From an optimization exercise on the open Yosys and OpenROAD flow, aimed at small area; shortcuts taken in it are not production practice.
Only simulation tests tie the RTL to the original design; equivalence was not proved.
The series may have gaps, and a smaller design here may also do less where the tests do not look.
Power and IR drop assume default switching activity.

`design/flow/design.v`:
```
module baud_gen #(
    parameter DIV_WIDTH = 20
)(
    input  wire                 clk,
    input  wire                 rst_n,
    input  wire [DIV_WIDTH-1:0] divisor,
    output reg                  tick_16x
);
    reg [DIV_WIDTH-1:0] counter;
    always @(posedge clk or negedge rst_n) begin
        if (!rst_n) begin
            counter  <= 0;
            tick_16x <= 0;
        end else begin
            if (divisor <= 1) begin
                tick_16x <= 1'b0;
                counter  <= 0;
            end
            else if (counter == divisor - 1) begin
                tick_16x <= 1'b1;
                counter  <= 0;
            end 
            else begin
                tick_16x <= 1'b0;
                counter  <= counter + 1;
            end
        end
    end
endmodule
module sync_fifo #(
    parameter DATA_WIDTH = 8,
    parameter DEPTH      = 16
)(
    input  wire                  clk,
    input  wire                  rst_n,
    input  wire                  wr_en,
    input  wire [DATA_WIDTH-1:0] din,
    input  wire                  rd_en,
    output wire [DATA_WIDTH-1:0] dout,  
    output wire                  full,
    output wire                  empty
);
    localparam PTR_WIDTH = $clog2(DEPTH);
    reg [DATA_WIDTH-1:0] mem [0:DEPTH-1];
    reg [PTR_WIDTH:0]    count;
    reg [PTR_WIDTH-1:0]  wr_ptr, rd_ptr;
    assign dout  = mem[rd_ptr];
    assign full  = (count == DEPTH);
    assign empty = (count == 0);
    always @(posedge clk or negedge rst_n) begin
        if (!rst_n) begin
            count  <= 0;
            wr_ptr <= 0;
            rd_ptr <= 0;
        end else begin
            case ({wr_en && !full, rd_en && !empty})
                2'b10: begin  
                    mem[wr_ptr] <= din;
                    wr_ptr      <= (wr_ptr == DEPTH-1) ? 0 : wr_ptr + 1;
                    count       <= count + 1;
                end
                2'b01: begin  
                    rd_ptr      <= (rd_ptr == DEPTH-1) ? 0 : rd_ptr + 1;
                    count       <= count - 1;
                end
                2'b11: begin  
                    mem[wr_ptr] <= din;
                    wr_ptr      <= (wr_ptr == DEPTH-1) ? 0 : wr_ptr + 1;
                    rd_ptr      <= (rd_ptr == DEPTH-1) ? 0 : rd_ptr + 1;
                end
                default: ; 
            endcase
        end
    end
endmodule
module uart_tx (
    input  wire       clk,
    input  wire       rst_n,
    input  wire       tx_start,     
    input  wire [7:0] din,          
    input  wire       s_tick,
    output reg        tx_busy,     
    output reg        tx
);
    localparam [1:0] IDLE=0, START=1, DATA=2, STOP=3;
    reg [1:0] state, next_state;
    reg [3:0] s_count;
    reg [2:0] n_count;
    reg [7:0] tx_reg;
    always @(posedge clk or negedge rst_n) begin
        if (!rst_n) begin
            state   <= IDLE;
            s_count <= 0;
            n_count <= 0;
            tx_reg  <= 0;
            tx      <= 1'b1;
        end else begin
            state <= next_state;
            case (state)
                IDLE: begin
                    tx <= 1'b1;
                    if (tx_start) begin
                        tx_reg  <= din;
                        s_count <= 0;
                    end
                end
                START: begin
                    tx <= 1'b0;
                    n_count <= 0; 
                    if (s_tick) s_count <= (s_count == 15) ? 0 : s_count + 1;
                end
                DATA: begin
                    tx <= tx_reg[0];  
                    if (s_tick) begin
                        if (s_count == 15) begin
                            s_count <= 0;
                            tx_reg  <= tx_reg >> 1;
                            if (n_count < 7) n_count <= n_count + 1;
                        end else s_count <= s_count + 1;
                    end
                end
                STOP: begin
                    tx <= 1'b1;
                    if (s_tick) begin
                        if (s_count == 15) s_count <= 0;
                        else s_count <= s_count + 1;
                    end
                end
            endcase
        end
    end
    always @(*) begin
        next_state = state;
        tx_busy    = 1'b1; 
        case (state)
            IDLE: begin
                tx_busy = 1'b0; 
                if (tx_start) next_state = START;
            end
            START: if (s_tick && s_count == 15) next_state = DATA;
            DATA:  if (s_tick && s_count == 15 && n_count == 7) next_state = STOP;
            STOP:  if (s_tick && s_count == 15) next_state = IDLE;
        endcase
    end
endmodule
module uart_rx (
    input  wire       clk,
    input  wire       rst_n,
    input  wire       rx,          
    input  wire       s_tick,
    output reg  [7:0] dout,
    output reg        rx_done_tick
);
    localparam [1:0] IDLE=0, START=1, DATA=2, STOP=3;
    reg [1:0] state, next_state;
    reg [3:0] s_count;
    reg [2:0] n_count;
    reg [7:0] rx_reg;
    always @(posedge clk or negedge rst_n) begin
        if (!rst_n) begin
            state   <= IDLE;
            s_count <= 0;
            n_count <= 0;
            rx_reg  <= 0;
            dout    <= 0;
            rx_done_tick <= 0;
        end else begin
            state <= next_state;
            rx_done_tick <= 1'b0;
            case (state)
                IDLE: if (~rx) s_count <= 0;
                START: begin
                    n_count <= 0;  
                    if (s_tick) s_count <= (s_count == 7) ? 0 : s_count + 1;
                end
                DATA: if (s_tick) begin
                    if (s_count == 15) begin
                        s_count <= 0;
                        rx_reg <= {rx, rx_reg[7:1]};
                        if (n_count < 7) n_count <= n_count + 1;
                    end else s_count <= s_count + 1;
                end
                STOP: if (s_tick) begin
                    if (s_count == 15) begin
                         rx_done_tick <= 1'b1;
                         dout <= rx_reg;
                         s_count <= 0;
                    end else s_count <= s_count + 1;
                end
            endcase
        end
    end
    always @(*) begin
        next_state = state;
        case (state)
            IDLE:  if (~rx) next_state = START;
            START: if (s_tick && s_count == 7) next_state = (~rx) ? DATA : IDLE;
            DATA:  if (s_tick && s_count == 15 && n_count == 7) next_state = STOP;
            STOP:  if (s_tick && s_count == 15) next_state = IDLE;
        endcase
    end
endmodule
    module apb_uart (
    input  wire        pclk,
    input  wire        presetn,
    input  wire [31:0] paddr,
    input  wire        psel,
    input  wire        penable,
    input  wire        pwrite,
    input  wire [31:0] pwdata,
    output reg  [31:0] prdata,
    output wire        pready,
    output wire        pslverr,
    output wire        tx_o,
    input  wire        rx_i
);
    initial begin
        if (16 < 2) $error("FIFO DEPTH must be >= 2");
    end
    wire rst_n = presetn; 
    assign pready  = 1'b1;   
    assign pslverr = 1'b0;
    reg rx_sync1, rx_sync2;
    always @(posedge pclk or negedge rst_n) begin
        if (!rst_n) begin
            rx_sync1 <= 1'b1;
            rx_sync2 <= 1'b1;
        end else begin
            rx_sync1 <= rx_i;
            rx_sync2 <= rx_sync1; 
        end
    end
    reg  [19:0] baud_divisor;
    wire        s_tick;
    wire [7:0]  tx_fifo_out, rx_fifo_out, rx_data_raw;
    wire        tx_full, tx_empty, rx_full, rx_empty;
    wire        rx_done_tick;
    wire        uart_tx_busy;
    reg         tx_fifo_rd_en;
    reg         uart_tx_start;
    reg  [7:0]  uart_tx_data_latched;
    wire wr_en = psel & penable & pwrite;
    wire rd_en = psel & penable & ~pwrite;
    wire [3:0] addr = paddr[3:0];
    localparam [1:0] S_TX_IDLE = 0, S_TX_POP = 1, S_TX_START = 2;
    reg [1:0] tx_fsm_state;
    always @(posedge pclk or negedge rst_n) begin
        if (!rst_n) begin
            tx_fsm_state   <= S_TX_IDLE;
            tx_fifo_rd_en  <= 0;
            uart_tx_start  <= 0;
            uart_tx_data_latched <= 0;
        end else begin
            tx_fifo_rd_en <= 0;
            uart_tx_start <= 0;
            case (tx_fsm_state)
                S_TX_IDLE: begin
                    if (!tx_empty && !uart_tx_busy && !uart_tx_start) begin  
                        tx_fifo_rd_en <= 1; 
                        uart_tx_data_latched <= tx_fifo_out;
                        tx_fsm_state <= S_TX_START;
                    end
                end
                S_TX_START: begin
                    uart_tx_start <= 1; 
                    tx_fsm_state  <= S_TX_IDLE;
                end
                default: tx_fsm_state <= S_TX_IDLE;
            endcase
        end
    end
    always @(posedge pclk or negedge rst_n) begin
        if (!rst_n) baud_divisor <= 20'd325;
        else if (wr_en && addr == 4'h08) baud_divisor <= pwdata[19:0];
    end
    always @(*) begin
        prdata = 32'b0;
        case (addr)
            4'h00: prdata = {24'b0, rx_fifo_out}; 
            4'h04: prdata = {30'b0, rx_empty, tx_full};
            4'h08: prdata = {12'b0, baud_divisor};
            default: prdata = 32'b0;
        endcase
    end
    baud_gen #(.DIV_WIDTH(20)) u_baud (
        .clk(pclk), .rst_n(rst_n),
        .divisor(baud_divisor), .tick_16x(s_tick)
    );
    sync_fifo #(.DATA_WIDTH(8), .DEPTH(16)) u_tx_fifo (
        .clk(pclk), .rst_n(rst_n),
        .wr_en(wr_en && (addr == 4'h00)),
        .din(pwdata[7:0]),
        .rd_en(tx_fifo_rd_en), 
        .dout(tx_fifo_out), 
        .full(tx_full), .empty(tx_empty)
    );
    uart_tx u_tx (
        .clk(pclk), .rst_n(rst_n),
        .tx_start(uart_tx_start),
        .din(uart_tx_data_latched),
        .s_tick(s_tick),
        .tx_busy(uart_tx_busy),
        .tx(tx_o)
    );
    sync_fifo #(.DATA_WIDTH(8), .DEPTH(16)) u_rx_fifo (
        .clk(pclk), .rst_n(rst_n),
        .wr_en(rx_done_tick),
        .din(rx_data_raw),
        .rd_en(rd_en && (addr == 4'h00)),
        .dout(rx_fifo_out),
        .full(rx_full), .empty(rx_empty)
    );
    uart_rx u_rx (
        .clk(pclk), .rst_n(rst_n),
        .rx(rx_sync2), 
        .s_tick(s_tick),
        .dout(rx_data_raw),
        .rx_done_tick(rx_done_tick)
    );
endmodule
```
`design/flow/run.sh`:
```
#!/bin/bash
# synth_recipe.tcl (not shown) runs the flow's synth.tcl, then flattens the netlist and writes it again
# the make line also repeats each setting of config.mk as NAME=value (left out here)
make -C /OpenROAD-flow-scripts/flow DESIGN_CONFIG=/design/flow/config.mk WORK_HOME=/design/flow/orfs CLKGATE_MAP_FILE= SYNTH_SCRIPT=/design/flow/synth_recipe.tcl finish
```
`design/flow/config.mk`:
```
export PLATFORM = sky130hd
export DESIGN_NAME = apb_uart
export DESIGN_NICKNAME = apb_uart
export VERILOG_FILES = /design/flow/design.v
export SDC_FILE = /design/flow/constraint.sdc
export NUM_CORES = 4
export LEC_CHECK = 0
export CAP_MARGIN = 20
export CORE_MARGIN = 2
export CORE_UTILIZATION = 40
export SLEW_MARGIN = 20
```
`design/flow/constraint.sdc`:
```
create_clock -name core_clock -period 6.0 [get_ports {pclk}]
set_input_delay 1.2000 -clock core_clock [delete_from_list [all_inputs] [get_ports {pclk}]]
set_output_delay 1.2000 -clock core_clock [all_outputs]
set_load 0.01 [all_outputs]
```
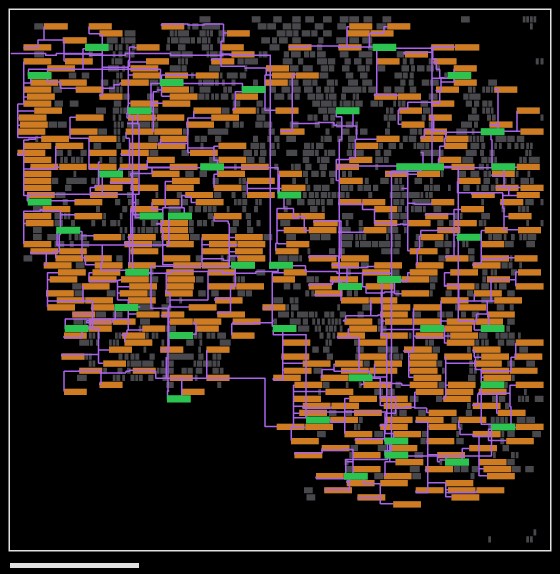
Fig. 1. Clock wires, drivers and flops (run 1).
Scale bar: 50 um.
[flip-flops] orange | count: 380
[clock wires] purple | length: 4,860 um
[clock-net drivers] green | count: 40
routed clock nets: 41
flops lie: spread over the die

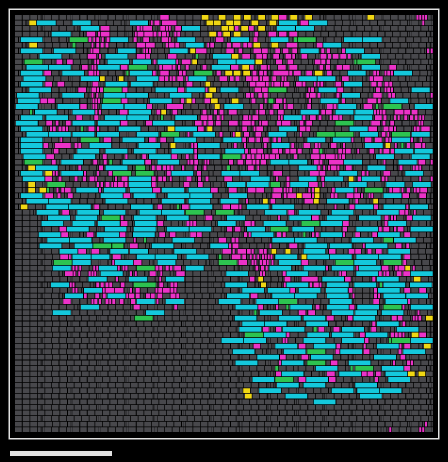
Fig. 2. Placed cells, one colour a class (run 1).
Scale bar: 50 um. Fill, decap, tap and diode cells in grey.
[clock drivers and dummy loads] green | cells: 73
[sequential cells] cyan | cells: 380
[remaining buffers and delay cells] yellow | cells: 77
[remaining logic cells] magenta | cells: 850

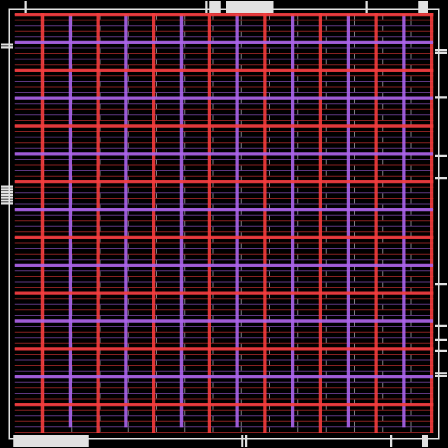
Fig. 3. Power grid (run 1).
Pins as bars on the die edge. Tap cells in grey.
[VDD] purple
[VSS] red
met5 straps: 15
met4 straps: 15
rows: 75
signal pins: 105
tap cells: 539

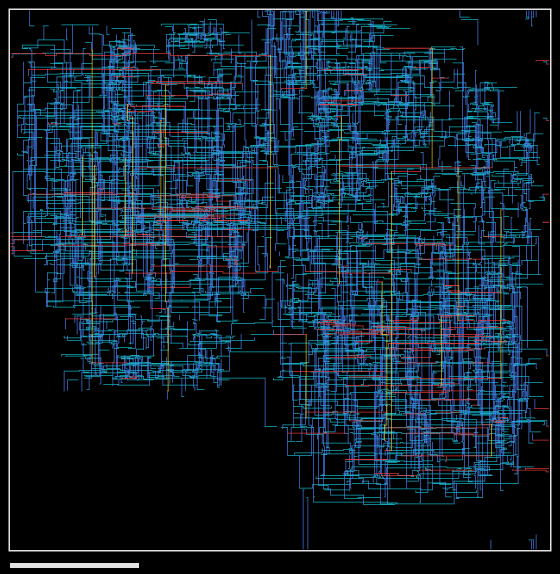
Fig. 4. Routed metal, one colour a layer (run 1).
Scale bar: 50 um.
[M2] blue | wire length: 18,800 um
[M4] yellow | wire length: 1,030 um
[M3] red | wire length: 2,450 um
[M1] cyan | wire length: 17,700 um

## run 1: worst paths after layout
check                                     from  depth (start not counted)                   end  slack [ns]
max                        u_rx_fifo.rd_ptr[0]                         10             prdata[1]        0.92
min                                   rx_sync1                          0              rx_sync2        0.36
max reg2reg                 u_tx_fifo.count[1]                          7  u_tx_fifo.mem[10][6]        2.40
min reg2reg                           rx_sync1                          0              rx_sync2        0.36
max in group asynchronous              presetn                          2       u_tx.n_count[0]        4.09
min in group asynchronous              presetn                          1   u_rx_fifo.wr_ptr[3]        0.65
## run 1: worst reg2reg max path, delay by kind of cell, from the launching register on
family                   cells  cell delay [ns]
AND/OR/NAND/NOR              5             1.92
AO/OA/AOI/OAI                1             0.55
flip-flops                   1             0.42
adder cells (fa/ha/maj)      1             0.32
## run 1: placed cells by master (no fill, tap or decap), types with 7 or more instances in the layout
cell type,count
nand3_1,37
conb_1,14
nor4_1,11
mux2_2,35
clkinv_1,11
clkbuf_1,7
dfstp_2,7
clkdlybuf4s50_1,49
xnor2_1,35
ha_1,42
a222oi_1,22
nand2_1,130
nor3_1,31
and3_1,23
clkbuf_16,42
a31oi_1,19
nand4_1,7
a221oi_1,17
a21oi_1,43
a22o_1,14
mux2i_1,23
a211oi_1,8
clkinv_2,8
edfxtp_1,256
nor2b_1,7
o21ai_0,73
xor2_1,27
buf_4,26
a21o_1,12
nor2_1,63
dfrtp_1,117
inv_1,38
a22oi_1,24
nand2b_1,8
## run 1: report_power, final
group / leakage [nW] / internal [mW] / total [mW] / switching (mW)
Sequential: 3.95 / 2.97 / 3.14 / 0.171
Clock: 0.616 / 1.36 / 2.38 / 1.02
Combinational: 2.58 / 0.543 / 1.39 / 0.846
## run 1: area by class of cell
| cell class | count | share of cell area |
|---|---|---|
| multi-input combinational | 811 | 0.288 |
| sequential | 380 | 0.566 |
| tap | 539 | 0.0354 |
| inverter | 39 | 0.00768 |
| clock buffer | 52 | 0.0587 |
| timing repair buffer | 77 | 0.0371 |
| clock inverter | 21 | 0.00689 |
## run 1: logic make-up after synthesis
| kind of cell | Yosys count | synth area share |
|---|---|---|
| and+or+nand+nor | 352 | 0.102 |
| buffers and inverters | 125 | 0.0334 |
| xor gates and xnor gates | 62 | 0.0323 |
| DFF | 380 | 0.643 |
| other | 2 | 0.000447 |
| adders and majority gates | 44 | 0.0337 |
| AOI/OAI and AO/OA | 278 | 0.114 |
| muxes | 61 | 0.0412 |
==> flow_results.xml, run 1 <==
<?xml version="1.0" encoding="UTF-8"?>
<metrics>
  <group name="clock_network">
    <metric name="cts_root_buffer" unit="">clkbuf_16</metric>
    <metric name="h-tree-depth" unit="">2</metric>
    <metric name="clock_latency" unit="ns">0.56</metric>
    <metric name="cts.repair_timing.setup_buffer_count" unit="">0</metric>
    <metric name="clock-sinks" unit="">380</metric>
    <metric name="clk_pin_slew" unit="ns">0.06</metric>
    <metric name="cts_hold_buf" unit="">0</metric>
  </group>
  <group name="critical_path">
    <metric name="cp-end-kind" unit="">primary output</metric>
    <metric name="worstSetupPathType" unit="">flip-flop to primary output</metric>
    <metric name="path_delay_family" unit="">buffers and inverters</metric>
    <metric name="start_kind" unit="">flip-flop</metric>
  </group>
  <group name="power">
    <metric name="totalPowerFinal" unit="mW">6.90</metric>
    <metric name="power_density" unit="mW/mm2">362</metric>
    <metric name="irDropWorstVdd" unit="V">0.000221</metric>
  </group>
  <group name="logic_synthesis">
    <metric name="yosys-top-cells-area" unit="">edfxtp_1 46%, dfrtp_1 17%, ha_1 3.1%</metric>
    <metric name="synth_async_sr_flop_share" unit="">0.326</metric>
    <metric name="mappedNetlistArea" unit="mm2">0.0168</metric>
    <metric name="synth_top_cells_by_count" unit="">256 x edfxtp_1, 130 x nand2_1, 117 x dfrtp_1, 73 x o21ai_0, 64 x nor2_1</metric>
    <metric name="number_of_enable_flip_flop_cells_after_synthesis" unit="">256</metric>
    <metric name="yosysTopAreaCell" unit="">edfxtp_1</metric>
    <metric name="netlist_instances" unit="">1304</metric>
    <metric name="synth.yosys.warnings" unit="">6</metric>
    <metric name="yosysSeqAreaShare" unit="">0.643</metric>
    <metric name="synth_unique_cells" unit="">77</metric>
    <metric name="most_used_flip_flop_cell_after_synthesis" unit="">edfxtp_1</metric>
  </group>
  <group name="layout">
    <metric name="finish.net_count" unit="">1463</metric>
    <metric name="final_cell_area" unit="mm2">0.0191</metric>
    <metric name="reg.largest.list" unit="">u_rx_fifo.mem: 128 flops, u_tx_fifo.mem: 128 flops</metric>
    <metric name="num-fill-cells" unit="">3728</metric>
    <metric name="antenna-diode-count" unit="">0</metric>
    <metric name="register_area" unit="mm2">0.0108</metric>
  </group>
  <group name="grt">
    <metric name="via_count_of_the_first_global_routing_pass" unit="">10500</metric>
    <metric name="grtUsageMet3" unit="">0.0307</metric>
    <metric name="grt_util_met1" unit="">0.254</metric>
    <metric name="grt_antenna_before_repair" unit="">0</metric>
    <metric name="grt.busiest_layer" unit="">met2</metric>
    <metric name="largest_net_degree_at_the_start_of_global_routing" unit="">76</metric>
    <metric name="gr-usage-all-layers" unit="">0.184</metric>
    <metric name="global_route_wire_length_before_repair" unit="mm">61.9</metric>
  </group>
  <group name="timing">
    <metric name="timing.fmax" unit="MHz">197</metric>
    <metric name="period_share" unit="">0.846</metric>
    <metric name="final_critical_path_setup_slack" unit="ns">0.925</metric>
    <metric name="finalSetupViolations" unit="">0</metric>
    <metric name="tightestPinTransition" unit="ns">1.09</metric>
  </group>
  <group name="route">
    <metric name="final_antenna_net_count" unit="">0</metric>
    <metric name="number_of_vias_per_cell" unit="">5.59</metric>
    <metric name="routed_wirelength" unit="mm">39.9</metric>
    <metric name="wl_per_cell" unit="um">20.8</metric>
    <metric name="detailroute.wirelength.met3" unit="mm">2.45</metric>
  </group>
  <group name="floorplan">
    <metric name="fp.dieW" unit="um">209</metric>
    <metric name="die_y" unit="um">209</metric>
    <metric name="rows" unit="">75</metric>
  </group>
  <group name="job">
    <metric name="maxCapViolCount" unit="">0</metric>
  </group>
  <group name="place">
    <metric name="placedCellCount" unit="">1844</metric>
    <metric name="port_buffers" unit="">50</metric>
    <metric name="hpwl" unit="mm">25.0</metric>
  </group>
  <group name="run_status">
    <metric name="status" unit="">complete, no violations</metric>
  </group>
  <group name="min_path">
    <metric name="hp-class" unit="">flip-flop to flip-flop</metric>
  </group>
</metrics>
## Run 2: files that changed since run 1, shown whole
==> design/flow/design.v <==
module baud_gen #(
    parameter DIV_WIDTH = 20
)(
    input  wire                 clk,
    input  wire                 rst_n,
    input  wire [DIV_WIDTH-1:0] divisor,
    output reg                  tick_16x
);
    reg  [DIV_WIDTH-1:0] counter;
    wire [DIV_WIDTH-1:0] next = counter + 1'b1;
    wire off   = ~|divisor[DIV_WIDTH-1:1];
    wire match = (next == divisor);
    always @(posedge clk or negedge rst_n) begin
        if (!rst_n) begin
            counter  <= 0;
            tick_16x <= 0;
        end else begin
            tick_16x <= ~off & match;
            counter  <= (off | match) ? {DIV_WIDTH{1'b0}} : next;
        end
    end
endmodule
module sync_fifo #(
    parameter DATA_WIDTH = 8,
    parameter DEPTH      = 16
)(
    input  wire                  clk,
    input  wire                  rst_n,
    input  wire                  wr_en,
    input  wire [DATA_WIDTH-1:0] din,
    input  wire                  rd_en,
    output wire [DATA_WIDTH-1:0] dout,
    output wire                  full,
    output wire                  empty
);
    localparam PTR_WIDTH = $clog2(DEPTH);
    reg [DATA_WIDTH-1:0] mem [0:DEPTH-1];
    reg [PTR_WIDTH:0]    last;
    assign dout  = mem[last[PTR_WIDTH-1:0]];
    assign empty = last[PTR_WIDTH];
    assign full  = (last == DEPTH-1);
    wire push = wr_en & ~full;
    wire pop  = rd_en & ~empty;
    always @(posedge clk or negedge rst_n) begin
        if (!rst_n)
            last <= {(PTR_WIDTH+1){1'b1}};
        else if (push & ~pop)
            last <= last + 1'b1;
        else if (pop & ~push)
            last <= last - 1'b1;
    end
    integer i;
    always @(posedge clk) begin
        if (push) begin
            mem[0] <= din;
            for (i = 1; i < DEPTH; i = i + 1)
                mem[i] <= mem[i-1];
        end
    end
endmodule
module uart_tx (
    input  wire       clk,
    input  wire       rst_n,
    input  wire       fifo_empty,
    input  wire [7:0] fifo_dout,
    input  wire       s_tick,
    output wire       fifo_pop,
    output reg        tx
);
    localparam [7:0] C_IDLE = 8'd253, C_POP = 8'd254, C_LAST = 8'd159;
    reg [7:0] c;
    reg [7:0] rot;    
    wire       idle  = (c == C_IDLE);
    wire       pre   = &c[7:2];       
    wire [3:0] slot  = c[7:4];
    assign fifo_pop = (c == C_POP);
    always @(posedge clk or negedge rst_n) begin
        if (!rst_n) begin
            c  <= C_IDLE;
            tx <= 1'b1;
        end else begin
            if (idle) begin
                if (!fifo_empty) c <= c + 1'b1;
            end else if (pre) begin
                c <= c + 1'b1;
            end else if (s_tick) begin
                c <= (c == C_LAST) ? C_IDLE : c + 1'b1;
            end
            if (slot == 4'd0)
                tx <= 1'b0;
            else if (slot <= 4'd8)
                tx <= rot[slot[2:0]];
            else
                tx <= 1'b1;
        end
    end
    always @(posedge clk) begin
        if (idle) rot <= {fifo_dout[6:0], fifo_dout[7]};
    end
endmodule
module uart_rx (
    input  wire       clk,
    input  wire       rst_n,
    input  wire       rx,          
    input  wire       s_tick,
    output reg  [7:0] dout,        
    output reg        rx_done_tick
);
    localparam [1:0] IDLE=0, START=1, DATA=2, STOP=3;
    reg [1:0] state;
    reg [3:0] s_count;
    wire ev = s_tick & (&s_count);
    always @(posedge clk or negedge rst_n) begin
        if (!rst_n) begin
            state        <= IDLE;
            rx_done_tick <= 1'b0;
        end else begin
            rx_done_tick <= (state == STOP) & ev;
            case (state)
                IDLE:  if (~rx) state <= START;
                START: if (ev) state <= rx ? IDLE : DATA;
                DATA:  if (ev & dout[0]) state <= STOP;
                STOP:  if (ev) state <= IDLE;
            endcase
        end
    end
    always @(posedge clk) begin
        if (state == IDLE) begin
            s_count <= 4'd8;
            dout    <= 8'h80;
        end else begin
            if (s_tick) s_count <= s_count + 1'b1;
            if (state == DATA && ev) dout <= {rx, dout[7:1]};
        end
    end
endmodule
module apb_uart (
    input  wire        pclk,
    input  wire        presetn,
    input  wire [31:0] paddr,
    input  wire        psel,
    input  wire        penable,
    input  wire        pwrite,
    input  wire [31:0] pwdata,
    output reg  [31:0] prdata,
    output wire        pready,
    output wire        pslverr,
    output wire        tx_o,
    input  wire        rx_i
);
    wire rst_n = presetn;
    assign pready  = 1'b1;
    assign pslverr = 1'b0;
    reg rx_sync1, rx_sync2;
    always @(posedge pclk or negedge rst_n) begin
        if (!rst_n) begin
            rx_sync1 <= 1'b1;
            rx_sync2 <= 1'b1;
        end else begin
            rx_sync1 <= rx_i;
            rx_sync2 <= rx_sync1;
        end
    end
    reg  [19:0] baud_divisor;
    wire        s_tick;
    wire [7:0]  tx_fifo_out, rx_fifo_out, rx_data;
    wire        tx_full, tx_empty, rx_full, rx_empty;
    wire        rx_done_tick;
    wire        tx_fifo_pop;
    wire wr_en = psel & penable & pwrite;
    wire rd_en = psel & penable & ~pwrite;
    wire [3:0] addr = paddr[3:0];
    wire a0 = (addr == 4'h0);
    wire a4 = (addr == 4'h4);
    wire a8 = (addr == 4'h8);
    always @(posedge pclk or negedge rst_n) begin
        if (!rst_n) baud_divisor <= 20'd325;
        else if (wr_en && a8) baud_divisor <= pwdata[19:0];
    end
    always @(*) begin
        prdata = 32'b0;
        prdata[19:0] = {20{a8}} & baud_divisor;
        prdata[7:0]  = prdata[7:0] | ({8{a0}} & rx_fifo_out);
        prdata[1:0]  = prdata[1:0] | ({2{a4}} & {rx_empty, tx_full});
    end
    baud_gen #(.DIV_WIDTH(20)) u_baud (
        .clk(pclk), .rst_n(rst_n),
        .divisor(baud_divisor), .tick_16x(s_tick)
    );
    sync_fifo #(.DATA_WIDTH(8), .DEPTH(16)) u_tx_fifo (
        .clk(pclk), .rst_n(rst_n),
        .wr_en(wr_en & a0),
        .din(pwdata[7:0]),
        .rd_en(tx_fifo_pop),
        .dout(tx_fifo_out),
        .full(tx_full), .empty(tx_empty)
    );
    uart_tx u_tx (
        .clk(pclk), .rst_n(rst_n),
        .fifo_empty(tx_empty),
        .fifo_dout(tx_fifo_out),
        .s_tick(s_tick),
        .fifo_pop(tx_fifo_pop),
        .tx(tx_o)
    );
    sync_fifo #(.DATA_WIDTH(8), .DEPTH(16)) u_rx_fifo (
        .clk(pclk), .rst_n(rst_n),
        .wr_en(rx_done_tick),
        .din(rx_data),
        .rd_en(rd_en & a0),
        .dout(rx_fifo_out),
        .full(rx_full), .empty(rx_empty)
    );
    uart_rx u_rx (
        .clk(pclk), .rst_n(rst_n),
        .rx(rx_sync2),
        .s_tick(s_tick),
        .dout(rx_data),
        .rx_done_tick(rx_done_tick)
    );
endmodule
==> design/flow/config.mk <==
export PLATFORM = sky130hd
export DESIGN_NAME = apb_uart
export DESIGN_NICKNAME = apb_uart
export VERILOG_FILES = /design/flow/design.v
export SDC_FILE = /design/flow/constraint.sdc
export NUM_CORES = 4
export LEC_CHECK = 0
export CAP_MARGIN = 20
export CORE_MARGIN = 2
export CORE_UTILIZATION = 40
export CTS_BUF_LIST = sky130_fd_sc_hd__clkbuf_8
export CTS_CLUSTER_DIAMETER = 60
export CTS_CLUSTER_SIZE = 18
export SLEW_MARGIN = 20
==> flow_results.xml, run 2 <==
<?xml version="1.0" encoding="UTF-8"?>
<metrics>
  <group name="place">
    <metric name="hpwl" unit="mm">22.0</metric>
    <metric name="gp_routability_congestion" unit="">0.862</metric>
    <metric name="placedCellCount" unit="">1580</metric>
    <metric name="port_buffers" unit="">50</metric>
  </group>
  <group name="layout">
    <metric name="layout-area-overhead-vs-synth" unit="%">11.1</metric>
    <metric name="finish.net_count" unit="">1234</metric>
    <metric name="reg.largest.list" unit="">u_rx_fifo.mem: 128 flops, u_tx_fifo.mem: 128 flops</metric>
    <metric name="final_common_cell" unit="">edfxtp_1</metric>
    <metric name="mostFrequentLayoutCells" unit="">264 x edfxtp_1, 73 x nand2_1, 58 x nor2_1</metric>
  </group>
  <group name="clock_network">
    <metric name="clock_latency" unit="ns">0.61</metric>
    <metric name="h-tree-depth" unit="">1</metric>
    <metric name="cts.repair_timing.setup_buffer_count" unit="">0</metric>
    <metric name="cts_root_buffer" unit="">clkbuf_8</metric>
    <metric name="cts_hold_buf" unit="">0</metric>
    <metric name="clock-sinks" unit="">341</metric>
  </group>
  <group name="route">
    <metric name="number_of_vias_per_cell" unit="">5.67</metric>
    <metric name="routed_wirelength" unit="mm">34.0</metric>
    <metric name="final_antenna_net_count" unit="">0</metric>
  </group>
  <group name="critical_path">
    <metric name="rrSetupSlack" unit="ns">2.24</metric>
    <metric name="reg2reg_to" unit="">u_rx_fifo.last[4]</metric>
    <metric name="worstSetupPathType" unit="">flip-flop to primary output</metric>
    <metric name="reg2reg_depth" unit="">11</metric>
    <metric name="worst_r2r_startpoint" unit="">u_rx_fifo.last[3]</metric>
    <metric name="start_kind" unit="">flip-flop</metric>
    <metric name="cp-end-kind" unit="">primary output</metric>
  </group>
  <group name="min_path">
    <metric name="timing.hold.worst_path_depth" unit="">0</metric>
    <metric name="hp-class" unit="">flip-flop to flip-flop</metric>
    <metric name="min_to" unit="">rx_sync2</metric>
    <metric name="hold_start" unit="">rx_sync1</metric>
  </group>
  <group name="grt">
    <metric name="global_route_wire_length_before_repair" unit="mm">52.9</metric>
    <metric name="largest_net_degree_at_the_start_of_global_routing" unit="">129</metric>
    <metric name="grt_antenna_before_repair" unit="">1</metric>
    <metric name="via_count_of_the_first_global_routing_pass" unit="">9076</metric>
  </group>
  <group name="power">
    <metric name="power_density" unit="mW/mm2">290</metric>
    <metric name="irDropWorstVdd" unit="V">0.000178</metric>
    <metric name="totalPowerFinal" unit="mW">4.82</metric>
  </group>
  <group name="logic_synthesis">
    <metric name="netlist_instances" unit="">1106</metric>
    <metric name="yosys-top-cells-area" unit="">edfxtp_1 53%, dfrtp_1 6.9%, dfstp_2 4.2%</metric>
    <metric name="yosysSeqAreaShare" unit="">0.657</metric>
    <metric name="number_of_enable_flip_flop_cells_after_synthesis" unit="">264</metric>
    <metric name="synth-seq-cells" unit="">341</metric>
    <metric name="synth.yosys.warnings" unit="">6</metric>
    <metric name="synth_top_cells_by_count" unit="">264 x edfxtp_1, 73 x nand2_1, 58 x nor2_1, 48 x o21ai_0, 42 x nand3_1</metric>
    <metric name="synth_unique_cells" unit="">72</metric>
    <metric name="mappedNetlistArea" unit="mm2">0.0150</metric>
    <metric name="yosysTopAreaCell" unit="">edfxtp_1</metric>
    <metric name="synth_async_sr_flop_share" unit="">0.191</metric>
    <metric name="most_used_flip_flop_cell_after_synthesis" unit="">edfxtp_1</metric>
  </group>
  <group name="timing">
    <metric name="period_share" unit="">0.872</metric>
    <metric name="timing.fmax" unit="MHz">191</metric>
    <metric name="final_critical_path_setup_slack" unit="ns">0.769</metric>
    <metric name="hold_violations" unit="">0</metric>
    <metric name="tightestPinTransition" unit="ns">1.03</metric>
    <metric name="finalSetupViolations" unit="">0</metric>
  </group>
  <group name="floorplan">
    <metric name="rows" unit="">70</metric>
    <metric name="die_y" unit="um">197</metric>
    <metric name="fp.dieW" unit="um">197</metric>
  </group>
  <group name="job">
    <metric name="maxCapViolCount" unit="">0</metric>
  </group>
  <group name="run_status">
    <metric name="status" unit="">complete, no violations</metric>
  </group>
</metrics>
==> run 2: logic make-up (layout without fill, tap and decap cells) <==
family	Yosys count	after routing	share of synthesized area
DFF	341	341	0.657
and+or+nand+nor	303	303	0.103
AOI/OAI and AO/OA	215	215	0.0997
buffers and inverters	96	144	0.0293
muxes	77	77	0.0606
xor gates and xnor gates	52	52	0.0323
adders and majority gates	20	20	0.0177
other	2	15	0.000502
==> run 2: cell type report <==
cell class / instances / area, um2
tap: 468 / 586
inverter: 25 / 93.8
clock inverter: 23 / 244
antenna: 1 / 2.50
multi-input combinational: 681 / 4810
fill: 3264 / 20100
clock buffer: 30 / 413
sequential: 341 / 9820
timing repair buffer: 66 / 652
==> run 2: how the worst max path moves through the flow <==
stage | slack (ns) | cells past startpoint | to | start
2_1_floorplan | -0.66 | 11 | u_tx_fifo.last[4] | paddr[2]
3_3_place_gp | 1.14 | 6 | prdata[2] | paddr[0]
3_5_place_dp | 1.13 | 6 | prdata[2] | paddr[0]
4_1_cts | 0.71 | 8 | prdata[2] | u_rx_fifo.last[2]
5_1_grt | 0.50 | 8 | prdata[2] | u_rx_fifo.last[2]
6_report | 0.77 | 8 | prdata[2] | u_rx_fifo.last[2]
==> run 2: critical path, cell delays in order (launching register included) <==
cell and delay [ns]:
dfstp_2 0.96, inv_1 0.47, nor2_1 0.53, a22o_1 0.23, a21oi_1 0.07, o22a_1 0.20
a21oi_1 0.29, a21o_1 0.12, clkdlybuf4s50_1 0.57
==> run 2: metal layers <==
layer / share of wire / GRT usage / up-vias
met5: 0 / 0 / -
met2: 0.46 / 0.272 / 264
met1: 0.47 / 0.254 / 4693
li1: - / - / 4267
met3: 0.058 / 0.0266 / 40
met4: 0.016 / 0.0379 / 0
==> run 2: where the power goes <==
part	internal [mW]	leakage, nW	switching [mW]
registers	2.59	2.97	0.0936
clock network	0.635	0.351	0.849
logic	0.273	2.04	0.378
==> run 2: per-stage QoR <==
stage	hold slack, ns	area [um2]
after floorplan	0.345	15100
after global placement	0.346	15900
after detailed placement	0.349	15900
after CTS	0.365	16600
after global routing	0.367	16600
final	0.363	16600
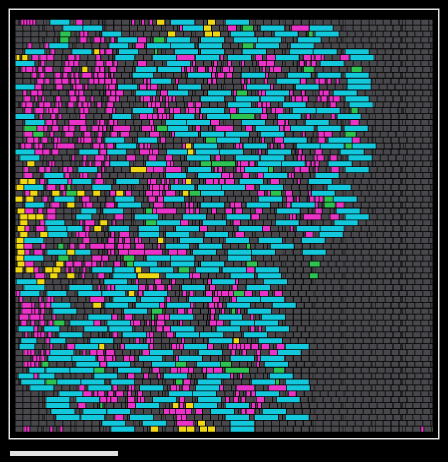
Fig. 5. Placed cells, one colour a class (run 2).
Scale bar: 50 um. Fill, decap, tap and diode cells in grey.
[sequential cells] cyan | cells: 341
[remaining logic cells] magenta | cells: 706
[remaining buffers and delay cells] yellow | cells: 66
[clock drivers and dummy loads] green | cells: 53

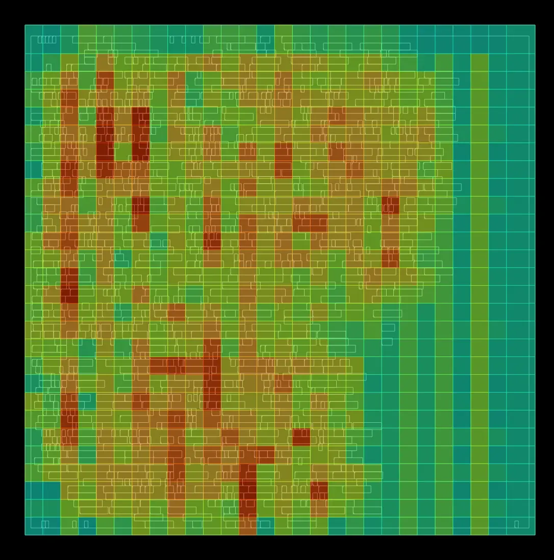
Fig. 6. Routing congestion map (run 2).
global-route track usage on met3: 0.0266
post-layout utilization of the core: 0.453
detailed-route wire length per cell: 20.8 um
total routing usage reported by global routing: 0.173
Global Route met1 Usage: 0.254

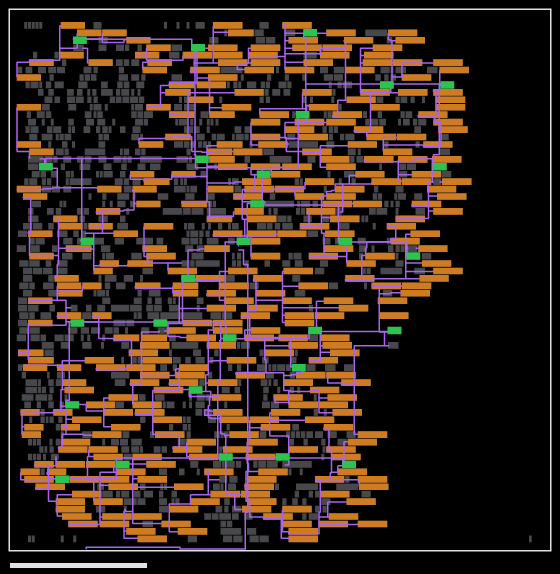
Fig. 7. Clock wires, drivers and flops (run 2).
Scale bar: 50 um.
[clock wires] purple | length: 4,050 um
[clock-net drivers] green | count: 29
[flip-flops] orange | count: 341
routed clock nets: 30
flops lie: spread over the die

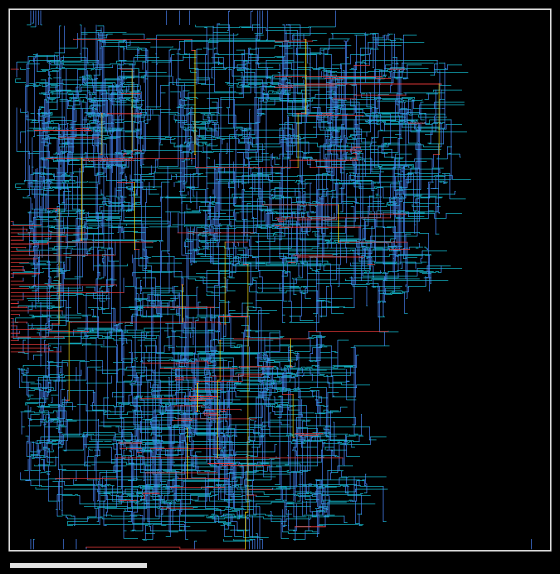
Fig. 8. Routed metal, one colour a layer (run 2).
Scale bar: 50 um.
[M1] cyan | wire length: 15,800 um
[M2] blue | wire length: 15,600 um
[M3] red | wire length: 1,990 um
[M4] yellow | wire length: 541 um

==> inputs of run 3 (changes only) <==
--- a/design/flow/config.mk
+++ b/design/flow/config.mk
@@ -8,7 +8,4 @@
 export CAP_MARGIN = 20
 export CORE_MARGIN = 2
 export CORE_UTILIZATION = 40
-export CTS_BUF_LIST = sky130_fd_sc_hd__clkbuf_8
-export CTS_CLUSTER_DIAMETER = 60
-export CTS_CLUSTER_SIZE = 18
 export SLEW_MARGIN = 20
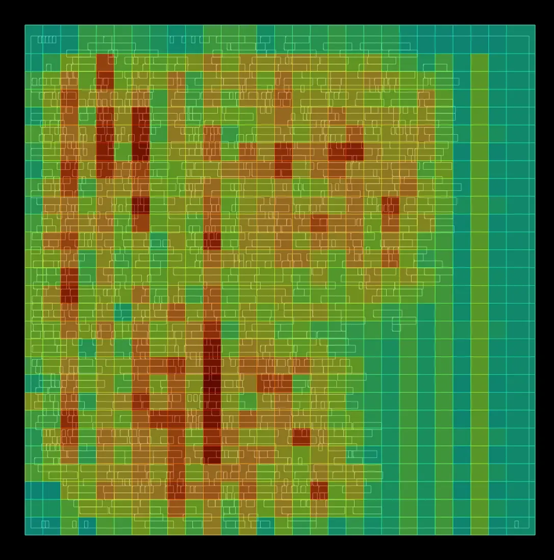
Fig. 9. Routing congestion map (run 3).
post-layout utilization of the core: 0.465
Global Route met1 Usage: 0.251
total routing usage reported by global routing: 0.176
global-route track usage on met3: 0.0338

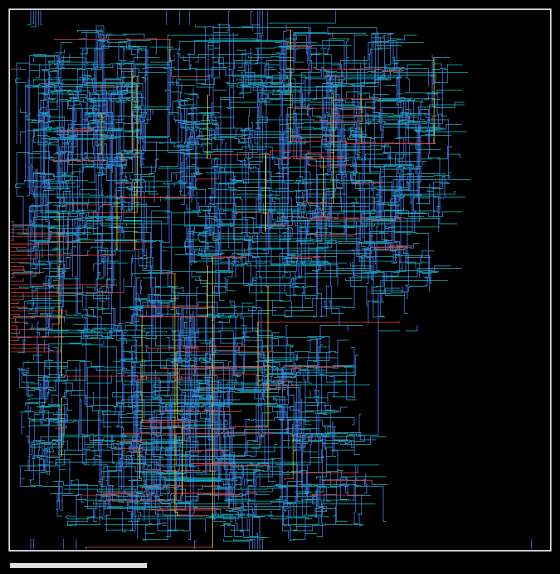
Fig. 10. Routed metal, one colour a layer (run 3).
Scale bar: 50 um.
[M3] red | wire length: 2,140 um
[M4] yellow | wire length: 837 um
[M2] blue | wire length: 15,600 um
[M1] cyan | wire length: 15,500 um

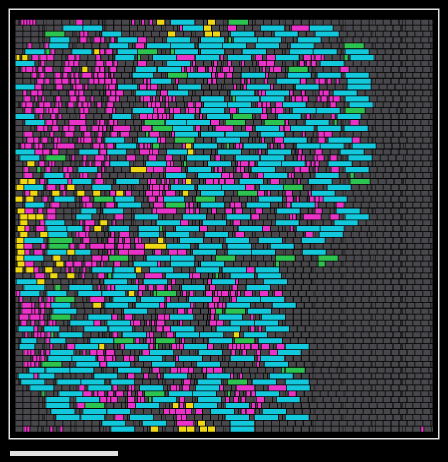
Fig. 11. Placed cells, one colour a class (run 3).
Scale bar: 50 um. Fill, decap, tap and diode cells in grey.
area of all placed cells without fillers: 0.0170 mm2
core region area: 0.0367 mm2
Seq area share: 0.576

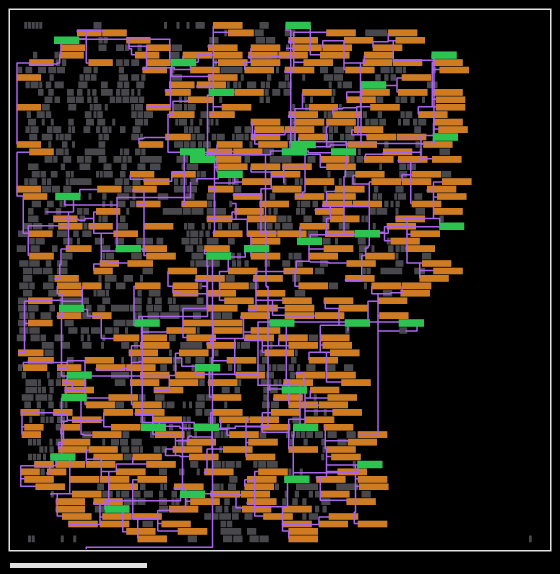
Fig. 12. Clock wires, drivers and flops (run 3).
Scale bar: 50 um.
[clock wires] purple | length: 4,280 um
[flip-flops] orange | count: 341
[clock-net drivers] green | count: 37
flops lie: spread over the die
routed clock nets: 38

==> flow_results.xml, run 3 <==
<?xml version="1.0" encoding="UTF-8"?>
<metrics>
  <group name="run_status">
    <metric name="status" unit="">complete, no violations</metric>
  </group>
  <group name="logic_synthesis">
    <metric name="yosysSeqAreaShare" unit="">0.657</metric>
    <metric name="synth_async_sr_flop_share" unit="">0.191</metric>
    <metric name="synth_unique_cells" unit="">72</metric>
    <metric name="synth.yosys.warnings" unit="">6</metric>
    <metric name="netlist_instances" unit="">1106</metric>
    <metric name="yosys-top-cells-area" unit="">edfxtp_1 53%, dfrtp_1 6.9%, dfstp_2 4.2%</metric>
    <metric name="synth-seq-cells" unit="">341</metric>
  </group>
  <group name="timing">
    <metric name="hold-worst-slack" unit="ns">0.358</metric>
    <metric name="timing.fmax" unit="MHz">192</metric>
    <metric name="period_share" unit="">0.867</metric>
    <metric name="hold_violations" unit="">0</metric>
    <metric name="finalSetupViolations" unit="">0</metric>
  </group>
  <group name="critical_path">
    <metric name="timing.critical_path.cells" unit="">inv_1 -&gt; nor2_1 -&gt; a22o_1 -&gt; a21oi_1 -&gt; o22a_1 -&gt; a21oi_1 -&gt; a21o_1 -&gt; clkdlybuf4s50_1</metric>
    <metric name="timing.critical_path.slowest_stage_cell" unit="">dfstp_2</metric>
    <metric name="worst_path_most_repeated_cell" unit="">a21oi_1</metric>
    <metric name="slowest_delay" unit="ns">0.95</metric>
    <metric name="worstSetupPathType" unit="">flip-flop to primary output</metric>
    <metric name="cp-end-kind" unit="">primary output</metric>
  </group>
  <group name="route">
    <metric name="wl_per_cell" unit="um">20.7</metric>
    <metric name="final_antenna_net_count" unit="">0</metric>
    <metric name="number_of_vias_per_cell" unit="">5.66</metric>
  </group>
  <group name="power">
    <metric name="power_density" unit="mW/mm2">318</metric>
  </group>
  <group name="clock_network">
    <metric name="clock_latency" unit="ns">0.53</metric>
  </group>
  <group name="grt">
    <metric name="largest_net_degree_at_the_start_of_global_routing" unit="">129</metric>
    <metric name="grt_antenna_before_repair" unit="">0</metric>
  </group>
  <group name="job">
    <metric name="maxCapViolCount" unit="">0</metric>
  </group>
  <group name="floorplan">
    <metric name="rows" unit="">70</metric>
    <metric name="fp.dieW" unit="um">197</metric>
  </group>
  <group name="layout">
    <metric name="reg.largest.list" unit="">u_rx_fifo.mem: 128 flops, u_tx_fifo.mem: 128 flops</metric>
  </group>
</metrics>
==> run 3: cell counts after synthesis <==
Identical to the previous run, type by type.
==> run 3: power by group <==
part,total (mW),internal [mW],switching [mW]
sequential,2.69,2.59,0.0941
clock,2.08,1.18,0.902
combinational,0.647,0.272,0.374
==> run 3: layout make-up <==
class,count,share of cell area
Inverter,25,0.00551
Tap cell,468,0.0344
Clock buffer,45,0.0561
Timing Repair Buffer,66,0.0382
Clock inverter,20,0.00756
Multi-Input combinational cell,681,0.282
Sequential cell,341,0.576
==> run 3: kinds of logic after synthesis <==
| logic type | count (synthesis) | share of synthesized area |
|---|---|---|
| flip-flops | 341 | 0.657 |
| AND/OR/NAND/NOR | 303 | 0.103 |
| AO/OA/AOI/OAI | 215 | 0.0997 |
| buffers and inverters | 96 | 0.0293 |
| multiplexers | 77 | 0.0606 |
| XOR/XNOR | 52 | 0.0323 |
| adder cells (fa/ha/maj) | 20 | 0.0177 |
| other | 2 | 0.000502 |
==> run 3: path summary, 6_finish.rpt <==
path	depth (start not counted)	start	slack, ns	end
max	8	u_rx_fifo.last[2]	0.80	prdata[2]
min	0	rx_sync1	0.36	rx_sync2
max reg2reg	11	u_rx_fifo.last[3]	2.27	u_rx_fifo.last[4]
min reg2reg	0	rx_sync1	0.36	rx_sync2
max in group asynchronous	2	presetn	4.58	u_tx.c[1]
min in group asynchronous	2	presetn	0.88	u_baud.counter[16]
==> run 3: stage by stage <==
| step | cells | setup WS, ns | power (mW) | cell area [um2] |
|---|---|---|---|---|
| 2_1_floorplan | 1118 | -0.657 | 3.18 | 15100 |
| 3_3_place_gp | 1580 | 1.14 | 3.38 | 15900 |
| 3_5_place_dp | 1580 | 1.13 | 3.38 | 15900 |
| 4_1_cts | 1645 | 0.758 | 5.47 | 17000 |
| 5_1_grt | 1646 | 0.546 | 5.64 | 17000 |
| 6_report | 1646 | 0.795 | 5.42 | 17000 |
==> run 3: layer usage <==
layer	share of wire	vias to the layer above	track usage
li1	-	4302	-
met1	0.46	4683	0.251
met3	0.063	59	0.0338
met5	0	-	0
met4	0.025	0	0.0574
met2	0.46	273	0.273
==> inputs of run 4 (changes only) <==
--- a/design/flow/config.mk
+++ b/design/flow/config.mk
@@ -8,4 +8,7 @@
 export CAP_MARGIN = 20
 export CORE_MARGIN = 2
 export CORE_UTILIZATION = 40
+export CTS_BUF_LIST = sky130_fd_sc_hd__clkbuf_16
+export CTS_CLUSTER_DIAMETER = 80
+export CTS_CLUSTER_SIZE = 22
 export SLEW_MARGIN = 20
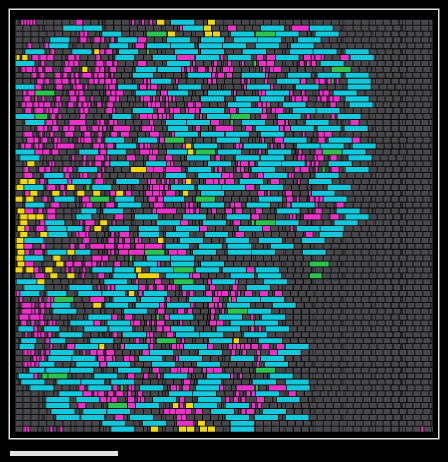
Fig. 13. Placed cells, one colour a class (run 4).
Scale bar: 50 um. Fill, decap, tap and diode cells in grey.
[sequential cells] cyan | cells: 341
[remaining logic cells] magenta | cells: 706
[remaining buffers and delay cells] yellow | cells: 66
[clock drivers and dummy loads] green | cells: 36

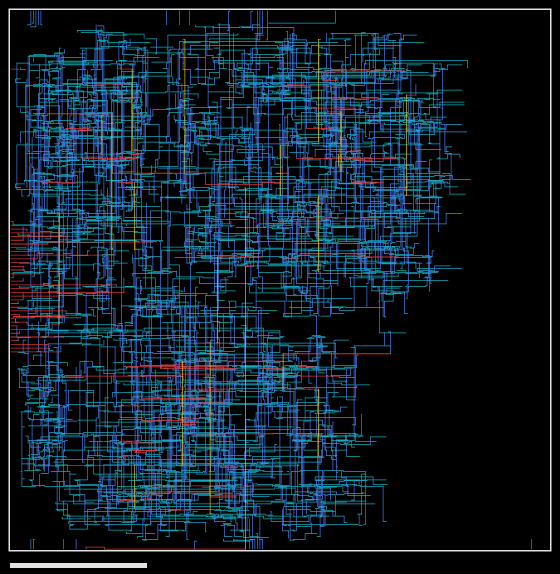
Fig. 14. Routed metal, one colour a layer (run 4).
Scale bar: 50 um.
[M4] yellow | wire length: 666 um
[M2] blue | wire length: 15,400 um
[M3] red | wire length: 1,860 um
[M1] cyan | wire length: 15,800 um

==> flow_results.xml, run 4 <==
<?xml version="1.0" encoding="UTF-8"?>
<metrics>
  <group name="timing">
    <metric name="period_share" unit="">0.865</metric>
    <metric name="timing.fmax" unit="MHz">193</metric>
    <metric name="hold_violations" unit="">0</metric>
    <metric name="slew_headroom" unit="">0.273</metric>
    <metric name="finalSetupViolations" unit="">0</metric>
    <metric name="final_critical_path_setup_slack" unit="ns">0.812</metric>
  </group>
  <group name="route">
    <metric name="routed_wirelength" unit="mm">33.7</metric>
    <metric name="number_of_vias_per_cell" unit="">5.71</metric>
    <metric name="num_vias" unit="">9236</metric>
    <metric name="wl_per_cell" unit="um">20.8</metric>
  </group>
  <group name="clock_network">
    <metric name="count_of_instances_resized_after_the_clock_tree_is_built" unit="">0</metric>
    <metric name="cts.repair_timing.setup_buffer_count" unit="">0</metric>
    <metric name="clock_latency" unit="ns">0.54</metric>
    <metric name="cts_hold_buf" unit="">0</metric>
    <metric name="h-tree-depth" unit="">1</metric>
  </group>
  <group name="layout">
    <metric name="reg.largest.list" unit="">u_rx_fifo.mem: 128 flops, u_tx_fifo.mem: 128 flops</metric>
    <metric name="finish.net_count" unit="">1225</metric>
    <metric name="num-fill-cells" unit="">3269</metric>
    <metric name="layout-area-overhead-vs-synth" unit="%">10.8</metric>
    <metric name="final_common_cell" unit="">edfxtp_1</metric>
    <metric name="mostFrequentLayoutCells" unit="">264 x edfxtp_1, 73 x nand2_1, 58 x nor2_1</metric>
    <metric name="antenna-diode-count" unit="">0</metric>
    <metric name="register_area" unit="mm2">0.00982</metric>
    <metric name="multiInputGateArea" unit="mm2">0.00481</metric>
  </group>
  <group name="power">
    <metric name="intPower" unit="mW">3.51</metric>
    <metric name="power_switching_share" unit="">0.263</metric>
    <metric name="net-switching-power" unit="mW">1.25</metric>
    <metric name="irDropWorstVdd" unit="V">0.000204</metric>
    <metric name="clock_power_share" unit="">0.301</metric>
    <metric name="power_density" unit="mW/mm2">288</metric>
    <metric name="sequential_power_share" unit="">0.563</metric>
  </group>
  <group name="critical_path">
    <metric name="critPathBufInv" unit="">2</metric>
    <metric name="worst_path_most_repeated_cell" unit="">a21oi_1</metric>
    <metric name="slowest_delay" unit="ns">0.96</metric>
    <metric name="arrival" unit="ns">3.99</metric>
    <metric name="start_kind" unit="">flip-flop</metric>
    <metric name="path_delay_family" unit="">buffers and inverters</metric>
    <metric name="worstSetupPathType" unit="">flip-flop to primary output</metric>
  </group>
  <group name="floorplan">
    <metric name="fp.dieW" unit="um">197</metric>
    <metric name="rows" unit="">70</metric>
    <metric name="core_region_area" unit="mm2">0.0367</metric>
    <metric name="die_y" unit="um">197</metric>
  </group>
  <group name="logic_synthesis">
    <metric name="most_used_flip_flop_cell_after_synthesis" unit="">edfxtp_1</metric>
    <metric name="synth_async_sr_flop_share" unit="">0.191</metric>
    <metric name="synth.yosys.warnings" unit="">6</metric>
    <metric name="yosys-top-cells-area" unit="">edfxtp_1 53%, dfrtp_1 6.9%, dfstp_2 4.2%</metric>
    <metric name="synth_unique_cells" unit="">72</metric>
    <metric name="synth_top_cells_by_count" unit="">264 x edfxtp_1, 73 x nand2_1, 58 x nor2_1, 48 x o21ai_0, 42 x nand3_1</metric>
    <metric name="synth-seq-cells" unit="">341</metric>
    <metric name="number_of_enable_flip_flop_cells_after_synthesis" unit="">264</metric>
    <metric name="yosysTopAreaCell" unit="">edfxtp_1</metric>
  </group>
  <group name="job">
    <metric name="maxCapViolCount" unit="">0</metric>
  </group>
  <group name="grt">
    <metric name="gr-usage-all-layers" unit="">0.173</metric>
    <metric name="via_count_of_the_first_global_routing_pass" unit="">9043</metric>
    <metric name="global_route_wire_length_before_repair" unit="mm">52.7</metric>
    <metric name="grt_antenna_before_repair" unit="">0</metric>
  </group>
  <group name="place">
    <metric name="port_buffers" unit="">50</metric>
    <metric name="worst_slack_at_placement" unit="ns">1.13</metric>
  </group>
  <group name="run_status">
    <metric name="status" unit="">complete, no violations</metric>
  </group>
</metrics>
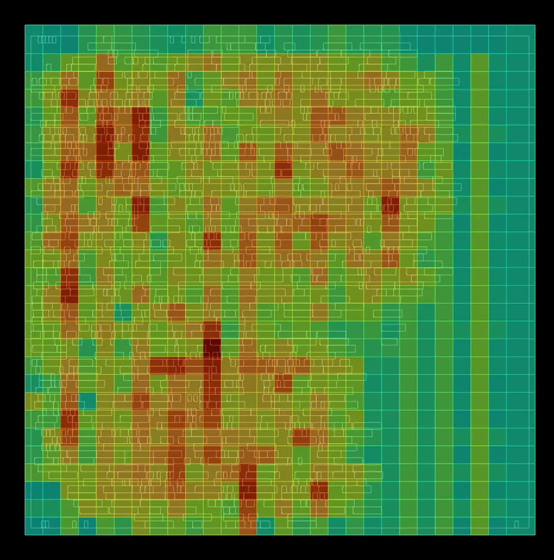
Fig. 15. Routing congestion map (run 4).
met2 GRT Util: 0.270
post-layout utilization of the core: 0.452

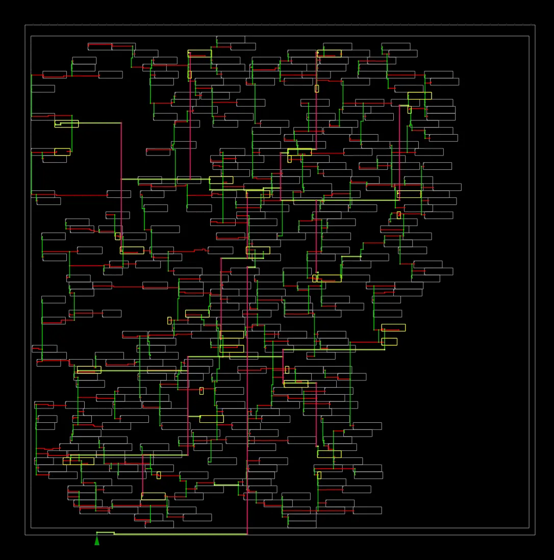
Fig. 16. Clock nets (run 4).
cts bufs inserted: 20
final clock skew: 0.0234 ns
sequential cells: 341
count of clock tree sinks: 341

==> run 4: cell count changes in the layout (fill, tap and decap cells not counted), sizes merged <==
cell / before / now
clkbuf: 45 / 21
clkinv: 19 / 6
inv: 24 / 33
bufinv: 1 / 0
==> run 4: path summary, 6_finish.rpt <==
path | startpoint | end | slack (ns) | cells past startpoint
setup / recovery | u_rx_fifo.last[2] | prdata[2] | 0.81 | 8
hold / removal | rx_sync1 | rx_sync2 | 0.36 | 0
setup reg to reg | u_rx_fifo.last[3] | u_rx_fifo.last[4] | 2.24 | 11
hold reg to reg | rx_sync1 | rx_sync2 | 0.36 | 0
max in group asynchronous | presetn | baud_divisor[19] | 4.61 | 2
min in group asynchronous | presetn | u_baud.counter[9] | 0.85 | 2
==> run 4: power by group through the flow <==
stage | clock [mW] | combinational, mW | sequential [mW]
after floorplan | 0 | 0.496 | 2.68
after global placement | 0 | 0.640 | 2.74
after detailed placement | 0 | 0.644 | 2.74
after CTS | 1.48 | 0.647 | 2.69
after global routing | 1.55 | 0.717 | 2.70
final | 1.43 | 0.648 | 2.68
==> run 4: through the flow <==
step	total power [mW]	utilization	setup TNS, ns	cell area [um2]	instances
2_1_floorplan	3.18	-	-1.94	15100	1118
3_3_place_gp	3.38	0.434	0	15900	1580
3_5_place_dp	3.38	0.434	0	15900	1580
4_1_cts	4.81	0.451	0	16500	1616
5_1_grt	4.97	0.452	0	16600	1617
6_report	4.77	0.452	0	16600	1617
==> run 4: cell type report <==
cell class                 instances  area share
timing repair buffer              66      0.0393
sequential                       341       0.593
inverter                          25     0.00566
clock inverter                    15     0.00521
tap                              468      0.0353
clock buffer                      21      0.0317
multi-input combinational        681       0.290
==> run 4: kinds of logic (layout without fill, tap and decap cells) <==
family | Yosys count | count (layout) | share of synthesized area
AO/OA/AOI/OAI | 215 | 215 | 0.0997
multiplexers | 77 | 77 | 0.0606
other | 2 | 14 | 0.000502
flip-flops | 341 | 341 | 0.657
XOR/XNOR | 52 | 52 | 0.0323
buffers and inverters | 96 | 127 | 0.0293
AND/OR/NAND/NOR | 303 | 303 | 0.103
adder cells (fa/ha/maj) | 20 | 20 | 0.0177
==> run 4: routing by layer <==
metal,vias to the layer above,track usage,share of wire
met5,-,0,0
met4,0,0.0429,0.020
met3,48,0.0246,0.055
met2,248,0.270,0.46
met1,4689,0.255,0.47
li1,4251,-,-
==> inputs of run 5 (changes only) <==
--- a/design/flow/config.mk
+++ b/design/flow/config.mk
@@ -8,7 +8,5 @@
 export CAP_MARGIN = 20
 export CORE_MARGIN = 2
 export CORE_UTILIZATION = 40
-export CTS_BUF_LIST = sky130_fd_sc_hd__clkbuf_16
-export CTS_CLUSTER_DIAMETER = 80
-export CTS_CLUSTER_SIZE = 22
+export CTS_BUF_LIST = sky130_fd_sc_hd__clkbuf_2 sky130_fd_sc_hd__clkbuf_4
 export SLEW_MARGIN = 20
==> flow_results.xml, run 5 <==
<?xml version="1.0" encoding="UTF-8"?>
<metrics>
  <group name="run_status">
    <metric name="status" unit="">complete, no violations</metric>
  </group>
  <group name="critical_path">
    <metric name="worst_r2r_startpoint" unit="">u_rx_fifo.last[3]</metric>
    <metric name="arrival" unit="ns">4.24</metric>
    <metric name="reg2reg_to" unit="">u_rx_fifo.last[4]</metric>
    <metric name="cp-end-kind" unit="">primary output</metric>
    <metric name="worst_path_most_repeated_cell" unit="">a21oi_1</metric>
    <metric name="critPathBufInv" unit="">2</metric>
    <metric name="reg2reg_depth" unit="">11</metric>
  </group>
  <group name="place">
    <metric name="gp_routability_congestion" unit="">0.862</metric>
    <metric name="hpwl" unit="mm">22.0</metric>
    <metric name="port_buffers" unit="">50</metric>
  </group>
  <group name="clock_network">
    <metric name="cts_hold_buf" unit="">0</metric>
    <metric name="clock-sinks" unit="">341</metric>
    <metric name="clk_pin_slew" unit="ns">0.06</metric>
    <metric name="cts_root_buffer" unit="">clkbuf_4</metric>
  </group>
  <group name="logic_synthesis">
    <metric name="yosys-top-cells-area" unit="">edfxtp_1 53%, dfrtp_1 6.9%, dfstp_2 4.2%</metric>
    <metric name="synth_unique_cells" unit="">72</metric>
    <metric name="most_used_flip_flop_cell_after_synthesis" unit="">edfxtp_1</metric>
    <metric name="netlist_instances" unit="">1106</metric>
    <metric name="yosysTopAreaCell" unit="">edfxtp_1</metric>
    <metric name="synth_top_cells_by_count" unit="">264 x edfxtp_1, 73 x nand2_1, 58 x nor2_1, 48 x o21ai_0, 42 x nand3_1</metric>
  </group>
  <group name="route">
    <metric name="num_vias" unit="">9660</metric>
    <metric name="detailroute.wirelength.met3" unit="mm">2.39</metric>
    <metric name="routed_wirelength" unit="mm">34.9</metric>
    <metric name="detailroute.wirelength.met2" unit="mm">16.2</metric>
  </group>
  <group name="grt">
    <metric name="grt_antenna_before_repair" unit="">2</metric>
    <metric name="global_route_wire_length_before_repair" unit="mm">54.6</metric>
  </group>
  <group name="min_path">
    <metric name="timing.hold.worst_path_depth" unit="">0</metric>
    <metric name="min_to" unit="">rx_sync2</metric>
  </group>
  <group name="floorplan">
    <metric name="rows" unit="">70</metric>
  </group>
  <group name="timing">
    <metric name="clock_skew" unit="ns">0.0565</metric>
    <metric name="tightestPinTransition" unit="ns">1.05</metric>
    <metric name="hold_violations" unit="">0</metric>
  </group>
  <group name="power">
    <metric name="power_density" unit="mW/mm2">313</metric>
    <metric name="totalPowerFinal" unit="mW">5.37</metric>
  </group>
  <group name="layout">
    <metric name="final_common_cell" unit="">edfxtp_1</metric>
    <metric name="mostFrequentLayoutCells" unit="">264 x edfxtp_1, 143 x clkbuf_4, 73 x nand2_1</metric>
    <metric name="finish.net_count" unit="">1294</metric>
  </group>
</metrics>
==> run 5: cell counts after synthesis <==
No cell type changed its count.
==> run 5: per-layer routing <==
layer  vias to the layer above  GRT usage
met5                         -          0
met4                         0     0.0585
met3                        40     0.0439
met2                       309      0.279
met1                      4843      0.251
li1                       4468          -
==> run 5: layout make-up <==
type | instances | share of cell area
sequential | 341 | 0.574
clock inverter | 19 | 0.00482
multi-input combinational | 681 | 0.281
tap | 468 | 0.0342
clock buffer | 143 | 0.0627
inverter | 25 | 0.00548
antenna | 4 | 0.000584
timing repair buffer | 66 | 0.0381
==> run 5: worst register-to-register path: stages (launching register included) <==
cell	delay, ns
dfstp_2	0.98
and2_1	0.37
nor2b_1	0.62
a21boi_4	0.28
ha_1	0.28
inv_1	0.16
ha_1	0.29
a21o_1	0.19
a21oi_1	0.17
xnor2_1	0.14
nor2_1	0.07
xnor2_1	0.14
==> run 5: cells by family (layout without fill, tap and decap cells) <==
group,count (synthesis),count (layout),share of synthesized area
flops,341,341,0.657
simple gates,303,303,0.103
compound gates,215,215,0.0997
buf+inv,96,253,0.0293
mux,77,77,0.0606
xor+xnor,52,52,0.0323
fa+ha+maj,20,20,0.0177
other cells,2,18,0.000502
==> run 5: where the power goes <==
group	switching, mW	internal, mW	total [mW]
Sequential	0.0936	2.59	2.69
Clock	0.951	1.08	2.03
Combinational	0.377	0.272	0.650
==> run 5: how the worst max path moves through the flow <==
| stage | startpoint | end | depth (start not counted) |
|---|---|---|---|
| after CTS | u_rx_fifo.last[2] | prdata[2] | 8 |
| after floorplan | paddr[2] | u_tx_fifo.last[4] | 11 |
| after global routing | u_rx_fifo.last[2] | prdata[2] | 8 |
| after detailed placement | paddr[0] | prdata[2] | 6 |
| final | u_rx_fifo.last[2] | prdata[2] | 8 |
| after global placement | paddr[0] | prdata[2] | 6 |
==> run 5: metrics by stage <==
stage / instance area, um2 / std cells / hold slack [ns] / setup slack [ns] / setup TNS, ns
floorplan: 15100 / 1118 / 0.345 / -0.657 / -1.94
global placement: 15900 / 1580 / 0.346 / 1.14 / 0
detailed placement: 15900 / 1580 / 0.349 / 1.13 / 0
CTS: 17100 / 1742 / 0.358 / 0.547 / 0
global route: 17100 / 1747 / 0.359 / 0.326 / 0
finish: 17100 / 1747 / 0.356 / 0.555 / 0
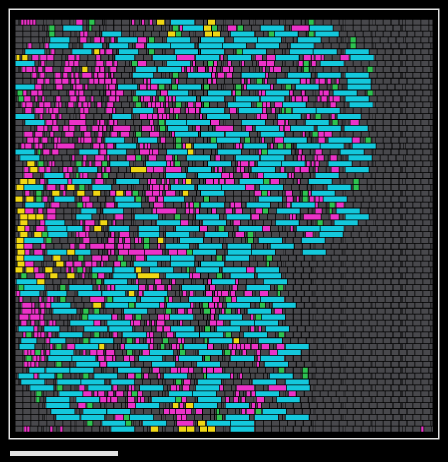
Fig. 17. Placed cells, one colour a class (run 5).
Scale bar: 50 um. Fill, decap, tap and diode cells in grey.
[remaining buffers and delay cells] yellow | cells: 66
[sequential cells] cyan | cells: 341
[clock drivers and dummy loads] green | cells: 162
[remaining logic cells] magenta | cells: 706

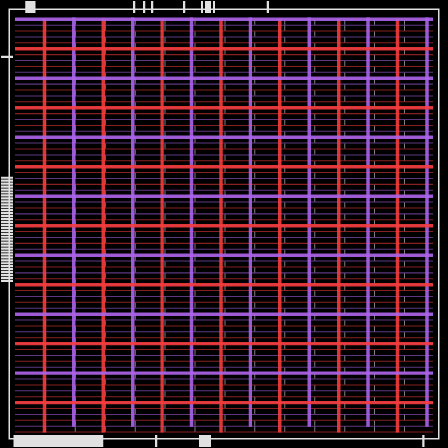
Fig. 18. Power grid (run 5).
Pins as bars on the die edge. Tap cells in grey.
[VSS] red
[VDD] purple
met1 rails: 71
signal pins: 105
met5 straps: 14
tap cells: 468
met4 straps: 14

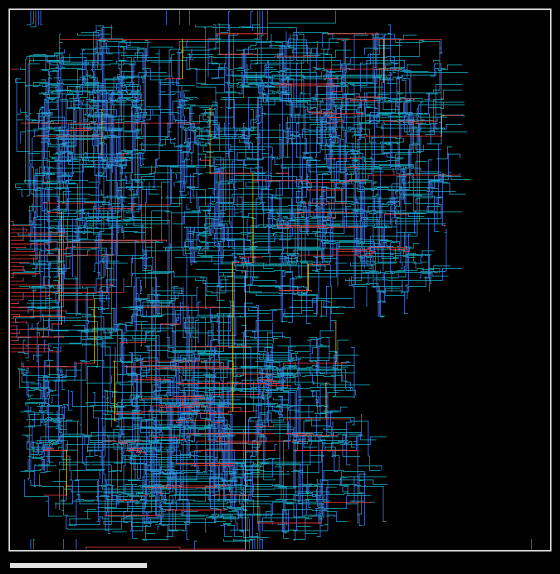
Fig. 19. Routed metal, one colour a layer (run 5).
Scale bar: 50 um.
[M1] cyan | wire length: 15,800 um
[M2] blue | wire length: 16,200 um
[M3] red | wire length: 2,390 um
[M4] yellow | wire length: 453 um

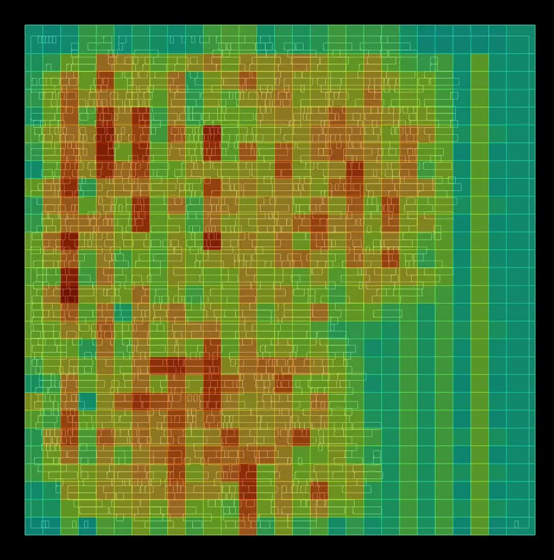
Fig. 20. Routing congestion map (run 5).
gr busiest metal: met2
total routing usage reported by global routing: 0.180
post-layout utilization of the core: 0.467

Fig. 21: run 5, clock nets
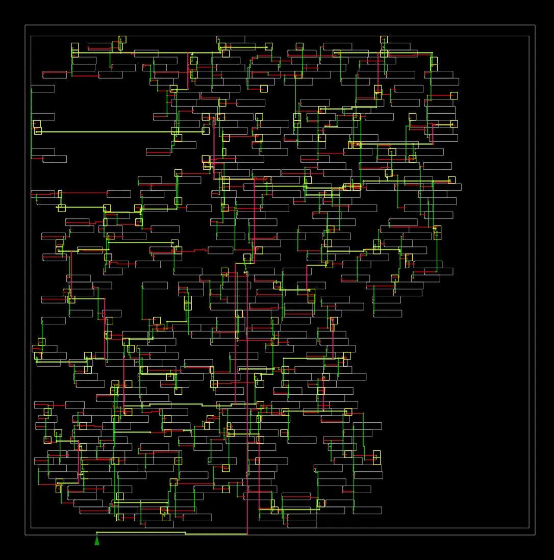

## Run 6: files that changed since run 5, shown whole
removed: design/flow/run.sh
==> design/flow/design.v <==
module baud_gen #(
    parameter DIV_WIDTH = 20
)(
    input  wire                 clk,
    input  wire                 rst_n,
    input  wire [DIV_WIDTH-1:0] divisor,
    output reg                  tick_16x
);
    reg  [DIV_WIDTH-1:0] counter;
    reg  [DIV_WIDTH-1:0] next;
    reg  [DIV_WIDTH:0]   cy;
    integer i;
    always @(*) begin
        cy[0] = 1'b1;
        for (i = 0; i < DIV_WIDTH; i = i + 1) begin
            next[i]  = counter[i] ^ cy[i];
            cy[i+1]  = counter[i] & cy[i];
        end
    end
    wire off   = ~|divisor[DIV_WIDTH-1:1];
    wire match = &(next ~^ divisor);
    always @(posedge clk or negedge rst_n) begin
        if (!rst_n) begin
            counter  <= 0;
            tick_16x <= 0;
        end else begin
            tick_16x <= ~off & match;
            counter  <= (off | match) ? {DIV_WIDTH{1'b0}} : next;
        end
    end
endmodule
module sync_fifo #(
    parameter DATA_WIDTH = 8,
    parameter DEPTH      = 16
)(
    input  wire                  clk,
    input  wire                  rst_n,
    input  wire                  wr_en,
    input  wire [DATA_WIDTH-1:0] din,
    input  wire                  rd_en,
    output wire [DATA_WIDTH-1:0] dout,
    output wire                  full,
    output wire                  empty
);
    localparam PTR_WIDTH = $clog2(DEPTH);
    reg [DATA_WIDTH-1:0] mem [0:DEPTH-1];
    reg [PTR_WIDTH:0]    last;
    assign dout  = mem[last[PTR_WIDTH-1:0]];
    assign empty = last[PTR_WIDTH];
    assign full  = (last == DEPTH-1);
    wire push = wr_en & ~full;
    wire pop  = rd_en & ~empty;
    wire dn = pop & ~push;
    reg  [PTR_WIDTH:0]   last_nx;
    reg  [PTR_WIDTH+1:0] cy;
    integer j;
    always @(*) begin
        cy[0] = push ^ pop;
        for (j = 0; j <= PTR_WIDTH; j = j + 1) begin
            last_nx[j] = last[j] ^ cy[j];
            cy[j+1]    = cy[j] & (last[j] ^ dn);
        end
    end
    always @(posedge clk or negedge rst_n) begin
        if (!rst_n)
            last <= {(PTR_WIDTH+1){1'b1}};
        else
            last <= last_nx;
    end
    integer i;
    always @(posedge clk) begin
        if (push) begin
            mem[0] <= din;
            for (i = 1; i < DEPTH; i = i + 1)
                mem[i] <= mem[i-1];
        end
    end
endmodule
module uart_tx (
    input  wire       clk,
    input  wire       rst_n,
    input  wire       fifo_empty,
    input  wire [7:0] fifo_dout,
    input  wire       s_tick,
    output wire       fifo_pop,
    output reg        tx
);
    localparam [7:0] C_IDLE = 8'd253, C_POP = 8'd254, C_LAST = 8'd159;
    reg [7:0] c;
    reg [7:0] rot;    
    reg  [7:0] c_inc;
    reg  [8:0] cy;
    integer j;
    always @(*) begin
        cy[0] = 1'b1;
        for (j = 0; j < 8; j = j + 1) begin
            c_inc[j] = c[j] ^ cy[j];
            cy[j+1]  = cy[j] & c[j];
        end
    end
    wire       idle  = (c == C_IDLE);
    wire       pre   = &c[7:2];       
    wire [3:0] slot  = c[7:4];
    assign fifo_pop = (c == C_POP);
    always @(posedge clk or negedge rst_n) begin
        if (!rst_n) begin
            c  <= C_IDLE;
            tx <= 1'b1;
        end else begin
            if (idle) begin
                if (!fifo_empty) c <= c_inc;
            end else if (pre) begin
                c <= c_inc;
            end else if (s_tick) begin
                c <= (c == C_LAST) ? C_IDLE : c_inc;
            end
            if (slot == 4'd0)
                tx <= 1'b0;
            else if (slot <= 4'd8)
                tx <= rot[slot[2:0]];
            else
                tx <= 1'b1;
        end
    end
    always @(posedge clk) begin
        if (idle) rot <= {fifo_dout[6:0], fifo_dout[7]};
    end
endmodule
module uart_rx (
    input  wire       clk,
    input  wire       rst_n,
    input  wire       rx,          
    input  wire       s_tick,
    output reg  [7:0] dout,        
    output reg        rx_done_tick
);
    localparam [1:0] IDLE=0, START=1, DATA=2, STOP=3;
    reg [1:0] state;
    reg [3:0] s_count;
    wire ev = s_tick & (&s_count);
    always @(posedge clk or negedge rst_n) begin
        if (!rst_n) begin
            state        <= IDLE;
            rx_done_tick <= 1'b0;
        end else begin
            rx_done_tick <= (state == STOP) & ev;
            case (state)
                IDLE:  if (~rx) state <= START;
                START: if (ev) state <= rx ? IDLE : DATA;
                DATA:  if (ev & dout[0]) state <= STOP;
                STOP:  if (ev) state <= IDLE;
            endcase
        end
    end
    always @(posedge clk) begin
        if (state == IDLE) begin
            s_count <= 4'd8;
            dout    <= 8'h80;
        end else begin
            if (s_tick) s_count <= {s_count[3] ^ (&s_count[2:0]), s_count[2] ^ (&s_count[1:0]),
                                   s_count[1] ^ s_count[0], ~s_count[0]};
            if (state == DATA && ev) dout <= {rx, dout[7:1]};
        end
    end
endmodule
module apb_uart (
    input  wire        pclk,
    input  wire        presetn,
    input  wire [31:0] paddr,
    input  wire        psel,
    input  wire        penable,
    input  wire        pwrite,
    input  wire [31:0] pwdata,
    output reg  [31:0] prdata,
    output wire        pready,
    output wire        pslverr,
    output wire        tx_o,
    input  wire        rx_i
);
    wire rst_n = presetn;
    assign pready  = 1'b1;
    assign pslverr = 1'b0;
    reg rx_sync1, rx_sync2;
    always @(posedge pclk or negedge rst_n) begin
        if (!rst_n) begin
            rx_sync1 <= 1'b1;
            rx_sync2 <= 1'b1;
        end else begin
            rx_sync1 <= rx_i;
            rx_sync2 <= rx_sync1;
        end
    end
    reg  [19:0] baud_divisor;
    wire        s_tick;
    wire [7:0]  tx_fifo_out, rx_fifo_out, rx_data;
    wire        tx_full, tx_empty, rx_full, rx_empty;
    wire        rx_done_tick;
    wire        tx_fifo_pop;
    wire wr_en = psel & penable & pwrite;
    wire rd_en = psel & penable & ~pwrite;
    wire [3:0] addr = paddr[3:0];
    wire a0 = (addr == 4'h0);
    wire a4 = (addr == 4'h4);
    wire a8 = (addr == 4'h8);
    always @(posedge pclk or negedge rst_n) begin
        if (!rst_n) baud_divisor <= 20'd325;
        else if (wr_en && a8) baud_divisor <= pwdata[19:0];
    end
    always @(*) begin
        prdata = 32'b0;
        prdata[19:0] = {20{a8}} & baud_divisor;
        prdata[7:0]  = prdata[7:0] | ({8{a0}} & rx_fifo_out);
        prdata[1:0]  = prdata[1:0] | ({2{a4}} & {rx_empty, tx_full});
    end
    baud_gen #(.DIV_WIDTH(20)) u_baud (
        .clk(pclk), .rst_n(rst_n),
        .divisor(baud_divisor), .tick_16x(s_tick)
    );
    sync_fifo #(.DATA_WIDTH(8), .DEPTH(16)) u_tx_fifo (
        .clk(pclk), .rst_n(rst_n),
        .wr_en(wr_en & a0),
        .din(pwdata[7:0]),
        .rd_en(tx_fifo_pop),
        .dout(tx_fifo_out),
        .full(tx_full), .empty(tx_empty)
    );
    uart_tx u_tx (
        .clk(pclk), .rst_n(rst_n),
        .fifo_empty(tx_empty),
        .fifo_dout(tx_fifo_out),
        .s_tick(s_tick),
        .fifo_pop(tx_fifo_pop),
        .tx(tx_o)
    );
    sync_fifo #(.DATA_WIDTH(8), .DEPTH(16)) u_rx_fifo (
        .clk(pclk), .rst_n(rst_n),
        .wr_en(rx_done_tick),
        .din(rx_data),
        .rd_en(rd_en & a0),
        .dout(rx_fifo_out),
        .full(rx_full), .empty(rx_empty)
    );
    uart_rx u_rx (
        .clk(pclk), .rst_n(rst_n),
        .rx(rx_sync2),
        .s_tick(s_tick),
        .dout(rx_data),
        .rx_done_tick(rx_done_tick)
    );
endmodule
==> design/flow/flow/run.sh <==
#!/bin/bash
# Own layout flow: the standard synthesis, then the combinational logic
# between its registers re-mapped by ABC for area (registers untouched:
# same instances, names and cell types), then the standard ORFS layout with
# smaller port buffers and a leaner clock tree.
set -euo pipefail
W=$(pwd)
F=$W/flow
R=$W/orfs/results/${FLOW_PLATFORM:-sky130hd}/apb_uart/base
LIB=$FLOW_HOME/platforms/sky130hd/lib/sky130_fd_sc_hd__tt_025C_1v80.lib
YOSYS=$(command -v yosys || echo "$FLOW_HOME/../tools/install/yosys/bin/yosys")

bash standard.sh synth > "$W/log_1_standard_synth.txt" 2>&1
cp "$R/1_2_yosys.v" "$W/standard_synth.v"

DU=""
for c in sky130_fd_sc_hd__probe_p_8 sky130_fd_sc_hd__probec_p_8 'sky130_fd_sc_hd__lpflow_*'; do
  DU="$DU -dont_use $c"
done
SEQ=$(tr '\n' ' ' < "$F/seqcells.txt")
cat > "$W/remap.ys" <<EOY
read_liberty -ignore_miss_func $LIB
blackbox $SEQ
read_verilog $W/standard_synth.v
hierarchy -top $FLOW_TOP
flatten
opt_clean -purge
abc -liberty $LIB $DU -script $F/remap.abc
opt_clean -purge
write_verilog -noattr -nohex -nodec -selected $W/remap_abc.v
design -reset
read_liberty -lib $LIB
read_verilog $W/remap_abc.v
hierarchy -top $FLOW_TOP
hilomap -hicell sky130_fd_sc_hd__conb_1 HI -locell sky130_fd_sc_hd__conb_1 LO
splitnets
opt_clean -purge
rename -enumerate -pattern _r%_
tee -o $W/remap_stat.txt stat -liberty $LIB
check -assert -mapped
write_verilog -noattr -nohex -nodec $W/remapped.v
EOY
"$YOSYS" -s "$W/remap.ys" > "$W/log_2_remap.txt" 2>&1
cp "$W/remapped.v" "$R/1_2_yosys.v"
touch "$R/1_2_yosys.v"

bash standard.sh \
  "BUFFER_PORTS_ARGS=-buffer_cell sky130_fd_sc_hd__buf_1" \
  "CTS_ARGS=-sink_clustering_enable -repair_clock_nets -dont_use_dummy_load -buf_list sky130_fd_sc_hd__clkbuf_16 -sink_clustering_size 22 -sink_clustering_max_diameter 80" \
  finish > "$W/log_3_layout.txt" 2>&1
==> design/flow/flow/remap.abc <==
strash
dc2
&get -n
&dch -f
&nf -a -R 1000
&put
topo
==> design/flow/flow/seqcells.txt <==
sky130_fd_sc_hd__dfbbn_1
sky130_fd_sc_hd__dfbbn_2
sky130_fd_sc_hd__dfbbp_1
sky130_fd_sc_hd__dfrbp_1
sky130_fd_sc_hd__dfrbp_2
sky130_fd_sc_hd__dfrtn_1
sky130_fd_sc_hd__dfrtp_1
sky130_fd_sc_hd__dfrtp_2
sky130_fd_sc_hd__dfrtp_4
sky130_fd_sc_hd__dfsbp_1
sky130_fd_sc_hd__dfsbp_2
sky130_fd_sc_hd__dfstp_1
sky130_fd_sc_hd__dfstp_2
sky130_fd_sc_hd__dfstp_4
sky130_fd_sc_hd__dfxbp_1
sky130_fd_sc_hd__dfxbp_2
sky130_fd_sc_hd__dfxtp_1
sky130_fd_sc_hd__dfxtp_2
sky130_fd_sc_hd__dfxtp_4
sky130_fd_sc_hd__dlclkp_1
sky130_fd_sc_hd__dlclkp_2
sky130_fd_sc_hd__dlclkp_4
sky130_fd_sc_hd__dlrbn_1
sky130_fd_sc_hd__dlrbn_2
sky130_fd_sc_hd__dlrbp_1
sky130_fd_sc_hd__dlrbp_2
sky130_fd_sc_hd__dlrtn_1
sky130_fd_sc_hd__dlrtn_2
sky130_fd_sc_hd__dlrtn_4
sky130_fd_sc_hd__dlrtp_1
sky130_fd_sc_hd__dlrtp_2
sky130_fd_sc_hd__dlrtp_4
sky130_fd_sc_hd__dlxbn_1
sky130_fd_sc_hd__dlxbn_2
sky130_fd_sc_hd__dlxbp_1
sky130_fd_sc_hd__dlxtn_1
sky130_fd_sc_hd__dlxtn_2
sky130_fd_sc_hd__dlxtn_4
sky130_fd_sc_hd__dlxtp_1
sky130_fd_sc_hd__edfxbp_1
sky130_fd_sc_hd__edfxtp_1
sky130_fd_sc_hd__lpflow_inputisolatch_1
sky130_fd_sc_hd__sdfbbn_1
sky130_fd_sc_hd__sdfbbn_2
sky130_fd_sc_hd__sdfbbp_1
sky130_fd_sc_hd__sdfrbp_1
sky130_fd_sc_hd__sdfrbp_2
sky130_fd_sc_hd__sdfrtn_1
sky130_fd_sc_hd__sdfrtp_1
sky130_fd_sc_hd__sdfrtp_2
sky130_fd_sc_hd__sdfrtp_4
sky130_fd_sc_hd__sdfsbp_1
sky130_fd_sc_hd__sdfsbp_2
sky130_fd_sc_hd__sdfstp_1
sky130_fd_sc_hd__sdfstp_2
sky130_fd_sc_hd__sdfstp_4
sky130_fd_sc_hd__sdfxbp_1
sky130_fd_sc_hd__sdfxbp_2
sky130_fd_sc_hd__sdfxtp_1
sky130_fd_sc_hd__sdfxtp_2
sky130_fd_sc_hd__sdfxtp_4
sky130_fd_sc_hd__sdlclkp_1
sky130_fd_sc_hd__sdlclkp_2
sky130_fd_sc_hd__sdlclkp_4
sky130_fd_sc_hd__sedfxbp_1
sky130_fd_sc_hd__sedfxbp_2
sky130_fd_sc_hd__sedfxtp_1
sky130_fd_sc_hd__sedfxtp_2
sky130_fd_sc_hd__sedfxtp_4
==> design/flow/standard.sh <==
#!/bin/bash
# synth_recipe.tcl (not shown) runs the flow's synth.tcl, then flattens the netlist and writes it again
# the make line also repeats each setting of config.mk as NAME=value (left out here)
make -C /OpenROAD-flow-scripts/flow DESIGN_CONFIG=/design/flow/config.mk WORK_HOME=/design/flow/orfs CLKGATE_MAP_FILE= SYNTH_SCRIPT=/design/flow/synth_recipe.tcl "${@:-finish}"
==> design/flow/config.mk <==
export PLATFORM = sky130hd
export DESIGN_NAME = apb_uart
export DESIGN_NICKNAME = apb_uart
export VERILOG_FILES = /design/flow/design.v
export SDC_FILE = /design/flow/constraint.sdc
export NUM_CORES = 4
export LEC_CHECK = 0
export ABC_AREA = 1
export CAP_MARGIN = 20
export CORE_MARGIN = 2
export CORE_UTILIZATION = 40
export SLEW_MARGIN = 20
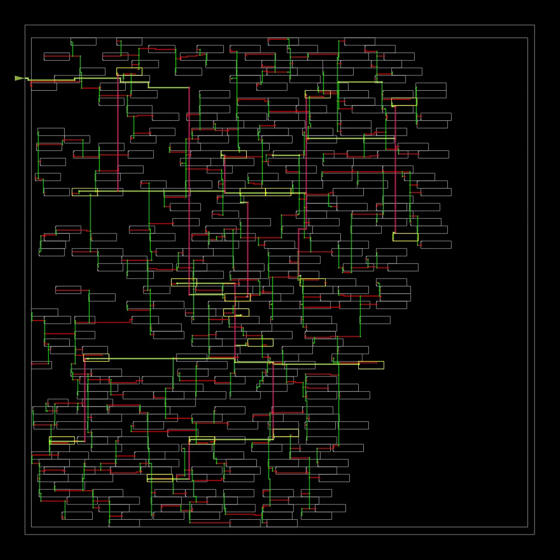
Fig. 22. Clock nets (run 6).
clock distribution power: 1.28 mW
latest clock arrival within the worst-skew pair: 0.51 ns

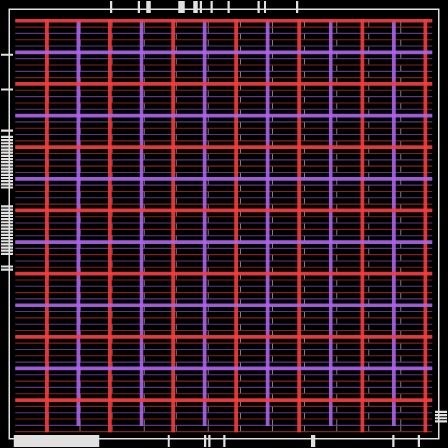
Fig. 23. Power grid (run 6).
Pins as bars on the die edge. Tap cells in grey.
[VDD] purple
[VSS] red
met1 rails: 66
signal pins: 105
tap cells: 402

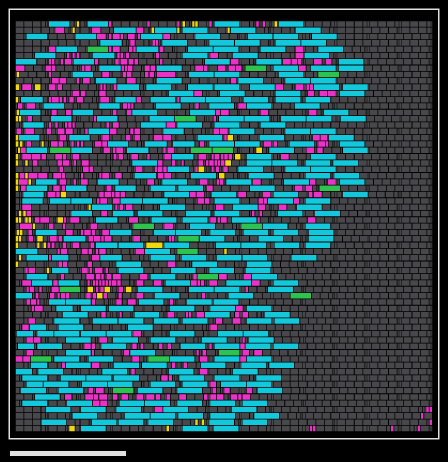
Fig. 24. Placed cells, one colour a class (run 6).
Scale bar: 50 um. Fill, decap, tap and diode cells in grey.
row cnt: 65
core region area: 0.0317 mm2
Seq area share: 0.686
post-layout utilization of the core: 0.451
area of all placed cells without fillers: 0.0143 mm2

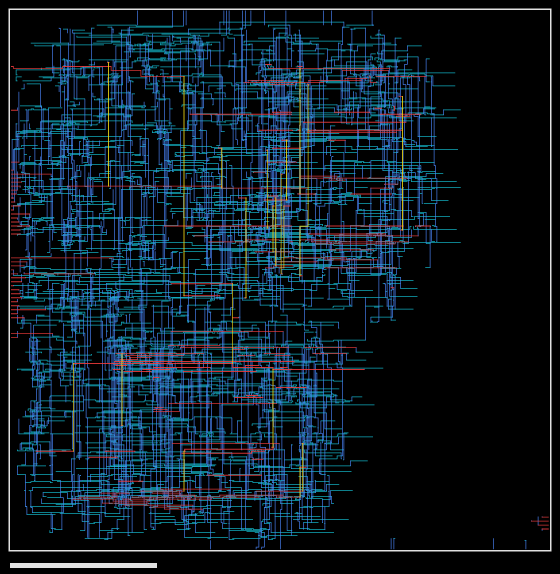
Fig. 25. Routed metal, one colour a layer (run 6).
Scale bar: 50 um.
total routing usage reported by global routing: 0.169
drt total wl: 28.5 mm
via count: 7,588
detailed-route wire length per cell: 22.0 um

==> flow_results.xml, run 6 <==
<?xml version="1.0" encoding="UTF-8"?>
<metrics>
  <group name="timing">
    <metric name="timing.fmax" unit="MHz">224</metric>
    <metric name="finalSetupViolations" unit="">0</metric>
    <metric name="setup_tns" unit="ns">0</metric>
    <metric name="hold_violations" unit="">0</metric>
    <metric name="slew_headroom" unit="">0.284</metric>
    <metric name="clock_skew" unit="ns">0.0179</metric>
    <metric name="period_share" unit="">0.746</metric>
    <metric name="hold-worst-slack" unit="ns">0.361</metric>
    <metric name="tightestPinTransition" unit="ns">1.07</metric>
  </group>
  <group name="power">
    <metric name="irDropWorstVdd" unit="V">0.000253</metric>
    <metric name="power.static_leakage" unit="nW">4.93</metric>
    <metric name="totalPowerFinal" unit="mW">4.52</metric>
    <metric name="power_density" unit="mW/mm2">315</metric>
  </group>
  <group name="job">
    <metric name="maxCapViolCount" unit="">0</metric>
  </group>
  <group name="place">
    <metric name="gp_routability_congestion" unit="">0.782</metric>
    <metric name="hpwl" unit="mm">17.9</metric>
    <metric name="port_buffers" unit="">50</metric>
    <metric name="place_area" unit="mm2">0.0138</metric>
  </group>
  <group name="logic_synthesis">
    <metric name="post_synth.cell_area_avg" unit="um2">16.0</metric>
    <metric name="synth.yosys.warnings" unit="">6</metric>
    <metric name="netlist_instances" unit="">810</metric>
    <metric name="mappedNetlistArea" unit="mm2">0.0130</metric>
  </group>
  <group name="clock_network">
    <metric name="h-tree-depth" unit="">1</metric>
    <metric name="cts_tree" unit="">built</metric>
    <metric name="clock-sinks" unit="">341</metric>
    <metric name="cts_inserted_buffers" unit="">19</metric>
    <metric name="clk_pin_slew" unit="ns">0.09</metric>
    <metric name="cts.repair_timing.setup_buffer_count" unit="">0</metric>
    <metric name="cts_root_buffer" unit="">clkbuf_16</metric>
    <metric name="cts_hold_buf" unit="">0</metric>
    <metric name="count_of_instances_resized_after_the_clock_tree_is_built" unit="">0</metric>
  </group>
  <group name="layout">
    <metric name="mostFrequentLayoutCells" unit="">264 x edfxtp_1, 58 x nor2_1, 54 x a222oi_1</metric>
    <metric name="reg.largest.list" unit="">u_rx_fifo.mem: 128 flops, u_tx_fifo.mem: 128 flops</metric>
    <metric name="layout-area-overhead-vs-synth" unit="%">10.3</metric>
    <metric name="finish.net_count" unit="">967</metric>
    <metric name="final_common_cell" unit="">edfxtp_1</metric>
    <metric name="antenna-diode-count" unit="">0</metric>
  </group>
  <group name="route">
    <metric name="drtIter0Drc" unit="">882</metric>
    <metric name="number_of_vias_per_cell" unit="">5.85</metric>
    <metric name="final_antenna_net_count" unit="">0</metric>
  </group>
  <group name="floorplan">
    <metric name="dieArea" unit="mm2">0.0339</metric>
    <metric name="fp.dieW" unit="um">184</metric>
    <metric name="die_y" unit="um">184</metric>
  </group>
  <group name="grt">
    <metric name="largest_net_degree_at_the_start_of_global_routing" unit="">131</metric>
    <metric name="global_route_wire_length_before_repair" unit="mm">43.7</metric>
    <metric name="grt_antenna_before_repair" unit="">0</metric>
    <metric name="grt_remaining_overflow" unit="">0</metric>
    <metric name="via_count_of_the_first_global_routing_pass" unit="">7256</metric>
  </group>
  <group name="critical_path">
    <metric name="rrSetupSlack" unit="ns">2.20</metric>
    <metric name="cp-end-kind" unit="">primary output</metric>
    <metric name="start_kind" unit="">flip-flop</metric>
    <metric name="worstSetupPathType" unit="">flip-flop to primary output</metric>
    <metric name="arrival" unit="ns">3.27</metric>
    <metric name="required" unit="ns">4.80</metric>
  </group>
  <group name="min_path">
    <metric name="hp-class" unit="">flip-flop to flip-flop</metric>
  </group>
  <group name="run_status">
    <metric name="status" unit="">complete, no violations</metric>
  </group>
</metrics>
==> run 6: cell types whose count changed in the layout (fill, tap and decap cells not counted), sizes merged, moves of 14 or more <==
cell | previous run | this run
a21oi | 39 | 10
clkinv | 20 | 6
a222oi | 6 | 54
nand3 | 44 | 24
clkbuf | 143 | 19
mux2 | 39 | 22
nand2 | 73 | 44
o21ai | 48 | 17
clkdlybuf4s50 | 49 | 0
inv | 23 | 1
ha | 18 | 0
buf | 17 | 66
mux2i | 31 | 3
==> run 6: worst max-delay path, cell delays in order (launching register included) <==
cell	delay, ns
dfstp_2	0.74
nand2_1	0.20
nor2_1	0.76
a222oi_1	0.28
and4_1	0.27
a21oi_1	0.22
a21o_1	0.11
buf_1	0.18
==> run 6: final cells by class <==
cell class | count | area [um2]
fill | 2795 | 17400
tap | 402 | 503
sequential | 341 | 9820
clock buffer | 19 | 475
timing repair buffer | 66 | 322
inverter | 7 | 28.8
multi-input combinational | 462 | 3160
==> run 6: stage by stage <==
stage               utilization  worst slack, ns  std cells
floorplan                     -            0.706        810
global placement          0.436             1.81       1278
detailed placement        0.436             1.70       1278
CTS                       0.451             1.48       1297
global route              0.451             1.35       1297
finish                    0.451             1.53       1297
==> run 6: per-layer routing <==
layer | wire length (um) | vias to the layer above | track usage
li1 | - | 3392 | -
met1 | 12700 | 3843 | 0.255
met2 | 13100 | 305 | 0.262
met3 | 2180 | 48 | 0.0211
met4 | 610 | 0 | 0.0400
met5 | 0 | - | 0
==> run 6: power breakdown <==
group          switching (mW)  total, mW  internal, mW
clock network           0.717       1.28         0.567
registers               0.100       2.71          2.61
logic                   0.315      0.519         0.204
total                    1.13       4.52          3.38
==> run 6: worst paths after layout <==
path / start / endpoint / cells after the start
setup / recovery: u_rx_fifo.last[1] / prdata[7] / 7
hold / removal: rx_sync1 / rx_sync2 / 0
setup reg to reg: u_baud.counter[0] / u_baud.counter[12] / 17
hold reg to reg: rx_sync1 / rx_sync2 / 0
max in group asynchronous: presetn / baud_divisor[9] / 2
min in group asynchronous: presetn / baud_divisor[12] / 2
==> inputs of run 7 (changes only) <==
--- a/design/flow/flow/run.sh
+++ b/design/flow/flow/run.sh
@@ -46,5 +46,5 @@
 
 bash standard.sh \
   "BUFFER_PORTS_ARGS=-buffer_cell sky130_fd_sc_hd__buf_1" \
-  "CTS_ARGS=-sink_clustering_enable -repair_clock_nets -dont_use_dummy_load -buf_list sky130_fd_sc_hd__clkbuf_16 -sink_clustering_size 22 -sink_clustering_max_diameter 80" \
+  "CTS_ARGS=-sink_clustering_enable -repair_clock_nets -dont_use_dummy_load -buf_list sky130_fd_sc_hd__clkbuf_16 -root_buf sky130_fd_sc_hd__clkbuf_8 -tree_buf sky130_fd_sc_hd__clkbuf_8 -sink_clustering_size 30 -sink_clustering_max_diameter 100" \
   finish > "$W/log_3_layout.txt" 2>&1
==> flow_results.xml, run 7 <==
<?xml version="1.0" encoding="UTF-8"?>
<metrics>
  <group name="run_status">
    <metric name="status" unit="">complete, no violations</metric>
  </group>
  <group name="critical_path">
    <metric name="arrival" unit="ns">3.32</metric>
    <metric name="required" unit="ns">4.80</metric>
    <metric name="worst_r2r_startpoint" unit="">u_baud.counter[0]</metric>
    <metric name="reg2reg_to" unit="">u_baud.counter[12]</metric>
    <metric name="reg2reg_depth" unit="">17</metric>
    <metric name="timing.critical_path.cells" unit="">nand2_1 -&gt; nor2_1 -&gt; a222oi_1 -&gt; and4_1 -&gt; a21oi_1 -&gt; a21o_1 -&gt; buf_1</metric>
    <metric name="worstSetupPathType" unit="">flip-flop to primary output</metric>
    <metric name="start_kind" unit="">flip-flop</metric>
    <metric name="timing.critical_path.slowest_stage_cell" unit="">dfstp_2</metric>
  </group>
  <group name="logic_synthesis">
    <metric name="netlist_instances" unit="">810</metric>
    <metric name="synth.yosys.warnings" unit="">6</metric>
  </group>
  <group name="place">
    <metric name="placedCellCount" unit="">1278</metric>
    <metric name="place_area" unit="mm2">0.0138</metric>
    <metric name="gp_routability_congestion" unit="">0.782</metric>
    <metric name="hpwl" unit="mm">17.9</metric>
    <metric name="port_buffers" unit="">50</metric>
  </group>
  <group name="layout">
    <metric name="num-fill-cells" unit="">2807</metric>
    <metric name="layout-area-overhead-vs-synth" unit="%">9.26</metric>
    <metric name="mostFrequentLayoutCells" unit="">264 x edfxtp_1, 58 x nor2_1, 54 x a222oi_1</metric>
    <metric name="fin_cells" unit="">1293</metric>
    <metric name="reg.largest.list" unit="">u_rx_fifo.mem: 128 flops, u_tx_fifo.mem: 128 flops</metric>
    <metric name="final_cell_area" unit="mm2">0.0142</metric>
  </group>
  <group name="floorplan">
    <metric name="rows" unit="">65</metric>
    <metric name="fp.dieW" unit="um">184</metric>
  </group>
  <group name="power">
    <metric name="power.static_leakage" unit="nW">4.87</metric>
    <metric name="power_density" unit="mW/mm2">305</metric>
    <metric name="combPwrFrac" unit="">0.119</metric>
    <metric name="clock_power_share" unit="">0.253</metric>
    <metric name="irDropWorstVdd" unit="V">0.000200</metric>
    <metric name="intPower" unit="mW">3.23</metric>
    <metric name="sequential_power_share" unit="">0.628</metric>
  </group>
  <group name="grt">
    <metric name="grt_remaining_overflow" unit="">0</metric>
    <metric name="gr-usage-all-layers" unit="">0.167</metric>
    <metric name="grt_antenna_before_repair" unit="">0</metric>
    <metric name="grt.busiest_layer" unit="">met2</metric>
    <metric name="global_route_wire_length_before_repair" unit="mm">43.3</metric>
    <metric name="largest_net_degree_at_the_start_of_global_routing" unit="">131</metric>
    <metric name="grt_util_met1" unit="">0.252</metric>
  </group>
  <group name="timing">
    <metric name="final_critical_path_setup_slack" unit="ns">1.48</metric>
    <metric name="hold_violations" unit="">0</metric>
    <metric name="setup_tns" unit="ns">0</metric>
    <metric name="timing.fmax" unit="MHz">221</metric>
    <metric name="clock_skew" unit="ns">0.0495</metric>
    <metric name="tightestPinTransition" unit="ns">1.08</metric>
  </group>
  <group name="min_path">
    <metric name="min_to" unit="">rx_sync2</metric>
    <metric name="hp-class" unit="">flip-flop to flip-flop</metric>
  </group>
  <group name="route">
    <metric name="num_vias" unit="">7503</metric>
    <metric name="final_antenna_net_count" unit="">0</metric>
    <metric name="drtIter0Drc" unit="">1028</metric>
    <metric name="routed_wirelength" unit="mm">28.5</metric>
  </group>
  <group name="clock_network">
    <metric name="cts_root_buffer" unit="">clkbuf_8</metric>
    <metric name="cts.repair_timing.setup_buffer_count" unit="">0</metric>
    <metric name="clock-sinks" unit="">341</metric>
    <metric name="cts_hold_buf" unit="">0</metric>
    <metric name="cts_inserted_buffers" unit="">15</metric>
    <metric name="clock_latency" unit="ns">0.55</metric>
    <metric name="count_of_instances_resized_after_the_clock_tree_is_built" unit="">0</metric>
    <metric name="h-tree-depth" unit="">1</metric>
    <metric name="clk_pin_slew" unit="ns">0.11</metric>
  </group>
</metrics>
run 7: power by group through the flow:
stage          Clock (mW)  Sequential, mW  Combinational [mW]
3_3_place_gp            0            2.76               0.509
4_1_cts              1.11            2.72               0.514
2_1_floorplan           0            2.73               0.339
5_1_grt              1.19            2.73               0.564
6_report             1.09            2.71               0.516
3_5_place_dp            0            2.77               0.507
run 7: worst max path at each step:
stage	end	depth (start not counted)	start
after floorplan	u_tx_fifo.last[4]	8	paddr[2]
after global placement	prdata[0]	6	paddr[2]
after detailed placement	prdata[0]	6	paddr[2]
after CTS	prdata[7]	7	u_rx_fifo.last[1]
after global routing	prdata[7]	7	u_rx_fifo.last[1]
final	prdata[7]	7	u_rx_fifo.last[1]
run 7: critical path, delay by kind of cell (launching register included):
kind                   cells  cell delay, ns
AND/OR/NAND/NOR            3            1.22
buffers and inverters      1            0.18
AO/OA/AOI/OAI              3            0.62
flip-flops                 1            0.75
run 7: per-layer routing:
metal,up-vias,part of all wire
met5,-,0
li1,3381,-
met4,0,0.016
met3,37,0.074
met1,3780,0.45
met2,305,0.46
run 7: cell type report:
cell class,count,area (um2),share of cell area
Timing Repair Buffer,66,322,0.0227
Inverter,7,28.8,0.00203
Multi-Input combinational cell,462,3160,0.223
Sequential cell,341,9820,0.693
Tap cell,402,503,0.0355
Clock buffer,15,342,0.0241
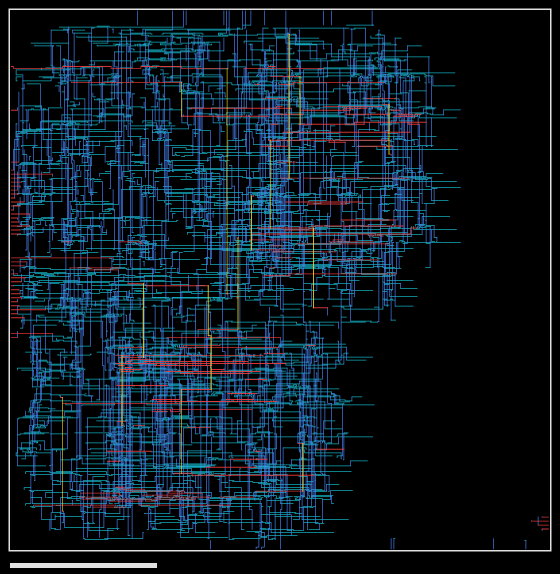
Fig. 26. Routed metal, one colour a layer (run 7).
Scale bar: 50 um.
[M4] yellow | wire length: 446 um
[M1] cyan | wire length: 12,700 um
[M3] red | wire length: 2,120 um
[M2] blue | wire length: 13,200 um

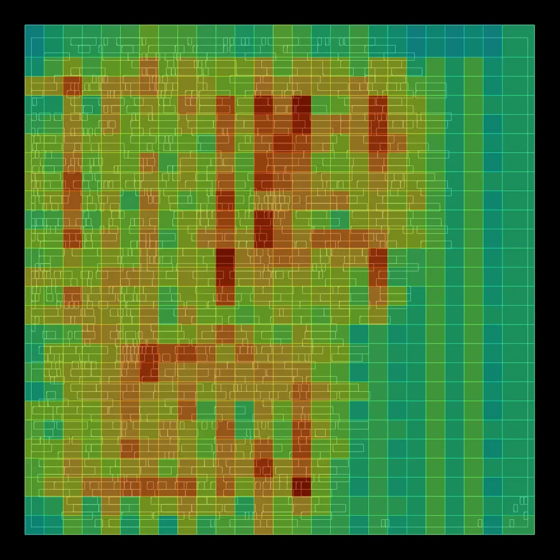
Fig. 27. Routing congestion map (run 7).
post-layout utilization of the core: 0.447
met2 GRT Util: 0.262

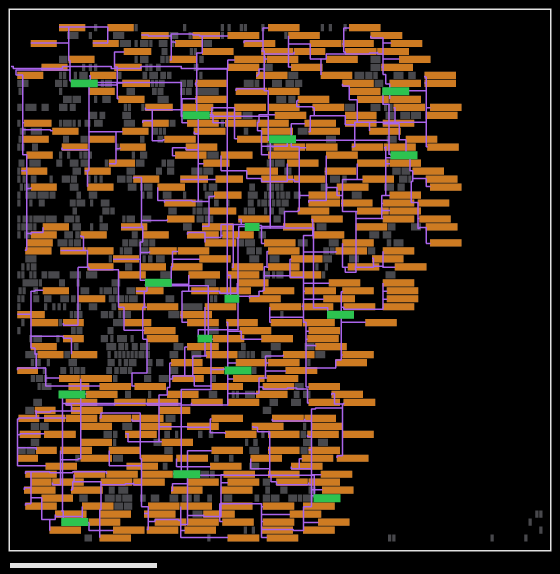
Fig. 28. Clock wires, drivers and flops (run 7).
Scale bar: 50 um.
[clock wires] purple | length: 3,630 um
[flip-flops] orange | count: 341
[clock-net drivers] green | count: 15
routed clock nets: 16

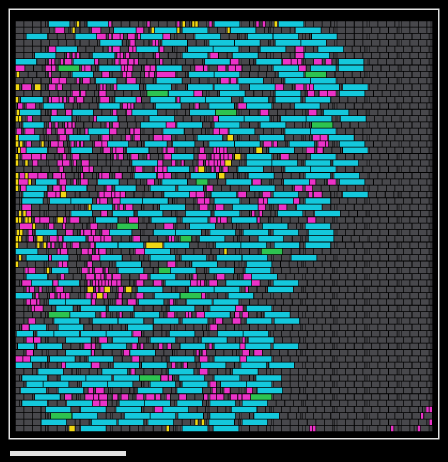
Fig. 29. Placed cells, one colour a class (run 7).
Scale bar: 50 um. Fill, decap, tap and diode cells in grey.
[sequential cells] cyan | cells: 341
[clock-net drivers] green | cells: 15
[remaining logic cells] magenta | cells: 469
[remaining buffers and delay cells] yellow | cells: 66

==> inputs of run 8 (changes only) <==
--- a/design/flow/design.v
+++ b/design/flow/design.v
@@ -85,7 +85,7 @@
     output wire       fifo_pop,
     output reg        tx
 );
-    localparam [7:0] C_IDLE = 8'd253, C_POP = 8'd254, C_LAST = 8'd159;
+    localparam [7:0] C_IDLE = 8'd253;
     reg [7:0] c;
     reg [7:0] rot;    
     reg  [7:0] c_inc;
@@ -98,10 +98,11 @@
             cy[j+1]  = cy[j] & c[j];
         end
     end
-    wire       idle  = (c == C_IDLE);
-    wire       pre   = &c[7:2];       
+    wire       pre   = &c[7:2];               
+    wire       idle  = pre & ~c[1];           
+    wire       last  = c[7] & c[4] & (&c[3:0]);  
     wire [3:0] slot  = c[7:4];
-    assign fifo_pop = (c == C_POP);
+    assign fifo_pop = pre & c[1] & ~c[0];     
     always @(posedge clk or negedge rst_n) begin
         if (!rst_n) begin
             c  <= C_IDLE;
@@ -112,14 +113,14 @@
             end else if (pre) begin
                 c <= c_inc;
             end else if (s_tick) begin
-                c <= (c == C_LAST) ? C_IDLE : c_inc;
+                c <= last ? C_IDLE : c_inc;
             end
             if (slot == 4'd0)
                 tx <= 1'b0;
-            else if (slot <= 4'd8)
+            else if (slot[3] & slot[0])
+                tx <= 1'b1;
+            else
                 tx <= rot[slot[2:0]];
-            else
-                tx <= 1'b1;
         end
     end
     always @(posedge clk) begin
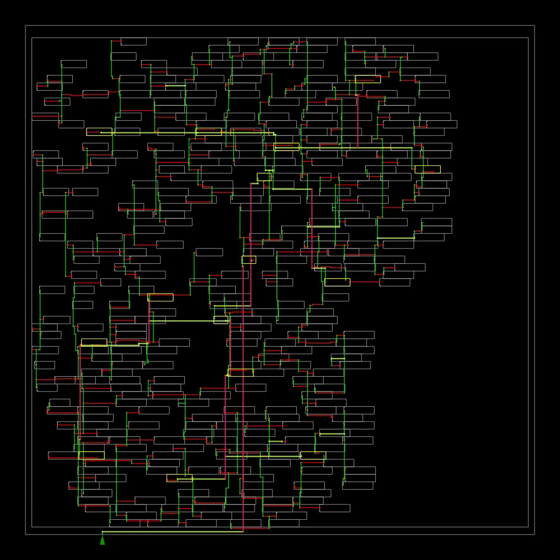
Fig. 30. Clock nets (run 8).
clock distribution power: 1.08 mW
latest clock arrival within the worst-skew pair: 0.56 ns
cts bufs inserted: 15

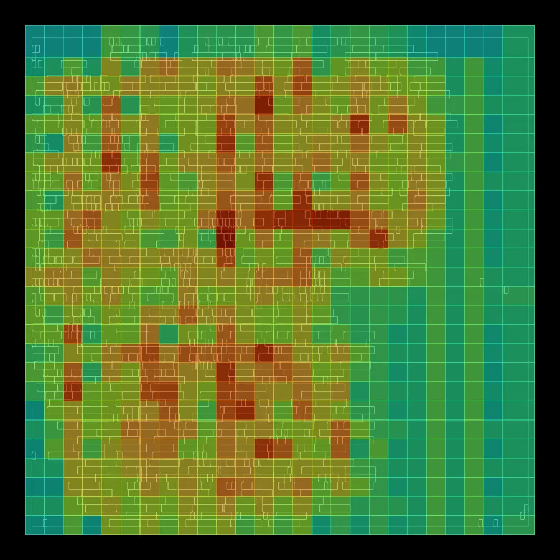
Fig. 31. Routing congestion map (run 8).
global-route track usage on met3: 0.0256
met2 GRT Util: 0.259
Global Route met1 Usage: 0.250
post-layout utilization of the core: 0.446

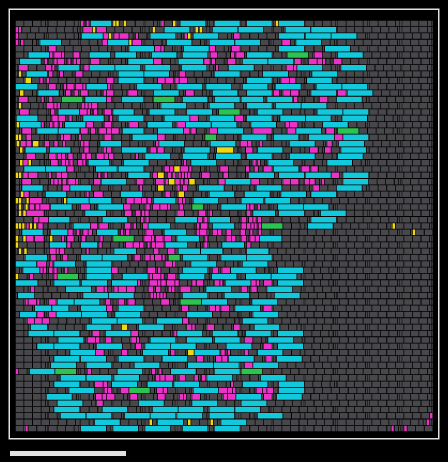
Fig. 32. Placed cells, one colour a class (run 8).
Scale bar: 50 um. Fill, decap, tap and diode cells in grey.
[clock-net drivers] green | cells: 15
[sequential cells] cyan | cells: 341
[remaining buffers and delay cells] yellow | cells: 61
[remaining logic cells] magenta | cells: 483

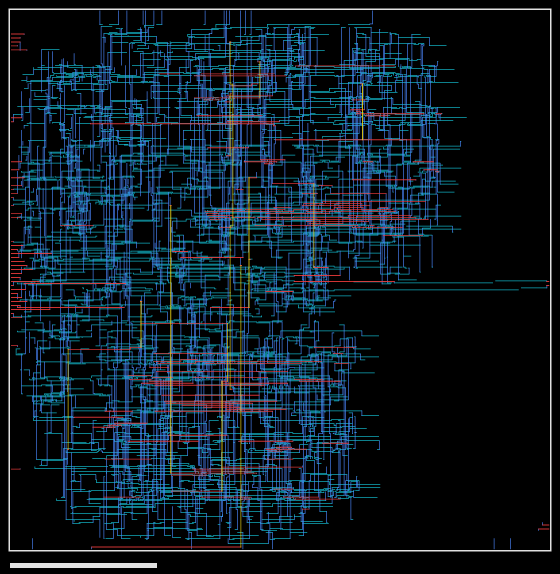
Fig. 33. Routed metal, one colour a layer (run 8).
Scale bar: 50 um.
detailed-route wire length per cell: 21.8 um
via count: 7,540
drt total wl: 28.3 mm

==> flow_results.xml, run 8 <==
<?xml version="1.0" encoding="UTF-8"?>
<metrics>
  <group name="critical_path">
    <metric name="arrival" unit="ns">3.28</metric>
    <metric name="rrSetupSlack" unit="ns">1.78</metric>
    <metric name="worstSetupPathType" unit="">flip-flop to primary output</metric>
  </group>
  <group name="place">
    <metric name="worst_slack_at_placement" unit="ns">1.73</metric>
    <metric name="gp_routability_congestion" unit="">0.766</metric>
    <metric name="port_buffers" unit="">50</metric>
  </group>
  <group name="timing">
    <metric name="timing.fmax" unit="MHz">223</metric>
    <metric name="hold_violations" unit="">0</metric>
    <metric name="setup_tns" unit="ns">0</metric>
    <metric name="final_critical_path_setup_slack" unit="ns">1.52</metric>
    <metric name="period_share" unit="">0.747</metric>
  </group>
  <group name="route">
    <metric name="final_antenna_net_count" unit="">0</metric>
    <metric name="number_of_vias_per_cell" unit="">5.79</metric>
    <metric name="drtIter0Drc" unit="">900</metric>
    <metric name="wl_met1" unit="mm">12.5</metric>
  </group>
  <group name="run_status">
    <metric name="status" unit="">complete, no violations</metric>
  </group>
  <group name="layout">
    <metric name="mostFrequentLayoutCells" unit="">264 x edfxtp_1, 60 x nand2_1, 58 x nor2_1</metric>
    <metric name="layout-area-overhead-vs-synth" unit="%">9.27</metric>
    <metric name="antenna-diode-count" unit="">0</metric>
  </group>
  <group name="grt">
    <metric name="gr-usage-all-layers" unit="">0.168</metric>
    <metric name="largest_net_degree_at_the_start_of_global_routing" unit="">73</metric>
    <metric name="grt_remaining_overflow" unit="">0</metric>
    <metric name="global_route_wire_length_before_repair" unit="mm">43.4</metric>
  </group>
  <group name="floorplan">
    <metric name="die_y" unit="um">184</metric>
    <metric name="dieArea" unit="mm2">0.0338</metric>
    <metric name="rows" unit="">65</metric>
  </group>
  <group name="power">
    <metric name="power_switching_share" unit="">0.232</metric>
    <metric name="power.static_leakage" unit="nW">4.77</metric>
    <metric name="irDropWorstVdd" unit="V">0.000190</metric>
    <metric name="sequential_power_share" unit="">0.655</metric>
  </group>
  <group name="clock_network">
    <metric name="clock-sinks" unit="">341</metric>
    <metric name="cts_hold_buf" unit="">0</metric>
    <metric name="h-tree-depth" unit="">1</metric>
  </group>
  <group name="logic_synthesis">
    <metric name="netlist_instances" unit="">824</metric>
  </group>
  <group name="min_path">
    <metric name="hp-class" unit="">flip-flop to flip-flop</metric>
  </group>
</metrics>
## run 8: changes by cell type in the layout (fill, tap and decap cells not counted), moves of 5 or more
cell	delta
and4_1	-5
buf_4	-5
xor2_1	-5
a221oi_1	-5
a22oi_1	+14
a222oi_1	-5
nand2b_1	-9
nand2_1	+16
a21oi_1	+9
## run 8: power by group through the flow
stage	Combinational [mW]	Sequential, mW	Clock, mW
after floorplan	0.226	2.71	0
after global placement	0.326	2.74	0
after detailed placement	0.329	2.74	0
after CTS	0.332	2.69	1.11
after global routing	0.374	2.70	1.18
final	0.335	2.69	1.08
## run 8: metrics by stage
stage / util / instances / instance area (um2) / hold WS, ns
final: 0.446 / 1302 / 14200 / 0.366
after global routing: 0.446 / 1302 / 14200 / 0.373
after CTS: 0.446 / 1302 / 14100 / 0.370
after detailed placement: 0.435 / 1287 / 13800 / 0.354
after global placement: 0.435 / 1287 / 13800 / 0.349
after floorplan: - / 824 / 13000 / 0.345
## run 8: area by class of cell
class	count	area, um2
Tap cell	402	503
Inverter	9	38.8
Clock buffer	15	342
Multi-Input combinational cell	474	3160
Fill cell	2841	17600
Timing Repair Buffer	61	284
Sequential cell	341	9820
## run 8: worst max-delay path, cell delays in order, from the launching register on
cell and delay [ns]:
dfstp_2 0.68, nand2b_1 0.16, nor2_1 0.77, a222oi_1 0.31
nand3_1 0.19, o221ai_1 0.29, nand2_1 0.17, buf_1 0.16
## run 8: per-layer routing
metal / vias to the layer above / GRT usage
li1: 3414 / -
met1: 3779 / 0.250
met2: 320 / 0.259
met3: 27 / 0.0256
met4: 0 / 0.0429
met5: - / 0
## run 8: worst paths after layout
path	startpoint	to	depth (start not counted)
hold / removal	rx_sync1	rx_sync2	0
min in group asynchronous	presetn	u_baud.counter[12]	2
setup / recovery	u_rx_fifo.last[1]	prdata[5]	7
max in group asynchronous	presetn	u_tx.c[1]	2
hold reg to reg	rx_sync1	rx_sync2	0
setup reg to reg	u_baud.counter[0]	u_baud.counter[14]	17
==> inputs of run 9 (changes only) <==
==> design/flow/flow/remap.abc (replaced) <==
strash
dc2
&get -n
&dch -f
&nf -a -R 1000
&put
strash
&get -n
&dch -f
&nf -a -R 1000
&put
strash
&get -n
&dch -f
&nf -a -R 1000
&put
strash
&get -n
&dch -f
&nf -a -R 1000
&put
strash
&get -n
&dch -f
&nf -a -R 1000
&put
topo
==> flow_results.xml, run 9 <==
<?xml version="1.0" encoding="UTF-8"?>
<metrics>
  <group name="job">
    <metric name="maxCapViolCount" unit="">0</metric>
  </group>
  <group name="critical_path">
    <metric name="timing.critical_path.cells" unit="">nand2_1 -&gt; nor3_1 -&gt; buf_4 -&gt; a222oi_1 -&gt; nand2_1 -&gt; a221oi_1 -&gt; nand3_1 -&gt; a221oi_1 -&gt; o21ai_0 -&gt; buf_1</metric>
    <metric name="reg2reg_depth" unit="">16</metric>
    <metric name="cp-end-kind" unit="">primary output</metric>
    <metric name="required" unit="ns">4.80</metric>
    <metric name="worstSetupPathType" unit="">flip-flop to primary output</metric>
    <metric name="start_kind" unit="">flip-flop</metric>
    <metric name="timing.critical_path.slowest_stage_cell" unit="">nor3_1</metric>
    <metric name="crit_start" unit="">u_rx_fifo.last[2]</metric>
    <metric name="arrival" unit="ns">3.38</metric>
    <metric name="worst_r2r_startpoint" unit="">u_baud.counter[0]</metric>
  </group>
  <group name="clock_network">
    <metric name="cts.repair_timing.setup_buffer_count" unit="">0</metric>
    <metric name="cts_tree" unit="">built</metric>
    <metric name="cts_inserted_buffers" unit="">15</metric>
    <metric name="cts_root_buffer" unit="">clkbuf_8</metric>
    <metric name="clock-sinks" unit="">341</metric>
    <metric name="cts_hold_buf" unit="">0</metric>
  </group>
  <group name="place">
    <metric name="place_area" unit="mm2">0.0138</metric>
    <metric name="hpwl" unit="mm">17.7</metric>
    <metric name="gp_routability_congestion" unit="">0.748</metric>
  </group>
  <group name="floorplan">
    <metric name="die_y" unit="um">184</metric>
    <metric name="rows" unit="">65</metric>
    <metric name="dieArea" unit="mm2">0.0337</metric>
    <metric name="core_region_area" unit="mm2">0.0316</metric>
  </group>
  <group name="timing">
    <metric name="tightestPinTransition" unit="ns">1.14</metric>
    <metric name="period_share" unit="">0.763</metric>
    <metric name="slew_headroom" unit="">0.236</metric>
    <metric name="finalSetupViolations" unit="">0</metric>
    <metric name="hold_violations" unit="">0</metric>
  </group>
  <group name="layout">
    <metric name="antenna-diode-count" unit="">0</metric>
    <metric name="mostFrequentLayoutCells" unit="">264 x edfxtp_1, 66 x nor2_1, 54 x a222oi_1</metric>
    <metric name="final_cell_area" unit="mm2">0.0141</metric>
    <metric name="layout-area-overhead-vs-synth" unit="%">9.31</metric>
    <metric name="reg.largest.list" unit="">u_rx_fifo.mem: 128 flops, u_tx_fifo.mem: 128 flops</metric>
    <metric name="finish.net_count" unit="">966</metric>
    <metric name="fin_util" unit="">0.445</metric>
  </group>
  <group name="grt">
    <metric name="grt_antenna_before_repair" unit="">0</metric>
    <metric name="global_route_wire_length_before_repair" unit="mm">42.3</metric>
    <metric name="grt_remaining_overflow" unit="">0</metric>
    <metric name="via_count_of_the_first_global_routing_pass" unit="">7115</metric>
    <metric name="largest_net_degree_at_the_start_of_global_routing" unit="">87</metric>
  </group>
  <group name="min_path">
    <metric name="timing.hold.worst_path_depth" unit="">0</metric>
    <metric name="hold_start" unit="">rx_sync1</metric>
    <metric name="hp-class" unit="">flip-flop to flip-flop</metric>
  </group>
  <group name="power">
    <metric name="power_density" unit="mW/mm2">304</metric>
    <metric name="power.static_leakage" unit="nW">4.63</metric>
  </group>
  <group name="logic_synthesis">
    <metric name="netlist_instances" unit="">811</metric>
    <metric name="post_synth.cell_area_avg" unit="um2">15.9</metric>
  </group>
  <group name="route">
    <metric name="final_antenna_net_count" unit="">0</metric>
    <metric name="routed_wirelength" unit="mm">27.6</metric>
    <metric name="wl_per_cell" unit="um">21.3</metric>
  </group>
  <group name="run_status">
    <metric name="status" unit="">complete, no violations</metric>
  </group>
</metrics>
==> run 9: critical path, delay by kind of cell (launching register included) <==
kind            cells  cell delay [ns]
compound gates      4             0.51
buf+inv             2             0.48
flops               1             0.67
simple gates        4             1.17
==> run 9: final timing paths <==
path	endpoint	slack, ns
worst max-delay path	prdata[1]	1.42
worst min-delay path	rx_sync2	0.36
worst max register to register	u_baud.counter[8]	1.81
worst min register to register	rx_sync2	0.36
max in group asynchronous	asynchronous set/reset pin	4.60
min in group asynchronous	baud_divisor[12]	0.83
==> run 9: stage by stage <==
stage	hold WS [ns]	power [mW]	std cells	setup slack [ns]
final	0.365	4.28	1296	1.42
after global routing	0.371	4.46	1296	1.24
after CTS	0.367	4.32	1296	1.33
after global placement	0.350	3.25	1281	1.92
after floorplan	0.345	3.07	811	0.792
after detailed placement	0.352	3.26	1281	1.85
==> run 9: area by class of cell <==
type | count | area, um2 | share of cell area
clock buffers | 15 | 342 | 0.0242
inverters | 6 | 25.0 | 0.00178
multi-input cells | 464 | 3080 | 0.218
flip-flops and latches | 341 | 9820 | 0.697
well taps | 402 | 503 | 0.0357
repair buffers | 68 | 324 | 0.0230
==> run 9: metal layers <==
| metal | part of all wire | up-vias | global-route usage |
|---|---|---|---|
| li1 | - | 3421 | - |
| met1 | 0.45 | 3795 | 0.244 |
| met2 | 0.46 | 290 | 0.250 |
| met3 | 0.076 | 35 | 0.0238 |
| met4 | 0.020 | 0 | 0.0410 |
| met5 | 0 | - | 0 |
==> run 9: report_power, final <==
part	switching, mW	leakage, nW	total, mW	internal [mW]
clock	0.667	0.169	1.07	0.408
combinational	0.299	1.18	0.504	0.205
sequential	0.0933	3.28	2.71	2.61
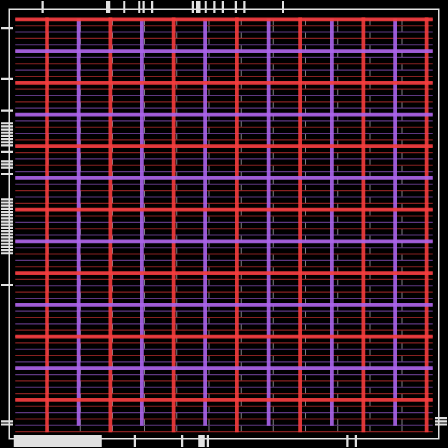
Fig. 34. Power grid (run 9).
Pins as bars on the die edge. Tap cells in grey.
[VSS] red
[VDD] purple
met1 rails: 66
tap cells: 402
met5 straps: 13

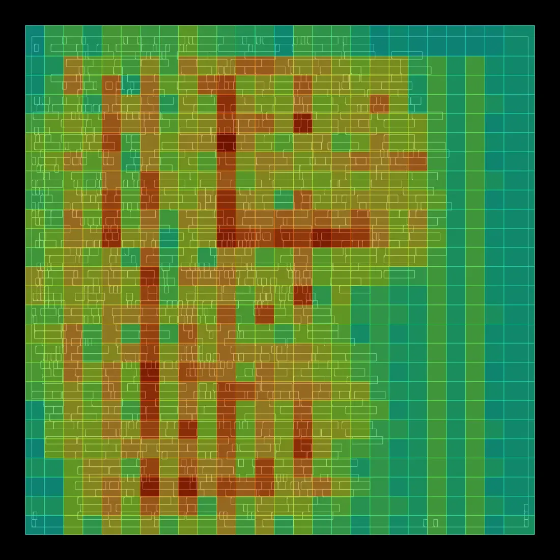
Fig. 35. Routing congestion map (run 9).
total routing usage reported by global routing: 0.163
Global Route met1 Usage: 0.244

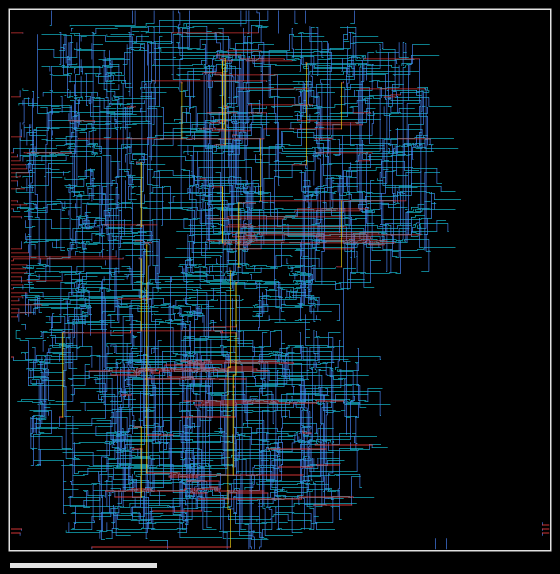
Fig. 36. Routed metal, one colour a layer (run 9).
Scale bar: 50 um.
[M3] red | wire length: 2,090 um
[M4] yellow | wire length: 542 um
[M2] blue | wire length: 12,600 um
[M1] cyan | wire length: 12,400 um

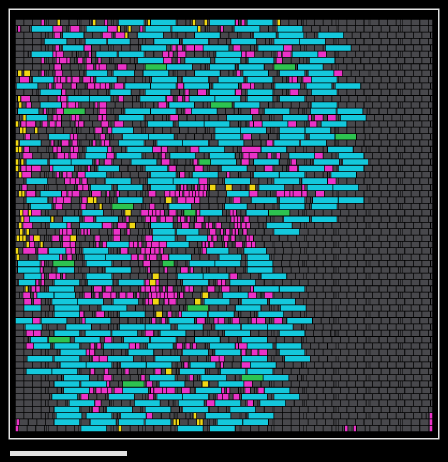
Fig. 37. Placed cells, one colour a class (run 9).
Scale bar: 50 um. Fill, decap, tap and diode cells in grey.
[remaining logic cells] magenta | cells: 470
[remaining buffers and delay cells] yellow | cells: 68
[clock-net drivers] green | cells: 15
[sequential cells] cyan | cells: 341


==> gallery <==
Clock wires, drivers and flops.
Scale bar: 50 um.
picture 1
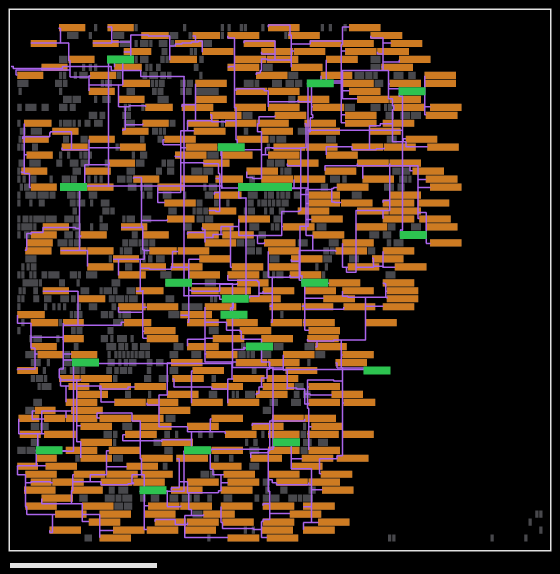
picture 2
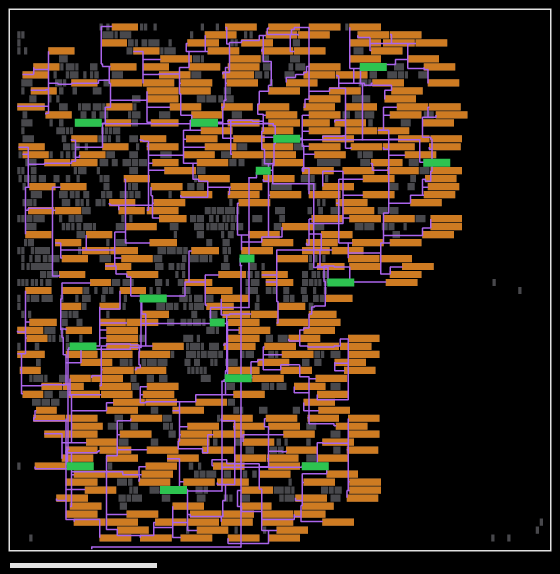
| from | picture |
|---|---|
| run 6 | picture 1 |
| run 8 | picture 2 |

Key to picture 2:
[clock wires] purple | length: 3,490 um
[flip-flops] orange | count: 341
[clock-net drivers] green | count: 15
routed clock nets: 16


==> gallery <==
Clock nets.
(a)
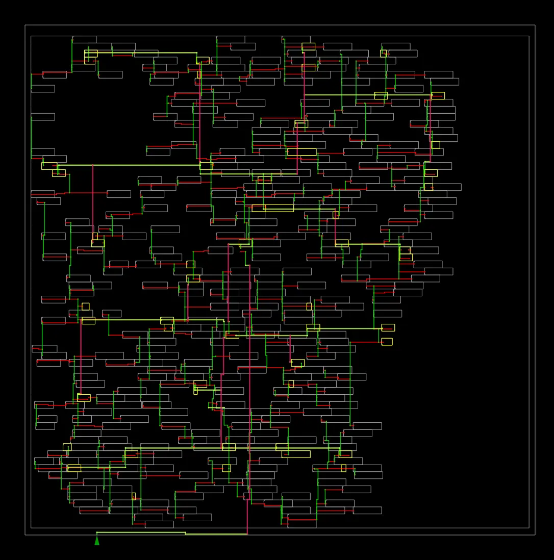
(b)
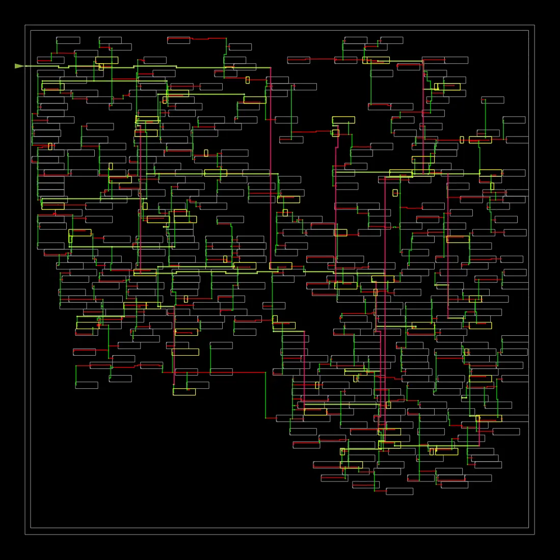
(a) -> run 2
(b) -> run 1
Of these, most clock buffers: (b)

-- separate check: timing with driven ports --
No port has a modelled driver above. Below, the same layouts with a new extraction and two added sets of constraints.
Step 1 assumes that a clkbuf_16 drives the clock port and a buf_2 every other input.
Step 2 moves the port delays by t, midway between the first and last clock arrival at a register: inputs arrive t later, outputs are due t later. That takes back most of the time a late clock gives input paths.
a / b / c = ideal / step 1 / step 2; a / b = the first two.
run	shift t [ns]	setup slack, ns	slew at the worst register clock pin (ns)	cell pins on the clock port's net
run 1	0.603	0.925 / 0.870 / 1.266	0.06 / 0.06	1
run 2	0.637	0.769 / 0.724 / 1.110	0.12 / 0.12	1
run 3	0.570	0.795 / 0.745 / 1.084	0.06 / 0.06	1
run 4	0.577	0.812 / 0.763 / 1.090	0.09 / 0.09	1
run 5	0.760	0.555 / 0.512 / 1.039	0.08 / 0.08	1
run 6	0.552	1.526 / 1.477 / 1.730	0.09 / 0.09	1
run 7	0.578	1.478 / 1.432 / 1.721	0.12 / 0.12	1
run 8	0.571	1.517 / 1.477 / 1.731	0.12 / 0.12	1
run 9	0.571	1.423 / 1.382 / 1.813	0.11 / 0.11	1
After both steps every run listed still meets setup and hold.
